This is an optimization exercise on Yosys and OpenROAD, whose aim is small area, a short achievable clock period and few clock cycles, not a production implementation. RTL that was checked went through simulation tests only; none was proved equivalent to the original. Some runs may be left out. An edit can pass the tests and still lose a function that they never use. Function not checked in runs 2 to 4: the RTL went through the layout flow alone.

### Placement view, run 1

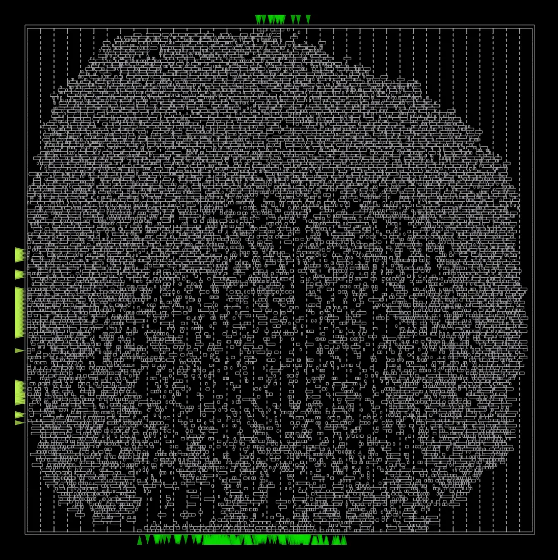
### Met3 routing, run 1

Scale: 1.5 px per µm.
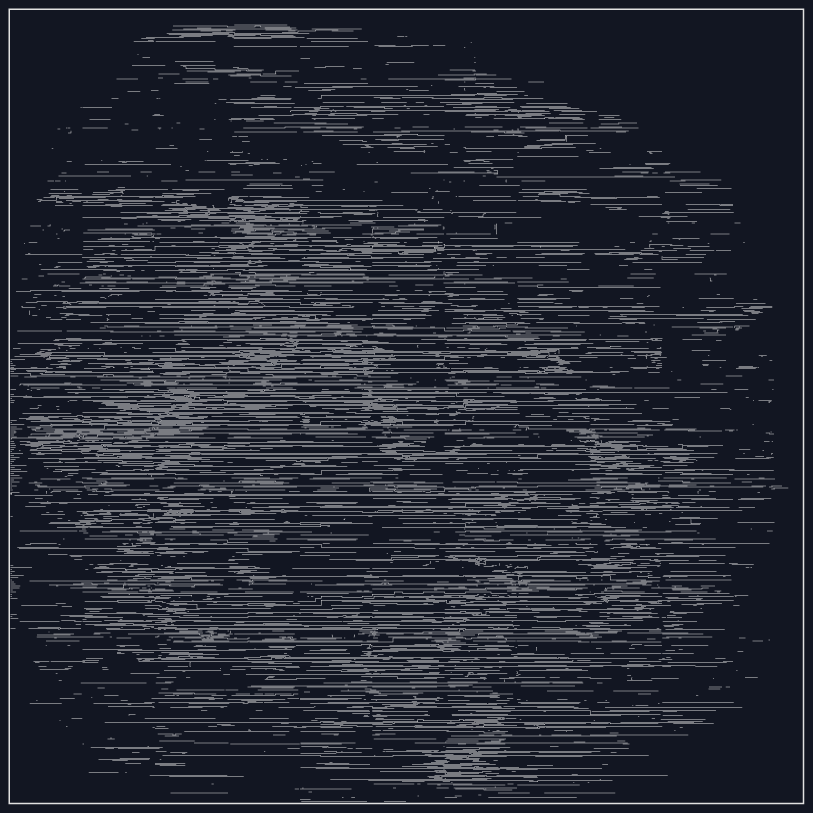
### Signal metal coverage by tile, run 1

The die is cut into 26 by 26 equal tiles; white is low, dark blue is high, scaled to the fullest tile. Values are wire area over tile area, all layers added.
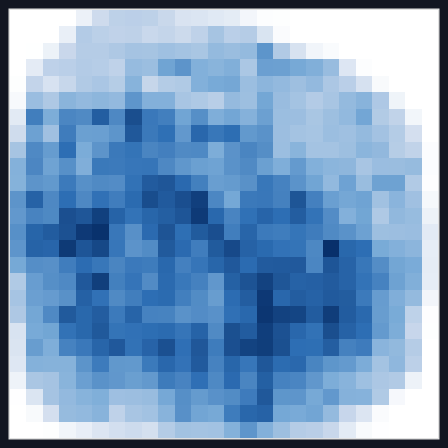
**flow/design.v**
```verilog
typedef enum logic[3:0] {
    ALU_NOP,
    ALU_ADD,
    ALU_SUB,
    ALU_MUL,
    ALU_DIV,
    ALU_MOD,
    ALU_CMP,
    ALU_RESERVED,
    ALU_SHL,
    ALU_SHR,
    ALU_XOR,
    ALU_AND,
    ALU_OR,
    ALU_NOT,
    ALU_BSET,
    ALU_BRESET
} ALUInstruction;
typedef enum logic[3:0] {
    FPU_NOP,
    FPU_INT_TO_FLOAT,
    FPU_FLOAT_TO_INT,
    FPU_ADD,
    FPU_SUB,
    FPU_MUL,
    FPU_DIV,
    FPU_CMP,
    FPU_FLAGS
} FPUInstruction;
typedef enum logic[2:0] {
    DATA_NOP,
    DATA_REG_TO_ACCU,
    DATA_ACCU_TO_REG,
    DATA_LOAD,
    DATA_STORE,
    DATA_SWAP,
    DATA_RESERVED0,
    DATA_RESERVED1
} DataInstruction;
typedef enum logic[3:0] {
    CONTROL_NOP,
    CONTROL_FLAG_TO_REG0,
    CONTROL_REG0_TO_FLAG,
    CONTROL_STACK_TO_REG0,
    CONTROL_REG0_TO_STACK,
    CONTROL_IP_TO_REG0,
    CONTROL_REG0_TO_IP,
    CONTROL_CPU_TO_REG1,
    CONTROL_REG1_TO_CPU,
    CONTROL_CALL_SYS,
    CONTROL_RET_USER,
    CONTROL_JUMP_REL,
    CONTROL_JUMP_ABS,
    CONTROL_CALL,
    CONTROL_RETURN
} ControlInstruction;
typedef enum logic[1:0] {
    STACK_NOP,
    STACK_PUSH,
    STACK_POP
} StackInstruction;
typedef logic[4:0] Arg;
typedef struct packed {
    logic z;
    logic nz;
    logic n;
    logic nn;
    logic c;
    logic nc;
    logic o;
    logic no;
} Conditionals;
typedef struct packed {
    logic move_bits;
    logic alu_use_carry;
    ALUInstruction alu;
    FPUInstruction fpu;
    logic accu_override;
    DataInstruction data;
    ControlInstruction control;
    StackInstruction stack;
    Arg arg_alu;
    Arg arg_fpu;
    Arg arg_data;
    Arg arg_control;
    Arg arg_stack;
    logic reserved;
    Conditionals conditionals;
} Instruction;
module ALU(
    input wire i_clk, i_rst,
    input wire i_start,
    input wire [3:0] i_inst,
    input wire[63:0] i_data0, i_data1,
    input wire i_c,
    output reg o_wait,
    output reg o_finished,
    output reg[63:0] o_result,
    output reg o_c,
    output wire o_o, o_z, o_n,
    output wire o_error_div_by_zero
);
    assign o_o = o_c & i_data0[63] & i_data1[63];
    assign o_z = o_result == 0;
    assign o_n = o_result[63];
    assign o_error_div_by_zero = ((i_inst == ALU_DIV) | (i_inst == ALU_MOD)) && (i_data1 == 0);
    reg stage;
    reg[63:0] Q, N;
    reg doing_div;
    reg[5:0] div_count;
    wire[64:0] div_shifted = {N, Q[63]};
    wire div_fits = div_shifted >= {1'b0, i_data1};
    wire[63:0] div_next_n = div_fits ? (div_shifted[63:0] - i_data1) : div_shifted[63:0];
    wire[63:0] div_next_q = {Q[62:0], div_fits};
    always @(posedge i_clk or posedge i_rst) begin
        if (i_rst) begin
            o_wait <= 0;
            o_finished <= 0;
            o_result <= 0;
            o_c <= 0;
            stage <= 0;
        end else if (o_error_div_by_zero) begin
            o_result <= 0;
            o_wait <= 0;
            o_finished <= 1;
            stage <= 0;
        end else if (o_wait || i_start) begin
            o_finished <= 0;
            case (stage)
                0: begin
                    case (i_inst)
                        ALU_ADD: begin
                            {o_c, o_result} <= i_data0 + i_data1 + i_c;
                            o_finished <= 1;
                        end
                        ALU_SUB: begin
                            {o_c, o_result} <= i_data0 - i_data1 - i_c;
                            o_finished <= 1;
                        end
                        ALU_MUL: begin
                            o_result <= i_data0 * i_data1;
                            o_finished <= 1;
                        end
                        ALU_DIV: begin
                            o_wait <= 1;
                            Q <= i_data0;
                            N <= 0;
                            div_count <= 0;
                            stage <= 1;
                            doing_div <= 1;
                        end
                        ALU_MOD: begin
                            o_wait <= 1;
                            Q <= i_data0;
                            N <= 0;
                            div_count <= 0;
                            stage <= 1;
                            doing_div <= 0;
                        end
                        ALU_CMP: begin
                            {o_c, o_result} <= i_data0 - i_data1 - i_c;
                            o_finished <= 1;
                        end
                        ALU_SHL: begin
                            {o_c, o_result} <= {i_data0, i_c} << i_data1;
                            o_finished <= 1;
                        end
                        ALU_SHR: begin
                            {o_c, o_result} <= {i_c, i_data0} >> i_data1;
                            o_finished <= 1;
                        end
                        ALU_XOR: begin
                            o_result <= i_data0 ^ i_data1;
                            o_finished <= 1;
                        end
                        ALU_AND: begin
                            o_result <= i_data0 & i_data1;
                            o_finished <= 1;
                        end
                        ALU_OR: begin
                            o_result <= i_data0 | i_data1;
                            o_finished <= 1;
                        end
                        ALU_NOT: begin
                            o_result <= ~i_data0;
                            o_finished <= 1;
                        end
                        ALU_BSET: begin
                            o_result <= i_data0 | (1 << i_data1);
                            o_finished <= 1;
                        end
                        ALU_BRESET: begin
                            o_result <= i_data0 & ~(1 << i_data1);
                            o_finished <= 1;
                        end
                    endcase
                end
                1: begin
                    Q <= div_next_q;
                    N <= div_next_n;
                    div_count <= div_count + 1;
                    if (div_count == 63) begin
                        o_wait <= 0;
                        o_finished <= 1;
                        stage <= 0;
                        if (doing_div) begin
                            o_result <= div_next_q;
                        end else begin
                            o_result <= div_next_n;
                        end
                    end
                end
            endcase
        end else begin
            o_finished <= 0;
        end
    end
endmodule
```
**flow/config.mk**
```make
export PLATFORM = sky130hd
export DESIGN_NAME = ALU
export DESIGN_NICKNAME = ALU
export VERILOG_FILES = /design/flow/design.v
export SDC_FILE = /design/flow/constraint.sdc
export NUM_CORES = 4
export LEC_CHECK = 0
export CAP_MARGIN = 40
export CORE_MARGIN = 2
export CORE_UTILIZATION = 35
export SLEW_MARGIN = 20
```
**flow/constraint.sdc**
```tcl
create_clock -name core_clock -period 13.0 [get_ports {i_clk}]
set_input_delay 2.6000 -clock core_clock [delete_from_list [all_inputs] [get_ports {i_clk}]]
set_output_delay 2.6000 -clock core_clock [all_outputs]
set_load 0.01 [all_outputs]
```
**flow/run.sh**
```bash
#!/bin/bash
# synth_recipe.tcl (not shown) runs the flow's synth.tcl, then flattens the netlist and writes it again
# the make line also repeats each setting of config.mk as NAME=value (left out here)
make -C /OpenROAD-flow-scripts/flow DESIGN_CONFIG=/design/flow/config.mk WORK_HOME=/design/flow/orfs CLKGATE_MAP_FILE= SYNTH_SCRIPT=/design/flow/synth_recipe.tcl finish
```
==> summary.txt, run 1 <==
Starting Density 35.2%; Crit path depth 36; CP Max Fanout 8; Die X 529 µm; multi-input combinational area share 73.8%; FF-to-FF setup slack 6.70 ns; fin area 107000 µm²; H-tree levels 1; cell count after synthesis 12050; Die Y 529 µm; Post-DP HPWL 506000 µm; top-count cell post-synth inv_1; first-pass GRT wire length 831000 µm; Post-CTS Setup Bufs 0; Worst Slack Setup Final 0.627 ns; clk tree area frac 0.946%; worst reg2reg startpoint N[38]; count of hold-fix buffers inserted at cts 0; largest class multi-input combinational cells; Top cell by count, worst path fa_1; die area 279000 µm²; inverters 2258; Site Rows 192; Netlist cell types 95; TritonCTS Buffers 28; status no timing/DRC/antenna violations; nets 14715; vias 97839; post-route DRC violation count 0; routed wl met3 79000 µm; YS warnings 1; Worst EP arrival 12.92 ns; Cell Area, Placed 106000 µm²; async set-or-reset flop fraction in the synthesized netlist 33.5%; initial antenna violation count 77; number of signal-net buffers in the layout 957
Testbench counts for the RTL of run 1, summed over its fixed seeds: cycles 68,288.
About 'Placement view':
Core Footprint: 274000 µm²
TAP cells: 3589
flip-flop and latch count: 203
sequential share of cell area: 5.38%

About 'Met3 routing':
share of all routed wire: 13%
main direction: horizontal

About 'Signal metal coverage by tile':
fullest tile: 0.82
mean over tiles: 0.40
tiles over half the peak: 53%
nearly empty tiles: 11%
emptiest ninth of the die: top right

## run 1: cells by family after synthesis
group	after synthesis	share of synthesized area, %
simple gates	3823	16.9
xor+xnor	351	3.19
compound gates	1916	13.0
flops	203	5.98
buf+inv	3118	12.3
fa+ha+maj	2402	45.5
mux	237	3.06
## run 1: state kept, by name, indices dropped and copies added, names as in the netlist
register    flops
N              64
Q              64
div_count       6
doing_div       1
o_c             1
o_finished      1
o_result       64
o_wait          1
stage           1
## run 1: cell usage in the layout (no fill, tap or decap), types with 110 or more instances in the layout
cell	Yosys	routed
nand4_1	166	166
clkdlybuf4s50_1	0	140
ha_1	566	566
xnor2_1	257	256
nor2_1	1291	1281
nor3_1	116	110
fa_1	1836	1836
nand2_1	1704	1702
inv_1	2224	2207
edfxtp_1	135	135
buf_4	6	661
mux2i_1	167	164
o21ai_0	407	403
nand3_1	208	207
a21oi_1	491	490
### Cell density map, run 1

The die is cut into 26 by 26 equal tiles; white is low, dark blue is high, 0 to 100% covered.
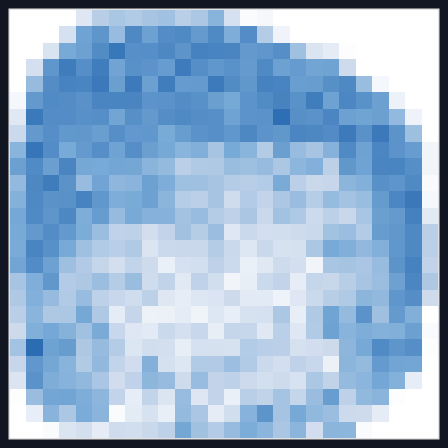

--- run 2 (changed files replaced; the others as in run 1) ---
==> flow/design.v <==
typedef enum logic[3:0] {
    ALU_NOP,
    ALU_ADD,
    ALU_SUB,
    ALU_MUL,
    ALU_DIV,
    ALU_MOD,
    ALU_CMP,
    ALU_RESERVED,
    ALU_SHL,
    ALU_SHR,
    ALU_XOR,
    ALU_AND,
    ALU_OR,
    ALU_NOT,
    ALU_BSET,
    ALU_BRESET
} ALUInstruction;
typedef enum logic[3:0] {
    FPU_NOP,
    FPU_INT_TO_FLOAT,
    FPU_FLOAT_TO_INT,
    FPU_ADD,
    FPU_SUB,
    FPU_MUL,
    FPU_DIV,
    FPU_CMP,
    FPU_FLAGS
} FPUInstruction;
typedef enum logic[2:0] {
    DATA_NOP,
    DATA_REG_TO_ACCU,
    DATA_ACCU_TO_REG,
    DATA_LOAD,
    DATA_STORE,
    DATA_SWAP,
    DATA_RESERVED0,
    DATA_RESERVED1
} DataInstruction;
typedef enum logic[3:0] {
    CONTROL_NOP,
    CONTROL_FLAG_TO_REG0,
    CONTROL_REG0_TO_FLAG,
    CONTROL_STACK_TO_REG0,
    CONTROL_REG0_TO_STACK,
    CONTROL_IP_TO_REG0,
    CONTROL_REG0_TO_IP,
    CONTROL_CPU_TO_REG1,
    CONTROL_REG1_TO_CPU,
    CONTROL_CALL_SYS,
    CONTROL_RET_USER,
    CONTROL_JUMP_REL,
    CONTROL_JUMP_ABS,
    CONTROL_CALL,
    CONTROL_RETURN
} ControlInstruction;
typedef enum logic[1:0] {
    STACK_NOP,
    STACK_PUSH,
    STACK_POP
} StackInstruction;
typedef logic[4:0] Arg;
typedef struct packed {
    logic z;
    logic nz;
    logic n;
    logic nn;
    logic c;
    logic nc;
    logic o;
    logic no;
} Conditionals;
typedef struct packed {
    logic move_bits;
    logic alu_use_carry;
    ALUInstruction alu;
    FPUInstruction fpu;
    logic accu_override;
    DataInstruction data;
    ControlInstruction control;
    StackInstruction stack;
    Arg arg_alu;
    Arg arg_fpu;
    Arg arg_data;
    Arg arg_control;
    Arg arg_stack;
    logic reserved;
    Conditionals conditionals;
} Instruction;
module ALU(
    input wire i_clk, i_rst,
    input wire i_start,
    input wire [3:0] i_inst,
    input wire[63:0] i_data0, i_data1,
    input wire i_c,
    output reg o_wait,
    output reg o_finished,
    output reg[63:0] o_result,
    output reg o_c,
    output wire o_o, o_z, o_n,
    output wire o_error_div_by_zero
);
    assign o_o = o_c & i_data0[63] & i_data1[63];
    assign o_z = o_result == 0;
    assign o_n = o_result[63];
    wire d1_zero = i_data1 == 0;
    wire is_divmod = (i_inst == ALU_DIV) | (i_inst == ALU_MOD);
    assign o_error_div_by_zero = is_divmod && d1_zero;
    reg m_mul;           
    reg m_mod;           
    reg [63:0] ra;       
    reg [64:0] rb;       
    reg [4:0] cnt;       
    wire is_sub = (i_inst == ALU_SUB) | (i_inst == ALU_CMP);
    wire [63:0] add_b = is_sub ? ~i_data1 : i_data1;
    wire [64:0] add_s = {1'b0, i_data0} + {1'b0, add_b} + {64'd0, i_c ^ is_sub};
    wire add_c = add_s[64] ^ is_sub;
    function automatic [6:0] lzc64(input [63:0] v);
        integer i;
        reg found;
        begin
            lzc64 = 7'd64;
            found = 0;
            for (i = 63; i >= 0; i = i - 1)
                if (!found && v[i]) begin
                    lzc64 = 7'd63 - i[6:0];
                    found = 1;
                end
        end
    endfunction
    wire [6:0] lz0 = lzc64(i_data0);
    wire [6:0] lz1 = lzc64(i_data1);
    wire [7:0] jdiff = {1'b0, lz1} - {1'b0, lz0};    
    wire div_none = jdiff[7];                        
    wire [5:0] je = jdiff[5:0] | 6'd1;               
    wire is_shr = i_inst == ALU_SHR;
    reg [64:0] sh_in;
    integer k;
    always @(*) begin
        if (is_divmod)
            sh_in = {1'b0, i_data1};
        else if (is_shr)
            for (k = 0; k < 65; k = k + 1) sh_in[k] = (k == 0) ? i_c : i_data0[64 - k];
        else
            sh_in = {i_data0, i_c};
    end
    wire [6:0] sh_amt = is_divmod ? {1'b0, je} : i_data1[6:0];
    wire sh_big = !is_divmod && (i_data1[63:7] != 0);
    wire [64:0] sh_raw = sh_in << sh_amt;
    wire [64:0] sh_out = sh_big ? 65'd0 : sh_raw;
    reg [64:0] shr_out;
    always @(*)
        for (k = 0; k < 65; k = k + 1) shr_out[k] = sh_out[64 - k];
    wire [63:0] bit_mask = (i_data1[63:6] == 0) ? (64'd1 << i_data1[5:0]) : 64'd0;
    wire [63:0] mul_a   = o_wait ? ra : i_data0;
    wire [7:0]  mul_b   = o_wait ? rb[7:0] : i_data1[7:0];
    wire [63:0] mul_acc = o_wait ? o_result : 64'd0;
    wire [63:0] mul_sum = mul_acc + mul_a * mul_b;
    function automatic [3:0] nbytes(input [63:0] v);
        integer i;
        begin
            nbytes = 0;
            for (i = 0; i < 8; i = i + 1)
                if (v[8*i +: 8] != 0) nbytes = i + 1;
        end
    endfunction
    wire mul_swap = ({1'b0, nbytes(i_data0)} + 5'd1) < {1'b0, nbytes(i_data1)};
    wire [63:0] mul_ra0 = mul_swap ? {i_data1[63:8], 8'd0} : {i_data0[55:0], 8'd0};
    wire [63:0] mul_rb0 = mul_swap ? i_data0 : {8'd0, i_data1[63:8]};
    wire [65:0] dv_t1 = {2'b0, ra} - {1'b0, rb};
    wire dv_q1 = !dv_t1[65];
    wire [63:0] dv_r1 = dv_q1 ? dv_t1[63:0] : ra;
    wire [64:0] dv_d2 = rb >> 1;
    wire [65:0] dv_t2 = {2'b0, dv_r1} - {1'b0, dv_d2};
    wire dv_q2 = !dv_t2[65];
    wire [63:0] dv_r2 = dv_q2 ? dv_t2[63:0] : dv_r1;
    always @(posedge i_clk or posedge i_rst) begin
        if (i_rst) begin
            o_wait <= 0;
            o_finished <= 0;
            o_c <= 0;
        end else if (o_wait) begin
            if (m_mul) begin
                o_result <= mul_sum;
                ra <= {ra[55:0], 8'd0};
                rb <= {8'd0, rb[64:8]};
                if (rb[63:8] == 0) begin
                    o_wait <= 0;
                    o_finished <= 1;
                end
            end else begin
                ra <= dv_r2;
                rb <= {2'b0, rb[64:2]};
                cnt <= cnt - 1;
                o_result <= m_mod ? dv_r2 : {o_result[61:0], dv_q1, dv_q2};
                if (cnt == 0) begin
                    o_wait <= 0;
                    o_finished <= 1;
                end
            end
        end else if (i_start) begin
            o_finished <= 1;
            case (i_inst)
                ALU_ADD, ALU_SUB, ALU_CMP: begin
                    o_result <= add_s[63:0];
                    o_c <= add_c;
                end
                ALU_SHL: {o_c, o_result} <= sh_out;
                ALU_SHR: {o_c, o_result} <= shr_out;
                ALU_XOR: o_result <= i_data0 ^ i_data1;
                ALU_AND: o_result <= i_data0 & i_data1;
                ALU_OR: o_result <= i_data0 | i_data1;
                ALU_NOT: o_result <= ~i_data0;
                ALU_BSET: o_result <= i_data0 | bit_mask;
                ALU_BRESET: o_result <= i_data0 & ~bit_mask;
                ALU_MUL: begin
                    o_result <= mul_sum;
                    m_mul <= 1;
                    ra <= mul_ra0;
                    rb <= {1'b0, mul_rb0};
                    if (mul_rb0 != 0) begin
                        o_wait <= 1;
                        o_finished <= 0;
                    end
                end
                ALU_DIV, ALU_MOD: begin
                    m_mul <= 0;
                    m_mod <= i_inst == ALU_MOD;
                    ra <= i_data0;
                    rb <= sh_out;
                    cnt <= je[5:1];
                    if (d1_zero)
                        o_result <= 0;
                    else if (div_none)
                        o_result <= (i_inst == ALU_MOD) ? i_data0 : 64'd0;
                    else begin
                        o_result <= 0;
                        o_wait <= 1;
                        o_finished <= 0;
                    end
                end
                default: o_result <= 0;
            endcase
        end else begin
            o_finished <= 0;
        end
    end
endmodule
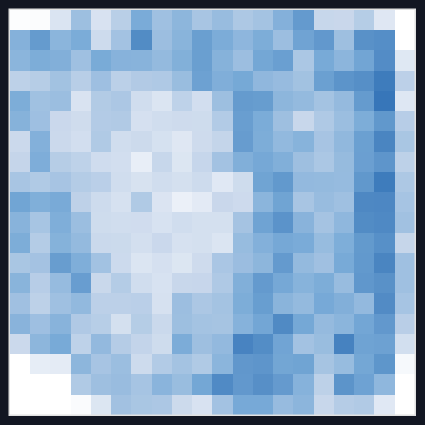
*Cell density map, run 2*
Scale: 1 px per µm. The die is cut into 20 by 20 equal tiles; white is low, dark blue is high, 0 to 100% covered.
fullest tile: 72%
nearly empty tiles: 3.3%
densest ninth of the die: right middle
mean over tiles: 37%

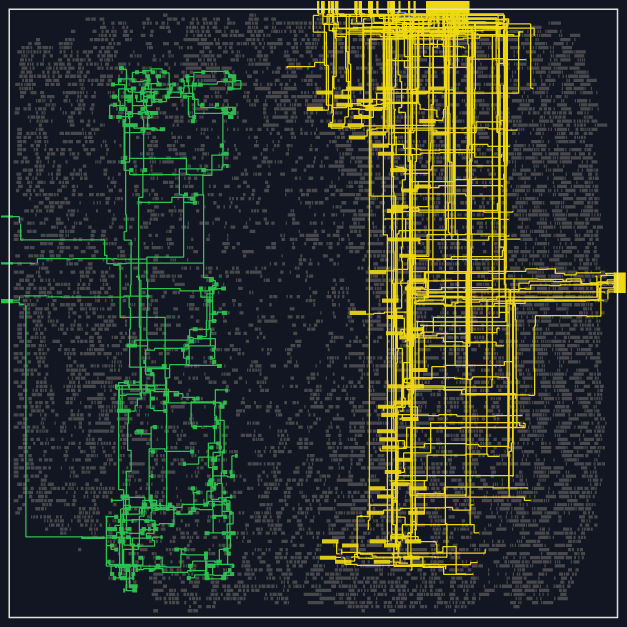
*Port wiring, run 2*
Scale: 1.5 px per µm.
| port | color | bits | direction | edge | end cells | wire |
|---|---|---|---|---|---|---|
| i_inst | green | 4 | input | left | 260 | 5240 µm |
| o_z | blue | 1 | output | top | 1 | 25.4 µm |
| o_result | yellow | 64 | output | 54 top, 10 right | 64 | 20.2 mm |
PortBufs: 206
Top Ports: 207

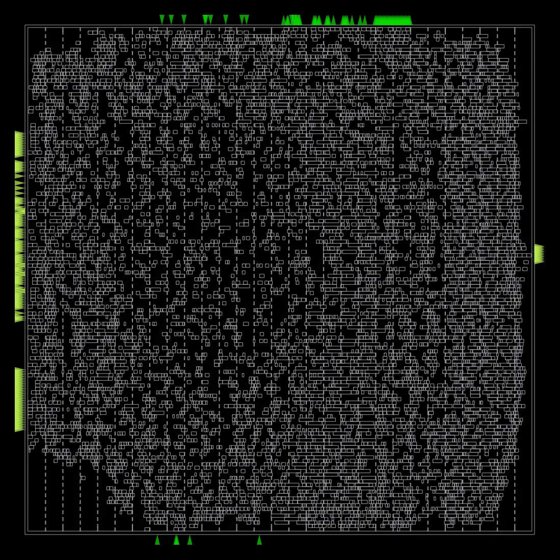
*Placement view, run 2*
fill count: 16755
sequential share of cell area: 9.55%
post-route insts no fill: 9766
TAP cells: 2086

==> run 2 against run 1 <==
Net effect: still clean; non-clock buffer count decreased by 283; first-iteration DRC count decreased by 17%; worst setup slack improved by 1.3 ns; register-to-register slack got worse by 4.5 ns; synthesized cell count decreased by 38%; flip-flop and latch count unchanged; design area decreased by 40%; global-route usage increased by 4.3 points; critical path type unchanged.
==> summary.txt, run 2 <==
async set-or-reset flop fraction in the synthesized netlist 1.48%; status no timing/DRC/antenna violations; Die X 405 µm; Netlist cell types 99; Core Footprint 160000 µm²; number of signal-net buffers in the layout 674; YS warnings 1; CP Max Fanout 8; count of hold-fix buffers inserted at cts 0; cell count after synthesis 7502; post-synthesis mux area share 10.4%; die area 164000 µm²; first-pass GRT wire length 540000 µm; Reg with most FFs rb; nets 8445; Synth Area in XOR/XNOR 4.65%; TritonCTS Buffers 24; top flop regs rb: 65 flops, o_result: 64 flops, ra: 64 flops; clk tree area frac 1.18%; Post-CTS Setup Bufs 0; Post-DP HPWL 324000 µm; Cell Area, Placed 62500 µm²; Synth Area in Compound Gates 26.2%; most frequent cells in the layout nand2_1 (869), nor2_1 (701), inv_1 (550); inverters 555; H-tree levels 1
==> run 2: cell count changes after synthesis, sizes merged, moves of 290 or more <==
cell   before  now
nand2    1705  870
mux2i     167  460
inv      2232  554
ha        566  276
nor2     1293  719
fa       1836  415
==> run 2: critical path: stages <==
cell	delay, ns
clkdlybuf4s50_1	0.93
inv_1	0.28
o21ai_1	0.80
nand2b_1	0.19
fa_1	0.54
fa_1	0.55
inv_1	0.05
fa_1	0.49
fa_1	0.42
ha_1	0.36
o21ai_0	0.12
o21ai_0	0.37
a31oi_1	0.21
nor2_1	0.34
a31oi_1	0.15
buf_4	0.19
a21oi_1	0.62
a31oi_1	0.23
clkbuf_4	0.26
o311ai_0	0.67
nand2_1	0.12
a2bb2oi_1	0.29
nor3_1	0.10
a2111oi_0	0.34
nand4_1	0.14
==> run 2: final timing paths <==
path	to	slack (ns)	cells after the start	start
min	cnt[0]	0.63	1	cnt[0]
min reg2reg	cnt[0]	0.63	1	cnt[0]
max reg2reg	ra[60]	2.16	28	rb[1]
max	o_result[63]	1.92	25	i_data0[5]
min in group asynchronous	o_wait	2.58	2	i_rst
max in group asynchronous	o_wait	10.23	2	i_rst
### Signal metal coverage by tile, run 2

Scale: 1 px per µm. The die is cut into 20 by 20 equal tiles; white is low, dark blue is high, scaled to the fullest tile. Values are wire area over tile area, all layers added.
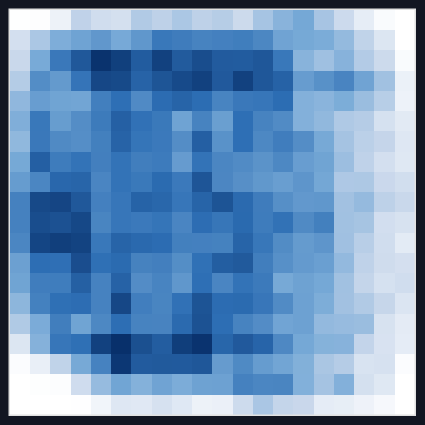

## Run 3: files that changed since run 2, shown whole
==> flow/design.v <==
typedef enum logic[3:0] {
    ALU_NOP,
    ALU_ADD,
    ALU_SUB,
    ALU_MUL,
    ALU_DIV,
    ALU_MOD,
    ALU_CMP,
    ALU_RESERVED,
    ALU_SHL,
    ALU_SHR,
    ALU_XOR,
    ALU_AND,
    ALU_OR,
    ALU_NOT,
    ALU_BSET,
    ALU_BRESET
} ALUInstruction;
typedef enum logic[3:0] {
    FPU_NOP,
    FPU_INT_TO_FLOAT,
    FPU_FLOAT_TO_INT,
    FPU_ADD,
    FPU_SUB,
    FPU_MUL,
    FPU_DIV,
    FPU_CMP,
    FPU_FLAGS
} FPUInstruction;
typedef enum logic[2:0] {
    DATA_NOP,
    DATA_REG_TO_ACCU,
    DATA_ACCU_TO_REG,
    DATA_LOAD,
    DATA_STORE,
    DATA_SWAP,
    DATA_RESERVED0,
    DATA_RESERVED1
} DataInstruction;
typedef enum logic[3:0] {
    CONTROL_NOP,
    CONTROL_FLAG_TO_REG0,
    CONTROL_REG0_TO_FLAG,
    CONTROL_STACK_TO_REG0,
    CONTROL_REG0_TO_STACK,
    CONTROL_IP_TO_REG0,
    CONTROL_REG0_TO_IP,
    CONTROL_CPU_TO_REG1,
    CONTROL_REG1_TO_CPU,
    CONTROL_CALL_SYS,
    CONTROL_RET_USER,
    CONTROL_JUMP_REL,
    CONTROL_JUMP_ABS,
    CONTROL_CALL,
    CONTROL_RETURN
} ControlInstruction;
typedef enum logic[1:0] {
    STACK_NOP,
    STACK_PUSH,
    STACK_POP
} StackInstruction;
typedef logic[4:0] Arg;
typedef struct packed {
    logic z;
    logic nz;
    logic n;
    logic nn;
    logic c;
    logic nc;
    logic o;
    logic no;
} Conditionals;
typedef struct packed {
    logic move_bits;
    logic alu_use_carry;
    ALUInstruction alu;
    FPUInstruction fpu;
    logic accu_override;
    DataInstruction data;
    ControlInstruction control;
    StackInstruction stack;
    Arg arg_alu;
    Arg arg_fpu;
    Arg arg_data;
    Arg arg_control;
    Arg arg_stack;
    logic reserved;
    Conditionals conditionals;
} Instruction;
module ALU(
    input wire i_clk, i_rst,
    input wire i_start,
    input wire [3:0] i_inst,
    input wire[63:0] i_data0, i_data1,
    input wire i_c,
    output reg o_wait,
    output reg o_finished,
    output reg[63:0] o_result,
    output reg o_c,
    output wire o_o, o_z, o_n,
    output wire o_error_div_by_zero
);
    reg [63:0] rs, rc;   
    reg rcin;
    reg cadd;            
    reg cinv;            
    reg c_keep;          
    reg m_mul;           
    reg m_mod;           
    reg [63:0] ra;       
    reg [64:0] rb;       
    reg [4:0] cnt;       
    wire [64:0] res_sum = {1'b0, rs} + {1'b0, rc} + {64'd0, rcin};
    always @(*) begin
        o_result = res_sum[63:0];
        o_c = cadd ? (res_sum[64] ^ cinv) : c_keep;
    end
    assign o_o = o_c & i_data0[63] & i_data1[63];
    assign o_z = o_result == 0;
    assign o_n = o_result[63];
    wire d1_zero = i_data1 == 0;
    wire is_divmod = (i_inst == ALU_DIV) | (i_inst == ALU_MOD);
    assign o_error_div_by_zero = is_divmod && d1_zero;
    function automatic [6:0] lzc64(input [63:0] v);
        integer i;
        reg found;
        begin
            lzc64 = 7'd64;
            found = 0;
            for (i = 63; i >= 0; i = i - 1)
                if (!found && v[i]) begin
                    lzc64 = 7'd63 - i[6:0];
                    found = 1;
                end
        end
    endfunction
    wire [6:0] lz0 = lzc64(i_data0);
    wire [6:0] lz1 = lzc64(i_data1);
    wire [7:0] jdiff = {1'b0, lz1} - {1'b0, lz0};    
    wire div_none = jdiff[7];                        
    wire [5:0] je = jdiff[5:0] | 6'd1;               
    wire is_shr = i_inst == ALU_SHR;
    reg [64:0] sh_in;
    integer k;
    always @(*) begin
        if (is_divmod)
            sh_in = {1'b0, i_data1};
        else if (is_shr)
            for (k = 0; k < 65; k = k + 1) sh_in[k] = (k == 0) ? i_c : i_data0[64 - k];
        else
            sh_in = {i_data0, i_c};
    end
    wire [6:0] sh_amt = is_divmod ? {1'b0, je} : i_data1[6:0];
    wire sh_big = !is_divmod && (i_data1[63:7] != 0);
    wire [64:0] sh_raw = sh_in << sh_amt;
    wire [64:0] sh_out = sh_big ? 65'd0 : sh_raw;
    reg [64:0] shr_out;
    always @(*)
        for (k = 0; k < 65; k = k + 1) shr_out[k] = sh_out[64 - k];
    wire [63:0] bit_mask = (i_data1[63:6] == 0) ? (64'd1 << i_data1[5:0]) : 64'd0;
    wire [63:0] mul_a = o_wait ? ra : i_data0;
    wire [7:0]  mul_b = o_wait ? rb[7:0] : i_data1[7:0];
    wire [63:0] acc_s = o_wait ? rs : 64'd0;
    wire [63:0] acc_c = o_wait ? rc : 64'd0;
    reg [63:0] pp [0:7];
    always @(*)
        for (k = 0; k < 8; k = k + 1) pp[k] = mul_b[k] ? (mul_a << k) : 64'd0;
    function automatic [127:0] csa(input [63:0] a, input [63:0] b, input [63:0] c);
        reg [63:0] s, cy;
        begin
            s = a ^ b ^ c;
            cy = (a & b) | (a & c) | (b & c);
            csa = {cy[62:0], 1'b0, s};
        end
    endfunction
    wire [127:0] l1a = csa(pp[0], pp[1], pp[2]);
    wire [127:0] l1b = csa(pp[3], pp[4], pp[5]);
    wire [127:0] l1c = csa(pp[6], pp[7], acc_s);
    wire [127:0] l2a = csa(l1a[63:0], l1a[127:64], l1b[63:0]);
    wire [127:0] l2b = csa(l1b[127:64], l1c[63:0], l1c[127:64]);
    wire [127:0] l3a = csa(l2a[63:0], l2a[127:64], l2b[63:0]);
    wire [127:0] l4a = csa(l3a[63:0], l3a[127:64], l2b[127:64]);
    wire [127:0] l5a = csa(l4a[63:0], l4a[127:64], acc_c);
    wire [63:0] mul_s = l5a[63:0];
    wire [63:0] mul_c = l5a[127:64];
    function automatic [3:0] nbytes(input [63:0] v);
        integer i;
        begin
            nbytes = 0;
            for (i = 0; i < 8; i = i + 1)
                if (v[8*i +: 8] != 0) nbytes = i + 1;
        end
    endfunction
    wire mul_swap = ({1'b0, nbytes(i_data0)} + 5'd1) < {1'b0, nbytes(i_data1)};
    wire [63:0] mul_ra0 = mul_swap ? {i_data1[63:8], 8'd0} : {i_data0[55:0], 8'd0};
    wire [63:0] mul_rb0 = mul_swap ? i_data0 : {8'd0, i_data1[63:8]};
    wire [65:0] dv_t1 = {2'b0, ra} - {1'b0, rb};
    wire dv_q1 = !dv_t1[65];
    wire [63:0] dv_r1 = dv_q1 ? dv_t1[63:0] : ra;
    wire [64:0] dv_d2 = rb >> 1;
    wire [65:0] dv_t2 = {2'b0, dv_r1} - {1'b0, dv_d2};
    wire dv_q2 = !dv_t2[65];
    wire [63:0] dv_r2 = dv_q2 ? dv_t2[63:0] : dv_r1;
    always @(posedge i_clk or posedge i_rst) begin
        if (i_rst) begin
            o_wait <= 0;
            o_finished <= 0;
            c_keep <= 0;
            cadd <= 0;
        end else begin
            o_finished <= 0;
            if (o_finished) begin
                c_keep <= o_c;
                cadd <= 0;
            end
            if (o_wait) begin
                if (m_mul ? (rb[63:8] == 0) : (cnt == 0)) begin
                    o_wait <= 0;
                    o_finished <= 1;
                end
            end else if (i_start) begin
                o_finished <= 1;
                case (i_inst)
                    ALU_ADD, ALU_SUB, ALU_CMP: cadd <= 1;
                    ALU_SHL: c_keep <= sh_out[64];
                    ALU_SHR: c_keep <= shr_out[64];
                    ALU_MUL:
                        if (mul_rb0 != 0) begin
                            o_wait <= 1;
                            o_finished <= 0;
                        end
                    ALU_DIV, ALU_MOD:
                        if (!d1_zero && !div_none) begin
                            o_wait <= 1;
                            o_finished <= 0;
                        end
                    default: ;
                endcase
            end
        end
    end
    wire is_sub = (i_inst == ALU_SUB) | (i_inst == ALU_CMP);
    always @(posedge i_clk) begin
        if (o_wait) begin
            rcin <= 0;
            if (m_mul) begin
                rs <= mul_s;
                rc <= mul_c;
                ra <= {ra[55:0], 8'd0};
                rb <= {8'd0, rb[64:8]};
            end else begin
                ra <= dv_r2;
                rb <= {2'b0, rb[64:2]};
                cnt <= cnt - 1;
                rs <= m_mod ? dv_r2 : {rs[61:0], dv_q1, dv_q2};
                rc <= 0;
            end
        end else begin
            rcin <= 0;
            rc <= 0;
            cinv <= is_sub;
            m_mul <= i_inst == ALU_MUL;
            m_mod <= i_inst == ALU_MOD;
            cnt <= je[5:1];
            case (i_inst)
                ALU_ADD, ALU_SUB, ALU_CMP: begin
                    rs <= i_data0;
                    rc <= is_sub ? ~i_data1 : i_data1;
                    rcin <= i_c ^ is_sub;
                end
                ALU_SHL: rs <= sh_out[63:0];
                ALU_SHR: rs <= shr_out[63:0];
                ALU_XOR: rs <= i_data0 ^ i_data1;
                ALU_AND: rs <= i_data0 & i_data1;
                ALU_OR: rs <= i_data0 | i_data1;
                ALU_NOT: rs <= ~i_data0;
                ALU_BSET: rs <= i_data0 | bit_mask;
                ALU_BRESET: rs <= i_data0 & ~bit_mask;
                ALU_MUL: begin
                    rs <= mul_s;
                    rc <= mul_c;
                end
                ALU_DIV, ALU_MOD:
                    rs <= (div_none && i_inst == ALU_MOD && !d1_zero) ? i_data0 : 64'd0;
                default: rs <= 0;
            endcase
            if (i_inst == ALU_MUL) begin
                ra <= mul_ra0;
                rb <= {1'b0, mul_rb0};
            end else begin
                ra <= i_data0;
                rb <= sh_out;
            end
        end
    end
endmodule
==> flow/config.mk <==
export PLATFORM = sky130hd
export DESIGN_NAME = ALU
export DESIGN_NICKNAME = ALU
export VERILOG_FILES = /design/flow/design.v
export SDC_FILE = /design/flow/constraint.sdc
export NUM_CORES = 4
export LEC_CHECK = 0
export CAP_MARGIN = 40
export CORE_MARGIN = 2
export CORE_UTILIZATION = 35
export SETUP_SLACK_MARGIN = 5
export SLEW_MARGIN = 20
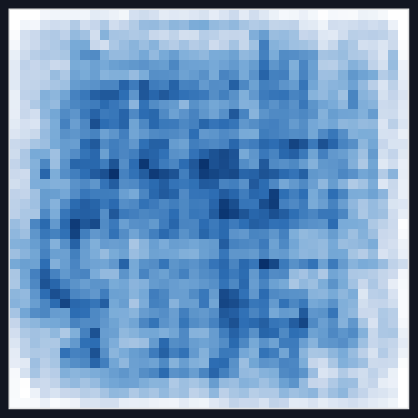
*Signal metal coverage by tile, run 3*
Scale: 1 px per µm. The die is cut into 40 by 40 equal tiles; white is low, dark blue is high, scaled to the fullest tile. Values are wire area over tile area, all layers added.
mean over tiles: 0.46
nearly empty tiles: 1.1%
fullest tile: 0.93
densest ninth of the die: middle
tiles over half the peak: 54%

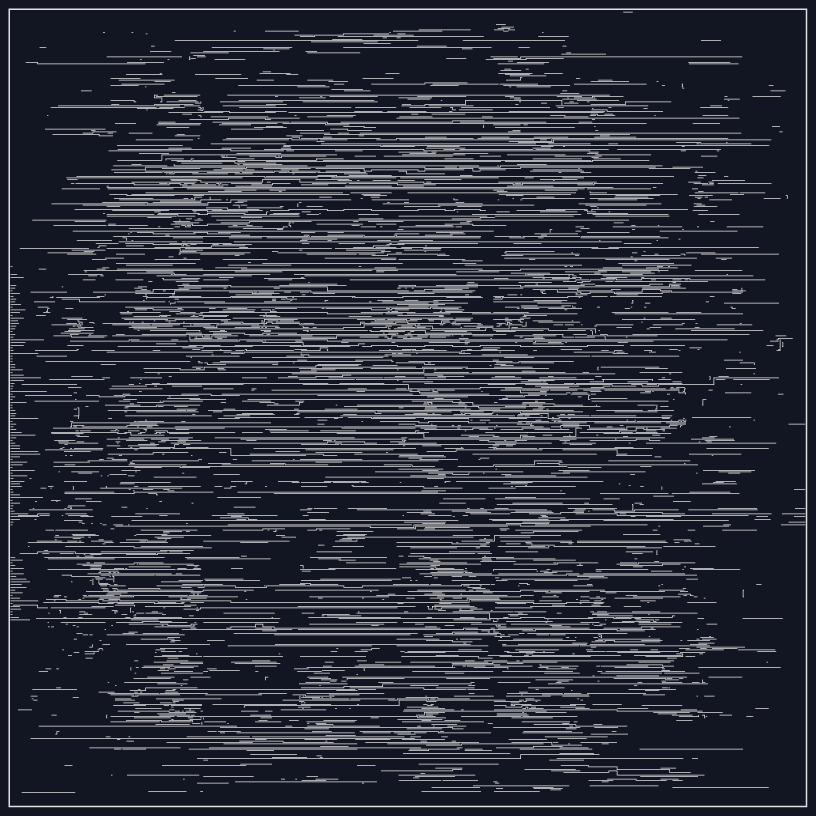
*Met3 routing, run 3*
Scale: 2 px per µm.
longest straight run: 253 µm
share of all routed wire: 14%
grt met3 use: 17.6%
vias: 66583

==> run 3 against run 2 <==
Net effect: clock-buffer cell count rose by 21; still clean on timing, DRC and antenna; design area is 4.4% higher; sequential share of layout area fell by 1.1 points; highest routed layer unchanged.
==> summary.txt, run 3 <==
Post-CTS Setup Bufs 126; TritonCTS Buffers 41; commonest non-fill, non-tap cell in the layout nor2_1; Worst Slack Setup Final 4.12 ns; Post-DP HPWL 316000 µm; Cell Area, Placed 60000 µm²; R2R depth 31; first-pass GRT wire length 538000 µm; Netlist cell types 98; number of signal-net buffers in the layout 819; hold_sp rs[40]; Crit path depth 19; hold path endpoint rs[42]; status no timing/DRC/antenna violations; CP max stage delay 0.66 ns; largest class multi-input combinational cells; fin area 66500 µm²; Core Footprint 154000 µm²; Top Ports 207; Die X 398 µm; YS warnings 2; FF-to-FF setup slack 5.14 ns; sequential share of cell area 8.41%; Starting Density 35.2%; flip-flop and latch count 270; TAP cells 2044; Die Y 398 µm; clk tree area frac 2.13%; WP buf/inv 3
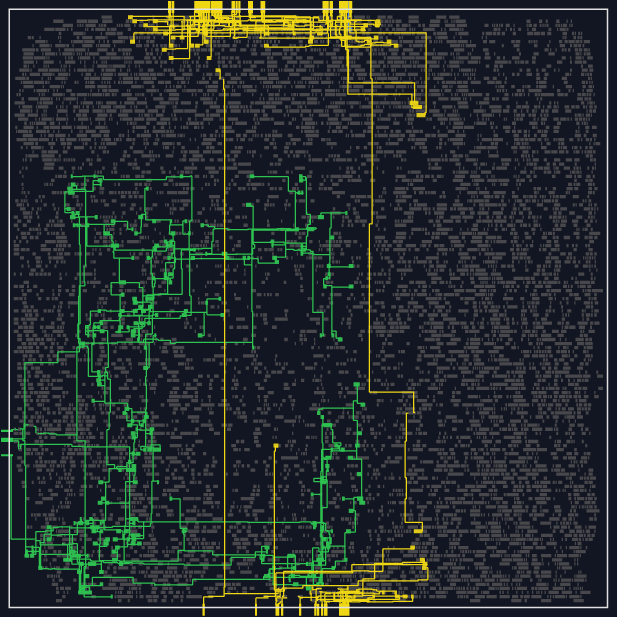
*Port wiring, run 3*
Scale: 1.5 px per µm.
| port | color | bits | direction | edge | end cells | wire |
|---|---|---|---|---|---|---|
| o_z | blue | 1 | output | top | 1 | 16.4 µm |
| o_result | yellow | 64 | output | 46 top, 18 bottom | 64 | 4670 µm |
| i_inst | green | 4 | input | left | 284 | 6190 µm |

==> run 3: cell types whose count changed in the layout (fill, tap and decap cells not counted), moves of 74 or more <==
cell | previous run | this run
ha_1 | 276 | 202
and2_1 | 28 | 142
nand2_1 | 869 | 724
buf_4 | 400 | 488
nor2_1 | 701 | 830
edfxtp_1 | 200 | 8
mux2i_1 | 452 | 320
o22ai_1 | 44 | 125
a21o_1 | 179 | 98
dfxtp_1 | 0 | 213
xor2_1 | 142 | 66
==> run 3: metal layers <==
metal	part of all wire [%]	global-route usage [%]	wire length (µm)	vias to the layer above
met1	39	63.5	155000	32862
met5	0.032	0	129	-
met2	39	67.5	157000	5429
met4	8.8	34.5	35400	18
li1	-	-	-	26886
met3	14	17.6	55700	1388
==> run 3: cell families (layout without fill, tap and decap cells) <==
logic type / Yosys count / count (layout) / synth area share, %
AO/OA/AOI/OAI: 2331 / 2334 / 28.0
AND/OR/NAND/NOR: 2281 / 2281 / 18.7
buffers and inverters: 1163 / 1458 / 8.08
adder cells (fa/ha/maj): 693 / 693 / 22.5
multiplexers: 493 / 493 / 9.55
flip-flops: 270 / 270 / 10.1
XOR/XNOR: 183 / 183 / 2.95
other: 0 / 29 / 0
### Placement view, run 3

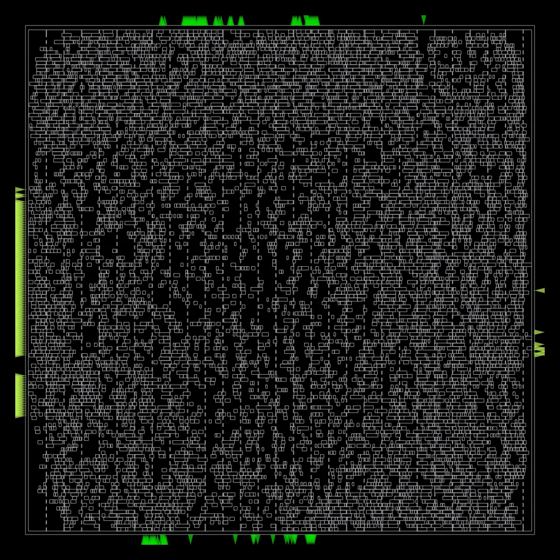

==> run 4: a larger rewrite; changed files in full <==
==> flow/design.v <==
typedef enum logic[3:0] {
    ALU_NOP,
    ALU_ADD,
    ALU_SUB,
    ALU_MUL,
    ALU_DIV,
    ALU_MOD,
    ALU_CMP,
    ALU_RESERVED,
    ALU_SHL,
    ALU_SHR,
    ALU_XOR,
    ALU_AND,
    ALU_OR,
    ALU_NOT,
    ALU_BSET,
    ALU_BRESET
} ALUInstruction;
typedef enum logic[3:0] {
    FPU_NOP,
    FPU_INT_TO_FLOAT,
    FPU_FLOAT_TO_INT,
    FPU_ADD,
    FPU_SUB,
    FPU_MUL,
    FPU_DIV,
    FPU_CMP,
    FPU_FLAGS
} FPUInstruction;
typedef enum logic[2:0] {
    DATA_NOP,
    DATA_REG_TO_ACCU,
    DATA_ACCU_TO_REG,
    DATA_LOAD,
    DATA_STORE,
    DATA_SWAP,
    DATA_RESERVED0,
    DATA_RESERVED1
} DataInstruction;
typedef enum logic[3:0] {
    CONTROL_NOP,
    CONTROL_FLAG_TO_REG0,
    CONTROL_REG0_TO_FLAG,
    CONTROL_STACK_TO_REG0,
    CONTROL_REG0_TO_STACK,
    CONTROL_IP_TO_REG0,
    CONTROL_REG0_TO_IP,
    CONTROL_CPU_TO_REG1,
    CONTROL_REG1_TO_CPU,
    CONTROL_CALL_SYS,
    CONTROL_RET_USER,
    CONTROL_JUMP_REL,
    CONTROL_JUMP_ABS,
    CONTROL_CALL,
    CONTROL_RETURN
} ControlInstruction;
typedef enum logic[1:0] {
    STACK_NOP,
    STACK_PUSH,
    STACK_POP
} StackInstruction;
typedef logic[4:0] Arg;
typedef struct packed {
    logic z;
    logic nz;
    logic n;
    logic nn;
    logic c;
    logic nc;
    logic o;
    logic no;
} Conditionals;
typedef struct packed {
    logic move_bits;
    logic alu_use_carry;
    ALUInstruction alu;
    FPUInstruction fpu;
    logic accu_override;
    DataInstruction data;
    ControlInstruction control;
    StackInstruction stack;
    Arg arg_alu;
    Arg arg_fpu;
    Arg arg_data;
    Arg arg_control;
    Arg arg_stack;
    logic reserved;
    Conditionals conditionals;
} Instruction;
module ALU(
    input wire i_clk, i_rst,
    input wire i_start,
    input wire [3:0] i_inst,
    input wire[63:0] i_data0, i_data1,
    input wire i_c,
    output reg o_wait,
    output reg o_finished,
    output reg[63:0] o_result,
    output reg o_c,
    output wire o_o, o_z, o_n,
    output wire o_error_div_by_zero
);
    reg [63:0] rs, rc;   
    reg rcin;
    reg cadd;            
    reg cinv;            
    reg c_keep;          
    reg m_mul;           
    reg m_mod;           
    reg [63:0] ra;       
    reg [63:0] rb;       
    reg rx;              
    reg [4:0] cnt;       
    wire [64:0] res_sum = {1'b0, rs} + {1'b0, rc} + {64'd0, rcin};
    always @(*) begin
        o_result = res_sum[63:0];
        o_c = cadd ? (res_sum[64] ^ cinv) : c_keep;
    end
    assign o_o = o_c & i_data0[63] & i_data1[63];
    assign o_z = o_result == 0;
    assign o_n = o_result[63];
    wire d1_zero = i_data1 == 0;
    wire is_divmod = (i_inst == ALU_DIV) | (i_inst == ALU_MOD);
    assign o_error_div_by_zero = is_divmod && d1_zero;
    function automatic [6:0] lzc64(input [63:0] v);
        integer i;
        reg found;
        begin
            lzc64 = 7'd64;
            found = 0;
            for (i = 63; i >= 0; i = i - 1)
                if (!found && v[i]) begin
                    lzc64 = 7'd63 - i[6:0];
                    found = 1;
                end
        end
    endfunction
    wire [6:0] lz0 = lzc64(i_data0);
    wire [6:0] lz1 = lzc64(i_data1);
    wire [7:0] jdiff = {1'b0, lz1} - {1'b0, lz0};    
    wire div_none = jdiff[7];                        
    wire [5:0] je = jdiff[5:0] | 6'd1;               
    wire is_shr = i_inst == ALU_SHR;
    reg [64:0] sh_in;
    integer k;
    always @(*) begin
        if (is_divmod)
            sh_in = {1'b0, i_data1};
        else if (is_shr)
            for (k = 0; k < 65; k = k + 1) sh_in[k] = (k == 0) ? i_c : i_data0[64 - k];
        else
            sh_in = {i_data0, i_c};
    end
    wire [6:0] sh_amt = is_divmod ? {1'b0, je} : i_data1[6:0];
    wire sh_big = !is_divmod && (i_data1[63:7] != 0);
    wire [64:0] sh_raw = sh_in << sh_amt;
    wire [64:0] sh_out = sh_big ? 65'd0 : sh_raw;
    reg [64:0] shr_out;
    always @(*)
        for (k = 0; k < 65; k = k + 1) shr_out[k] = sh_out[64 - k];
    wire [63:0] bit_mask = (i_data1[63:6] == 0) ? (64'd1 << i_data1[5:0]) : 64'd0;
    wire [63:0] mul_a = o_wait ? ra : i_data0;
    wire [8:0]  mul_b = o_wait ? {rb[7:0], rx} : {1'b0, i_data1[6:0], 1'b0};
    wire [63:0] acc_s = o_wait ? rs : 64'd0;
    wire [63:0] acc_c = o_wait ? rc : 64'd0;
    reg [63:0] row [0:3];
    reg [63:0] corr;
    reg b_one, b_two, b_neg;
    reg [63:0] b_m;
    always @(*) begin
        corr = 0;
        for (k = 0; k < 4; k = k + 1) begin
            b_one = mul_b[2*k+1] ^ mul_b[2*k];
            b_two = (mul_b[2*k+2] & ~mul_b[2*k+1] & ~mul_b[2*k]) |
                    (~mul_b[2*k+2] & mul_b[2*k+1] & mul_b[2*k]);
            b_neg = mul_b[2*k+2];
            b_m = b_one ? mul_a : b_two ? {mul_a[62:0], 1'b0} : 64'd0;
            row[k] = (b_m ^ {64{b_neg}}) << (2*k);
            corr[2*k] = b_neg;
        end
    end
    function automatic [127:0] csa(input [63:0] a, input [63:0] b, input [63:0] c);
        reg [63:0] s, cy;
        begin
            s = a ^ b ^ c;
            cy = (a & b) | (a & c) | (b & c);
            csa = {cy[62:0], 1'b0, s};
        end
    endfunction
    wire [127:0] l1a = csa(row[0], row[1], row[2]);
    wire [127:0] l1b = csa(row[3], corr, acc_s);
    wire [127:0] l2a = csa(l1a[63:0], l1a[127:64], l1b[63:0]);
    wire [127:0] l3a = csa(l2a[63:0], l2a[127:64], l1b[127:64]);
    wire [127:0] l4a = csa(l3a[63:0], l3a[127:64], acc_c);
    wire [63:0] mul_s = l4a[63:0];
    wire [63:0] mul_c = l4a[127:64];
    function automatic [3:0] nsteps(input [63:0] v);
        integer i;
        begin
            nsteps = (v != 0) ? 4'd1 : 4'd0;
            for (i = 1; i < 9; i = i + 1)
                if ((v >> (8*i - 1)) != 0) nsteps = nsteps + 4'd1;
        end
    endfunction
    wire mul_swap = nsteps(i_data0) < nsteps({7'd0, i_data1[63:7]});
    wire [63:0] mul_ra0 = mul_swap ? {i_data1[63:7], 7'd0} : {i_data0[56:0], 7'd0};
    wire [63:0] mul_rb0 = mul_swap ? i_data0 : {7'd0, i_data1[63:7]};
    wire dv_q1 = res_sum[64] & ~rx;
    wire [63:0] dv_r1 = dv_q1 ? res_sum[63:0] : rs;
    wire [64:0] dv_t2 = {1'b0, dv_r1} + {1'b0, ~rx, rc[63:1]} + 65'd1;
    wire dv_q2 = dv_t2[64];
    wire [63:0] dv_r2 = dv_q2 ? dv_t2[63:0] : dv_r1;
    wire [63:0] dv_q = {ra[61:0], dv_q1, dv_q2};
    always @(posedge i_clk or posedge i_rst) begin
        if (i_rst) begin
            o_wait <= 0;
            o_finished <= 0;
            c_keep <= 0;
            cadd <= 0;
        end else begin
            o_finished <= 0;
            if (o_finished) begin
                c_keep <= o_c;
                cadd <= 0;
            end
            if (o_wait) begin
                if (m_mul ? (rb[63:7] == 0) : (cnt == 0)) begin
                    o_wait <= 0;
                    o_finished <= 1;
                end
            end else if (i_start) begin
                o_finished <= 1;
                case (i_inst)
                    ALU_ADD, ALU_SUB, ALU_CMP: cadd <= 1;
                    ALU_SHL: c_keep <= sh_out[64];
                    ALU_SHR: c_keep <= shr_out[64];
                    ALU_MUL:
                        if (mul_rb0 != 0) begin
                            o_wait <= 1;
                            o_finished <= 0;
                        end
                    ALU_DIV, ALU_MOD:
                        if (!d1_zero && !div_none) begin
                            o_wait <= 1;
                            o_finished <= 0;
                        end
                    default: ;
                endcase
            end
        end
    end
    wire is_sub = (i_inst == ALU_SUB) | (i_inst == ALU_CMP);
    always @(posedge i_clk) begin
        if (o_wait) begin
            if (m_mul) begin
                rs <= mul_s;
                rc <= mul_c;
                rcin <= 0;
                ra <= {ra[55:0], 8'd0};
                rb <= {8'd0, rb[63:8]};
                rx <= rb[7];
            end else begin
                ra <= dv_q;
                rb <= {8'd0, rb[63:8]};
                cnt <= cnt - 1;
                rx <= 0;
                if (cnt == 0) begin
                    rs <= m_mod ? dv_r2 : dv_q;
                    rc <= 0;
                    rcin <= 0;
                end else begin
                    rs <= dv_r2;
                    rc <= {1'b1, ~rx, rc[63:2]};
                    rcin <= 1;
                end
            end
        end else begin
            rcin <= 0;
            rc <= 0;
            cinv <= is_sub;
            m_mul <= i_inst == ALU_MUL;
            m_mod <= i_inst == ALU_MOD;
            cnt <= je[5:1];
            case (i_inst)
                ALU_ADD, ALU_SUB, ALU_CMP: begin
                    rs <= i_data0;
                    rc <= is_sub ? ~i_data1 : i_data1;
                    rcin <= i_c ^ is_sub;
                end
                ALU_SHL: rs <= sh_out[63:0];
                ALU_SHR: rs <= shr_out[63:0];
                ALU_XOR: rs <= i_data0 ^ i_data1;
                ALU_AND: rs <= i_data0 & i_data1;
                ALU_OR: rs <= i_data0 | i_data1;
                ALU_NOT: rs <= ~i_data0;
                ALU_BSET: rs <= i_data0 | bit_mask;
                ALU_BRESET: rs <= i_data0 & ~bit_mask;
                ALU_MUL: begin
                    rs <= mul_s;
                    rc <= mul_c;
                end
                ALU_DIV, ALU_MOD:
                    if (d1_zero || div_none)
                        rs <= (div_none && i_inst == ALU_MOD && !d1_zero) ? i_data0 : 64'd0;
                    else begin
                        rs <= i_data0;
                        rc <= ~sh_out[63:0];
                        rcin <= 1;
                    end
                default: rs <= 0;
            endcase
            if (i_inst == ALU_MUL) begin
                ra <= mul_ra0;
                rb <= mul_rb0;
                rx <= 0;
            end else begin
                ra <= 0;
                rb <= 0;
                rx <= sh_out[64];
            end
        end
    end
endmodule
==> flow/config.mk <==
export PLATFORM = sky130hd
export DESIGN_NAME = ALU
export DESIGN_NICKNAME = ALU
export VERILOG_FILES = /design/flow/design.v
export SDC_FILE = /design/flow/constraint.sdc
export NUM_CORES = 4
export LEC_CHECK = 0
export ABC_CLOCK_PERIOD_IN_PS = 4500
export CAP_MARGIN = 40
export CORE_MARGIN = 2
export CORE_UTILIZATION = 35
export SETUP_SLACK_MARGIN = 5
export SLEW_MARGIN = 20
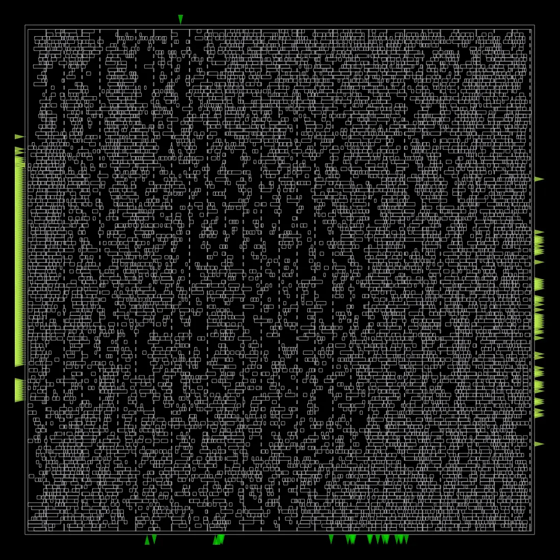
*Placement view, run 4*
post-layout util: 45.6%
Core Footprint: 150000 µm²

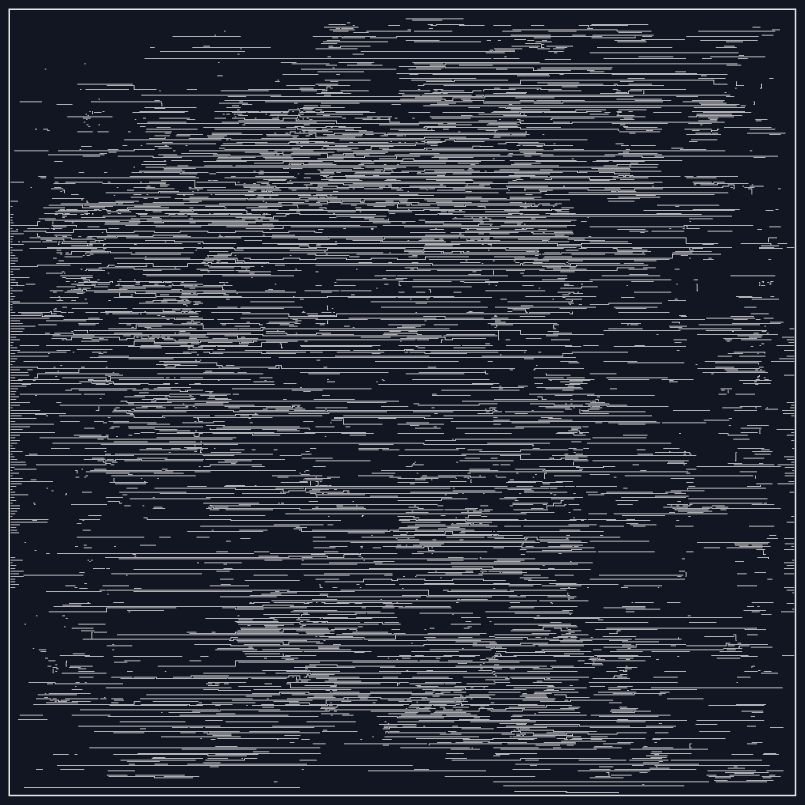
*Met3 routing, run 4*
Scale: 2 px per µm.
nets with wire on the layer: 1675
main direction: horizontal
share of all routed wire: 14%
grt met3 use: 21.7%
routed wire length: 424000 µm
vias: 70352

==> run 4 against run 3 <==
Net effect: worst hold slack lost 0.10 ns; register-to-register slack lost 0.06 ns; clock-buffer cell count shrank 5; routed wire length grew 5.1%; flip-flop and latch count is the same; first-iteration DRC count shrank 1.7%; worst setup slack lost 0.010 ns; highest routed layer unchanged.
==> summary.txt, run 4 <==
TritonCTS Buffers 39; worst reg2reg startpoint rs[0]; CP Max Fanout 10; post-route DRC violation count 0; PortBufs 206; hold depth 2; number of signal-net buffers in the layout 1078; Cell Area, Placed 59500 µm²; Die X 392 µm; CP top delay family adder cells; TAP cells 2016; largest class multi-input combinational cells; Worst EP arrival 9.39 ns; WP buf/inv 7; hold path endpoint rb[25]; fill count 15201; async set-or-reset flop fraction in the synthesized netlist 1.48%; hold_sp rb[33]; CP Capture Point ra[53]; H-tree levels 2; clk tree area frac 1.93%; Netlist cell types 120; count of hold-fix buffers inserted at cts 0; Top cell by count, worst path ha_4; Die Y 392 µm; Crit path depth 33; status no timing/DRC/antenna violations; sequential share of cell area 8.08%; Starting Density 35.2%; Top Ports 207; flip-flop and latch count 270; post-route insts no fill 9751; most frequent cells in the layout buf_4 (637), nand2_1 (606), a21oi_1 (508); cell count after synthesis 7296; YS warnings 2; R2R depth 31; top-count cell post-synth nand2_1
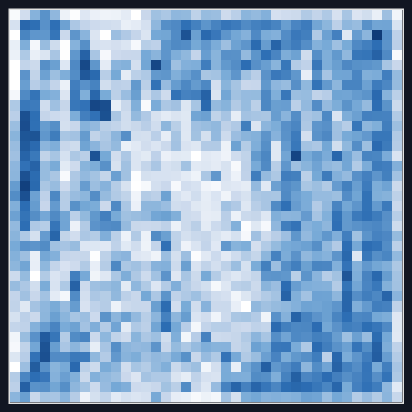
*Cell density map, run 4*
Scale: 1 px per µm. The die is cut into 39 by 39 equal tiles; white is low, dark blue is high, 0 to 100% covered.
mean over tiles: 43%
emptiest ninth of the die: middle
tiles over 75% full: 5.3%

==> run 4: changes by cell type after synthesis, sizes merged, moves of 77 or more <==
cell	change
nor2	-373
inv	-194
buf	+77
o211ai	+79
o22ai	+212
nand2	-113
fa	-231
xnor2	+108
maj3	+109
clkbuf	+79
nor3	+80
==> run 4: cells by family after synthesis <==
| logic type | after synthesis | share of synthesized area [%] |
|---|---|---|
| AOI/OAI and AO/OA | 2695 | 33.9 |
| and+or+nand+nor | 1889 | 16.9 |
| buffers and inverters | 1120 | 8.34 |
| adders and majority gates | 574 | 16.5 |
| muxes | 462 | 9.18 |
| xor gates and xnor gates | 286 | 4.77 |
| DFF | 270 | 10.4 |
==> run 4: stage by stage <==
step	setup WS (ns)	utilization [%]
3_5_place_dp	1.40	39.8
4_1_cts	4.16	44.1
6_report	4.11	45.6
2_1_floorplan	4.00	-
5_1_grt	4.02	45.5
3_3_place_gp	1.09	39.4
==> run 4: routing by layer <==
| layer | wire, µm | track usage, % |
|---|---|---|
| met5 | 375 | 1.08 |
| met4 | 46900 | 47.6 |
| met3 | 58500 | 21.7 |
| met2 | 165000 | 72.9 |
| met1 | 154000 | 63.0 |
## Run 5: files that changed since run 4, shown whole
==> flow/design.v <==
typedef enum logic[3:0] {
    ALU_NOP,
    ALU_ADD,
    ALU_SUB,
    ALU_MUL,
    ALU_DIV,
    ALU_MOD,
    ALU_CMP,
    ALU_RESERVED,
    ALU_SHL,
    ALU_SHR,
    ALU_XOR,
    ALU_AND,
    ALU_OR,
    ALU_NOT,
    ALU_BSET,
    ALU_BRESET
} ALUInstruction;
typedef enum logic[3:0] {
    FPU_NOP,
    FPU_INT_TO_FLOAT,
    FPU_FLOAT_TO_INT,
    FPU_ADD,
    FPU_SUB,
    FPU_MUL,
    FPU_DIV,
    FPU_CMP,
    FPU_FLAGS
} FPUInstruction;
typedef enum logic[2:0] {
    DATA_NOP,
    DATA_REG_TO_ACCU,
    DATA_ACCU_TO_REG,
    DATA_LOAD,
    DATA_STORE,
    DATA_SWAP,
    DATA_RESERVED0,
    DATA_RESERVED1
} DataInstruction;
typedef enum logic[3:0] {
    CONTROL_NOP,
    CONTROL_FLAG_TO_REG0,
    CONTROL_REG0_TO_FLAG,
    CONTROL_STACK_TO_REG0,
    CONTROL_REG0_TO_STACK,
    CONTROL_IP_TO_REG0,
    CONTROL_REG0_TO_IP,
    CONTROL_CPU_TO_REG1,
    CONTROL_REG1_TO_CPU,
    CONTROL_CALL_SYS,
    CONTROL_RET_USER,
    CONTROL_JUMP_REL,
    CONTROL_JUMP_ABS,
    CONTROL_CALL,
    CONTROL_RETURN
} ControlInstruction;
typedef enum logic[1:0] {
    STACK_NOP,
    STACK_PUSH,
    STACK_POP
} StackInstruction;
typedef logic[4:0] Arg;
typedef struct packed {
    logic z;
    logic nz;
    logic n;
    logic nn;
    logic c;
    logic nc;
    logic o;
    logic no;
} Conditionals;
typedef struct packed {
    logic move_bits;
    logic alu_use_carry;
    ALUInstruction alu;
    FPUInstruction fpu;
    logic accu_override;
    DataInstruction data;
    ControlInstruction control;
    StackInstruction stack;
    Arg arg_alu;
    Arg arg_fpu;
    Arg arg_data;
    Arg arg_control;
    Arg arg_stack;
    logic reserved;
    Conditionals conditionals;
} Instruction;
module ALU(
    input wire i_clk, i_rst,
    input wire i_start,
    input wire [3:0] i_inst,
    input wire[63:0] i_data0, i_data1,
    input wire i_c,
    output reg o_wait,
    output reg o_finished,
    output reg[63:0] o_result,
    output reg o_c,
    output wire o_o, o_z, o_n,
    output wire o_error_div_by_zero
);
    reg [63:0] rs, rc;   
    reg rcin;
    reg cadd;            
    reg cinv;            
    reg c_keep;          
    reg m_mul;           
    reg m_mod;           
    reg [63:0] ra;       
    reg [63:0] rb;       
    reg rx;              
    reg [4:0] cnt;       
    reg dv_align;        
    wire [64:0] res_sum = {1'b0, rs} + {1'b0, rc} + {64'd0, rcin};
    always @(*) begin
        o_result = res_sum[63:0];
        o_c = cadd ? (res_sum[64] ^ cinv) : c_keep;
    end
    assign o_o = o_c & i_data0[63] & i_data1[63];
    wire [63:0] z_p = rs ^ rc;
    wire [63:0] z_k = rs | rc;
    assign o_z = (z_p ^ {z_k[62:0], rcin}) == 64'd0;
    assign o_n = o_result[63];
    integer k;
    wire d1_zero = i_data1 == 0;
    wire is_divmod = (i_inst == ALU_DIV) | (i_inst == ALU_MOD);
    assign o_error_div_by_zero = is_divmod && d1_zero;
    wire [6:0] lz0, lz1;
    lzc64 u_lz0(.v(i_data0), .lz(lz0));
    lzc64 u_lz1(.v(i_data1), .lz(lz1));
    wire [7:0] jdiff = {1'b0, lz1} - {1'b0, lz0};    
    reg [63:0] d0_below;     
    always @(*) begin
        d0_below[63] = i_data0[63];
        for (k = 62; k >= 0; k = k - 1) d0_below[k] = d0_below[k+1] | i_data0[k];
    end
    wire div_none = (i_data1 & ~d0_below) != 0;
    wire [5:0] je = jdiff[5:0] | 6'd1;               
    wire is_shr = i_inst == ALU_SHR;
    reg [64:0] sh_in;
    always @(*) begin
        if (is_divmod)
            sh_in = {1'b0, i_data1};
        else if (is_shr)
            for (k = 0; k < 65; k = k + 1) sh_in[k] = (k == 0) ? i_c : i_data0[64 - k];
        else
            sh_in = {i_data0, i_c};
    end
    wire [6:0] sh_amt = is_divmod ? {1'b0, cnt, 1'b1} : i_data1[6:0];
    wire sh_big = !is_divmod && (i_data1[63:7] != 0);
    wire [64:0] sh_raw = sh_in << sh_amt;
    wire [64:0] sh_out = sh_big ? 65'd0 : sh_raw;
    reg [64:0] shr_out;
    always @(*)
        for (k = 0; k < 65; k = k + 1) shr_out[k] = sh_out[64 - k];
    wire [63:0] bit_mask = (i_data1[63:6] == 0) ? (64'd1 << i_data1[5:0]) : 64'd0;
    wire [63:0] mul_a = o_wait ? ra : i_data0;
    wire [8:0]  mul_b = o_wait ? {rb[7:0], rx} : {1'b0, i_data1[6:0], 1'b0};
    wire [63:0] acc_s = o_wait ? rs : 64'd0;
    wire [63:0] acc_c = o_wait ? rc : 64'd0;
    reg [63:0] row [0:3];
    reg [3:0] neg;
    reg b_one, b_two;
    reg [63:0] b_m;
    always @(*) begin
        for (k = 0; k < 4; k = k + 1) begin
            b_one = mul_b[2*k+1] ^ mul_b[2*k];
            b_two = (mul_b[2*k+2] & ~mul_b[2*k+1] & ~mul_b[2*k]) |
                    (~mul_b[2*k+2] & mul_b[2*k+1] & mul_b[2*k]);
            neg[k] = mul_b[2*k+2];
            b_m = b_one ? mul_a : b_two ? {mul_a[62:0], 1'b0} : 64'd0;
            row[k] = (b_m << (2*k)) ^ {64{neg[k]}};
        end
    end
    function automatic [127:0] csa(input [63:0] a, input [63:0] b, input [63:0] c, input ci);
        reg [63:0] s, cy;
        begin
            s = a ^ b ^ c;
            cy = (a & b) | (a & c) | (b & c);
            csa = {cy[62:0], ci, s};
        end
    endfunction
    wire [127:0] l1a = csa(row[0], row[1], row[2], neg[0]);
    wire [127:0] l1b = csa(row[3], acc_s, acc_c, neg[1]);
    wire [127:0] l2a = csa(l1a[63:0], l1a[127:64], l1b[63:0], neg[2]);
    wire [127:0] l3a = csa(l2a[63:0], l2a[127:64], l1b[127:64], neg[3]);
    wire [63:0] mul_s = l3a[63:0];
    wire [63:0] mul_c = l3a[127:64];
    reg [8:0] ns0, ns1;
    always @(*) begin
        ns0[0] = i_data0 != 0;
        ns1[0] = i_data1[63:7] != 0;
        for (k = 1; k < 9; k = k + 1) begin
            ns0[k] = (i_data0 >> (8*k - 1)) != 0;
            ns1[k] = (i_data1 >> (8*k + 6)) != 0;
        end
    end
    wire mul_swap = |(ns1 & ~ns0);
    wire [63:0] mul_ra0 = mul_swap ? {i_data1[63:7], 7'd0} : {i_data0[56:0], 7'd0};
    wire [63:0] mul_rb0 = mul_swap ? i_data0 : {7'd0, i_data1[63:7]};
    wire dv_q1 = res_sum[64] & ~rx;
    wire [63:0] dv_r1 = dv_q1 ? res_sum[63:0] : rs;
    wire [64:0] dv_t2 = {1'b0, dv_r1} + {1'b0, ~rx, rc[63:1]} + 65'd1;
    wire dv_q2 = dv_t2[64];
    wire [63:0] dv_r2 = dv_q2 ? dv_t2[63:0] : dv_r1;
    wire [63:0] dv_q = {ra[61:0], dv_q1, dv_q2};
    always @(posedge i_clk or posedge i_rst) begin
        if (i_rst) begin
            o_wait <= 0;
            o_finished <= 0;
            c_keep <= 0;
            cadd <= 0;
        end else begin
            o_finished <= 0;
            if (o_finished) begin
                c_keep <= o_c;
                cadd <= 0;
            end
            if (o_wait) begin
                if (m_mul ? (rb[63:7] == 0) : (!dv_align && cnt == 0)) begin
                    o_wait <= 0;
                    o_finished <= 1;
                end
            end else if (i_start) begin
                o_finished <= 1;
                case (i_inst)
                    ALU_ADD, ALU_SUB, ALU_CMP: cadd <= 1;
                    ALU_SHL: c_keep <= sh_out[64];
                    ALU_SHR: c_keep <= shr_out[64];
                    ALU_MUL:
                        if (mul_rb0 != 0) begin
                            o_wait <= 1;
                            o_finished <= 0;
                        end
                    ALU_DIV, ALU_MOD:
                        if (!d1_zero && !div_none) begin
                            o_wait <= 1;
                            o_finished <= 0;
                        end
                    default: ;
                endcase
            end
        end
    end
    wire is_sub = (i_inst == ALU_SUB) | (i_inst == ALU_CMP);
    wire is_mul = i_inst == ALU_MUL;
    wire sel_mul = o_wait ? m_mul : is_mul;
    reg [63:0] rs_o, rc_o;
    reg rcin_o;
    always @(*) begin
        rs_o = 64'd0;
        rc_o = 64'd0;
        rcin_o = 0;
        if (o_wait) begin
            if (dv_align) begin
                rs_o = i_data0;
                rc_o = ~sh_out[63:0];
                rcin_o = 1;
            end else if (cnt == 0) begin
                rs_o = m_mod ? dv_r2 : dv_q;
            end else begin
                rs_o = dv_r2;
                rc_o = {1'b1, ~rx, rc[63:2]};
                rcin_o = 1;
            end
        end else begin
            case (i_inst)
                ALU_ADD, ALU_SUB, ALU_CMP: begin
                    rs_o = i_data0;
                    rc_o = is_sub ? ~i_data1 : i_data1;
                    rcin_o = i_c ^ is_sub;
                end
                ALU_SHL: rs_o = sh_out[63:0];
                ALU_SHR: rs_o = shr_out[63:0];
                ALU_XOR: rs_o = i_data0 ^ i_data1;
                ALU_AND: rs_o = i_data0 & i_data1;
                ALU_OR: rs_o = i_data0 | i_data1;
                ALU_NOT: rs_o = ~i_data0;
                ALU_BSET: rs_o = i_data0 | bit_mask;
                ALU_BRESET: rs_o = i_data0 & ~bit_mask;
                ALU_DIV, ALU_MOD:
                    rs_o = (!d1_zero && (i_inst == ALU_MOD || !div_none)) ? i_data0 : 64'd0;
                default: ;
            endcase
        end
    end
    always @(posedge i_clk) begin
        rs <= sel_mul ? mul_s : rs_o;
        rc <= sel_mul ? mul_c : rc_o;
        rcin <= sel_mul ? 1'b0 : rcin_o;
        if (o_wait) begin
            if (m_mul) begin
                ra <= {ra[55:0], 8'd0};
                rb <= {8'd0, rb[63:8]};
                rx <= rb[7];
            end else if (dv_align) begin
                dv_align <= 0;
                ra <= 0;
                rx <= sh_out[64];
            end else begin
                ra <= dv_q;
                rb <= {8'd0, rb[63:8]};
                cnt <= cnt - 1;
                rx <= 0;
            end
        end else begin
            dv_align <= 1;
            cinv <= is_sub;
            m_mul <= is_mul;
            m_mod <= i_inst == ALU_MOD;
            cnt <= je[5:1];
            if (is_mul) begin
                ra <= mul_ra0;
                rb <= mul_rb0;
                rx <= 0;
            end else begin
                ra <= 0;
                rb <= 0;
                rx <= 0;
            end
        end
    end
endmodule
module lzc64(input wire [63:0] v, output wire [6:0] lz);
    wire [63:0] l0 = ~v;
    wire [32*2-1:0] l1;
    wire [16*3-1:0] l2;
    wire [8*4-1:0] l3;
    wire [4*5-1:0] l4;
    wire [2*6-1:0] l5;
    genvar i;
    for (i = 0; i < 32; i = i + 1) begin : g1
        wire h = l0[2*i+1], lo = l0[2*i];
        assign l1[2*i +: 2] = h ? {lo, ~lo} : 2'b00;
    end
    for (i = 0; i < 16; i = i + 1) begin : g2
        wire [1:0] h = l1[4*i+2 +: 2], lo = l1[4*i +: 2];
        assign l2[3*i +: 3] = h[1] ? {lo[1], ~lo[1], lo[0]} : {1'b0, h};
    end
    for (i = 0; i < 8; i = i + 1) begin : g3
        wire [2:0] h = l2[6*i+3 +: 3], lo = l2[6*i +: 3];
        assign l3[4*i +: 4] = h[2] ? {lo[2], ~lo[2], lo[1:0]} : {1'b0, h};
    end
    for (i = 0; i < 4; i = i + 1) begin : g4
        wire [3:0] h = l3[8*i+4 +: 4], lo = l3[8*i +: 4];
        assign l4[5*i +: 5] = h[3] ? {lo[3], ~lo[3], lo[2:0]} : {1'b0, h};
    end
    for (i = 0; i < 2; i = i + 1) begin : g5
        wire [4:0] h = l4[10*i+5 +: 5], lo = l4[10*i +: 5];
        assign l5[6*i +: 6] = h[4] ? {lo[4], ~lo[4], lo[3:0]} : {1'b0, h};
    end
    wire [5:0] h6 = l5[11:6], lo6 = l5[5:0];
    assign lz = h6[5] ? {lo6[5], ~lo6[5], lo6[4:0]} : {1'b0, h6};
endmodule
==> flow/config.mk <==
export PLATFORM = sky130hd
export DESIGN_NAME = ALU
export DESIGN_NICKNAME = ALU
export VERILOG_FILES = /design/flow/design.v
export SDC_FILE = /design/flow/constraint.sdc
export NUM_CORES = 4
export LEC_CHECK = 0
export CAP_MARGIN = 40
export CORE_MARGIN = 2
export CORE_UTILIZATION = 35
export SETUP_SLACK_MARGIN = 5
export SLEW_MARGIN = 20
==> run 5 against run 4 <==
Net effect: clock-buffer cell count is 2 lower; via count rose by 0.42%; maximum frequency increased by 8.8%; synthesized area rose by 3.4%; still clean; critical endpoint is now rs[7]; first-iteration DRC count rose by 18%; die area up 3.4%; sequential share of layout area increased by 1.9 points; cell count decreased by 1.5%; design area fell by 9.8%.
==> summary.txt, run 5 <==
met1 wire length 149000 µm; grt met3 use 22.7%; flip-flop and latch count 271; Netlist cell types 116; CP max stage delay 0.95 ns; CP Max Fanout 55; status no timing/DRC/antenna violations; TritonCTS Buffers 39; most frequent cells in the layout nand2_1 (772), o21ai_0 (616), nor2_1 (543); first-pass GRT wire length 570000 µm; H-tree levels 2; count of hold-fix buffers inserted at cts 0; Top Ports 207; post-route DRC violation count 0; routed wl met3 61900 µm; top-count cell post-synth nand2_1; nets 8103; slowest cell on the critical path a221oi_1; Cell Area, Placed 59600 µm²; origin of the worst setup path i_inst[2]; async set-or-reset flop fraction in the synthesized netlist 1.48%; number of signal-net buffers in the layout 651; Starting Density 35.4%; Die X 399 µm; TAP cells 2044; met2 WL post-DR 165000 µm; highest routed layer met5; initial antenna violation count 40; post-layout util 39.9%; Die Y 399 µm; die area 159000 µm²; met1 usage 60.2%
Testbench counts for the RTL of run 5, summed over its fixed seeds: cycles 41,653.
-- run 5: timing repair --
action / CTS / global route
gates resized for setup: 20 / 34
buffers inserted: 5 / 6
gates cloned: 0 / 3
pin swaps: 4 / 2
setup endpoints to repair: 50 / 58
-- run 5: cells by family after synthesis --
kind of cell             count (synthesis)  synth area share, %
multiplexers                           288                 5.95
flip-flops                             271                 11.3
adder cells (fa/ha/maj)                501                 14.8
AO/OA/AOI/OAI                         2847                 35.6
buffers and inverters                 1358                 9.70
AND/OR/NAND/NOR                       2007                 16.8
XOR/XNOR                               368                 5.90
other                                    1              0.00687
-- run 5: worst paths after layout --
kind / end / slack (ns) / cells past startpoint
worst max-delay path: rs[7] / 4.83 / 14
worst min-delay path: ra[4] / 0.54 / 1
worst max register to register: rs[21] / 5.12 / 25
worst min register to register: ra[4] / 0.54 / 1
max in group asynchronous: o_wait / 10.67 / 2
min in group asynchronous: o_finished / 2.15 / 2
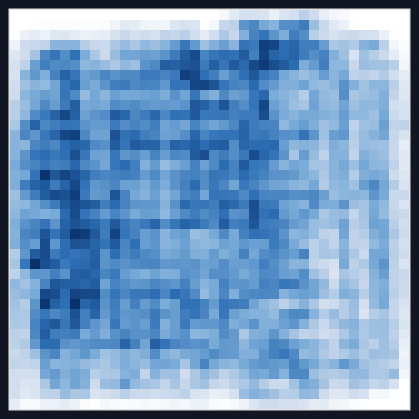
*Signal metal coverage by tile, run 5*
Scale: 1 px per µm. The die is cut into 40 by 40 equal tiles; white is low, dark blue is high, scaled to the fullest tile. Values are wire area over tile area, all layers added.
fullest tile: 1.0
densest ninth of the die: left middle
tiles over half the peak: 53%
mean over tiles: 0.50
nearly empty tiles: 3.6%
routed wire length: 425000 µm
Wirelength per Cell: 44.3 µm
total track usage: 51.5%
vias: 70647

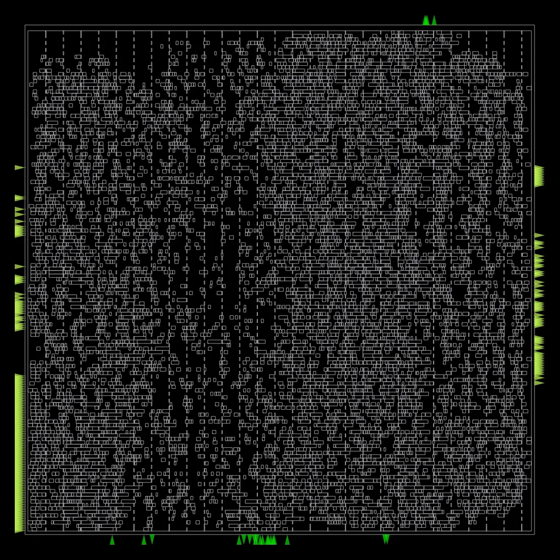
*Placement view, run 5*
Site Rows: 144
Core Footprint: 154000 µm²
sequential share of cell area: 10.0%
post-route insts no fill: 9603
fill count: 16218

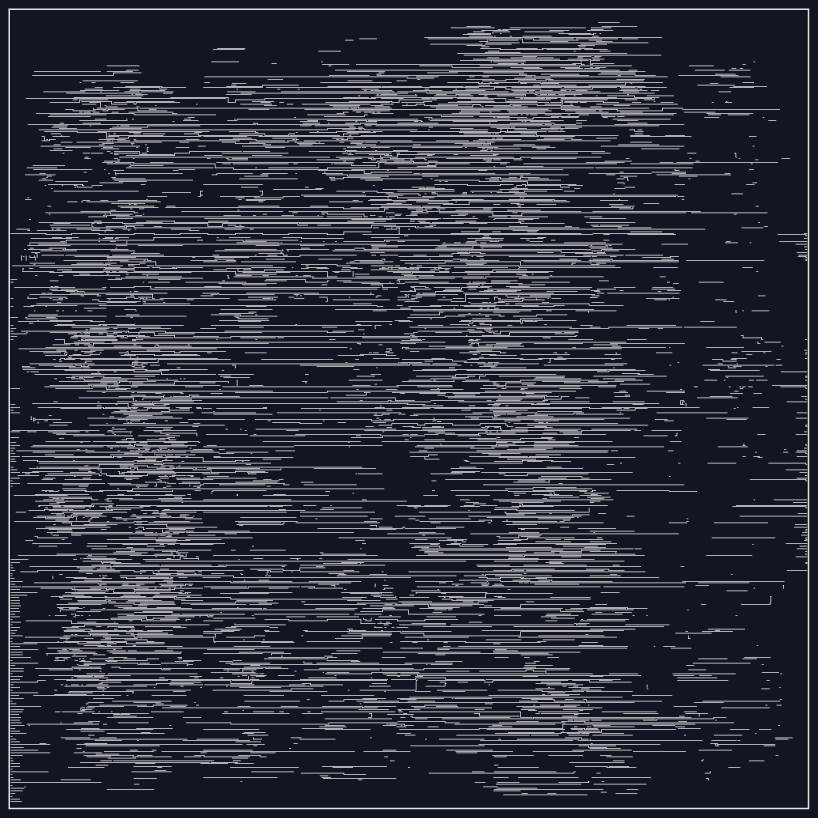
*Met3 routing, run 5*
Scale: 2 px per µm.
longest straight run: 174 µm
nets with wire on the layer: 1598

## port drivers added, routing unchanged
Ports are ideal in the flow. The routed layouts listed here were re-timed in OpenROAD.
Step 1 (the two cells are an assumption about what drives the block):
set clk [get_ports {i_clk}]
set_driving_cell -lib_cell sky130_fd_sc_hd__clkbuf_16 $clk
set_driving_cell -lib_cell sky130_fd_sc_hd__buf_2 [delete_from_list [all_inputs] $clk]
Step 2 moves the port delays by t, midway between the first and last clock arrival at a register: inputs arrive t later, outputs are due t later. That takes back most of the time a late clock gives input paths.
a / b / c = no drivers / after step 1 / after step 2; a / b = the first two.
run | t, ns | slack for setup (ns) | worst hold slack (ns) | clock arrival spread, ns | worst data-port slew with drivers (ns)
run 1 | 0.738 | 0.627 / 0.670 / -0.068 | 0.540 / 0.540 / 0.540 | 0.055 / 0.055 | 0.30
run 2 | 0.643 | 1.919 / 1.955 / 1.311 | 0.628 / 0.628 / 0.628 | 0.021 / 0.021 | 0.20
run 3 | 0.720 | 4.116 / 4.027 / 4.175 | 0.554 / 0.554 / 0.554 | 0.055 / 0.055 | 0.07
run 4 | 0.713 | 4.106 / 4.168 / 3.455 | 0.453 / 0.453 / 0.453 | 0.058 / 0.058 | 0.12
run 5 | 0.727 | 4.828 / 4.889 / 4.162 | 0.536 / 0.536 / 0.536 | 0.050 / 0.050 | 0.07
Met with ideal ports but missed after step 2: setup timing in run 1. The setup slack of run 1, which loses most, moves by +0.043 ns with the drivers and by -0.695 ns with both steps.
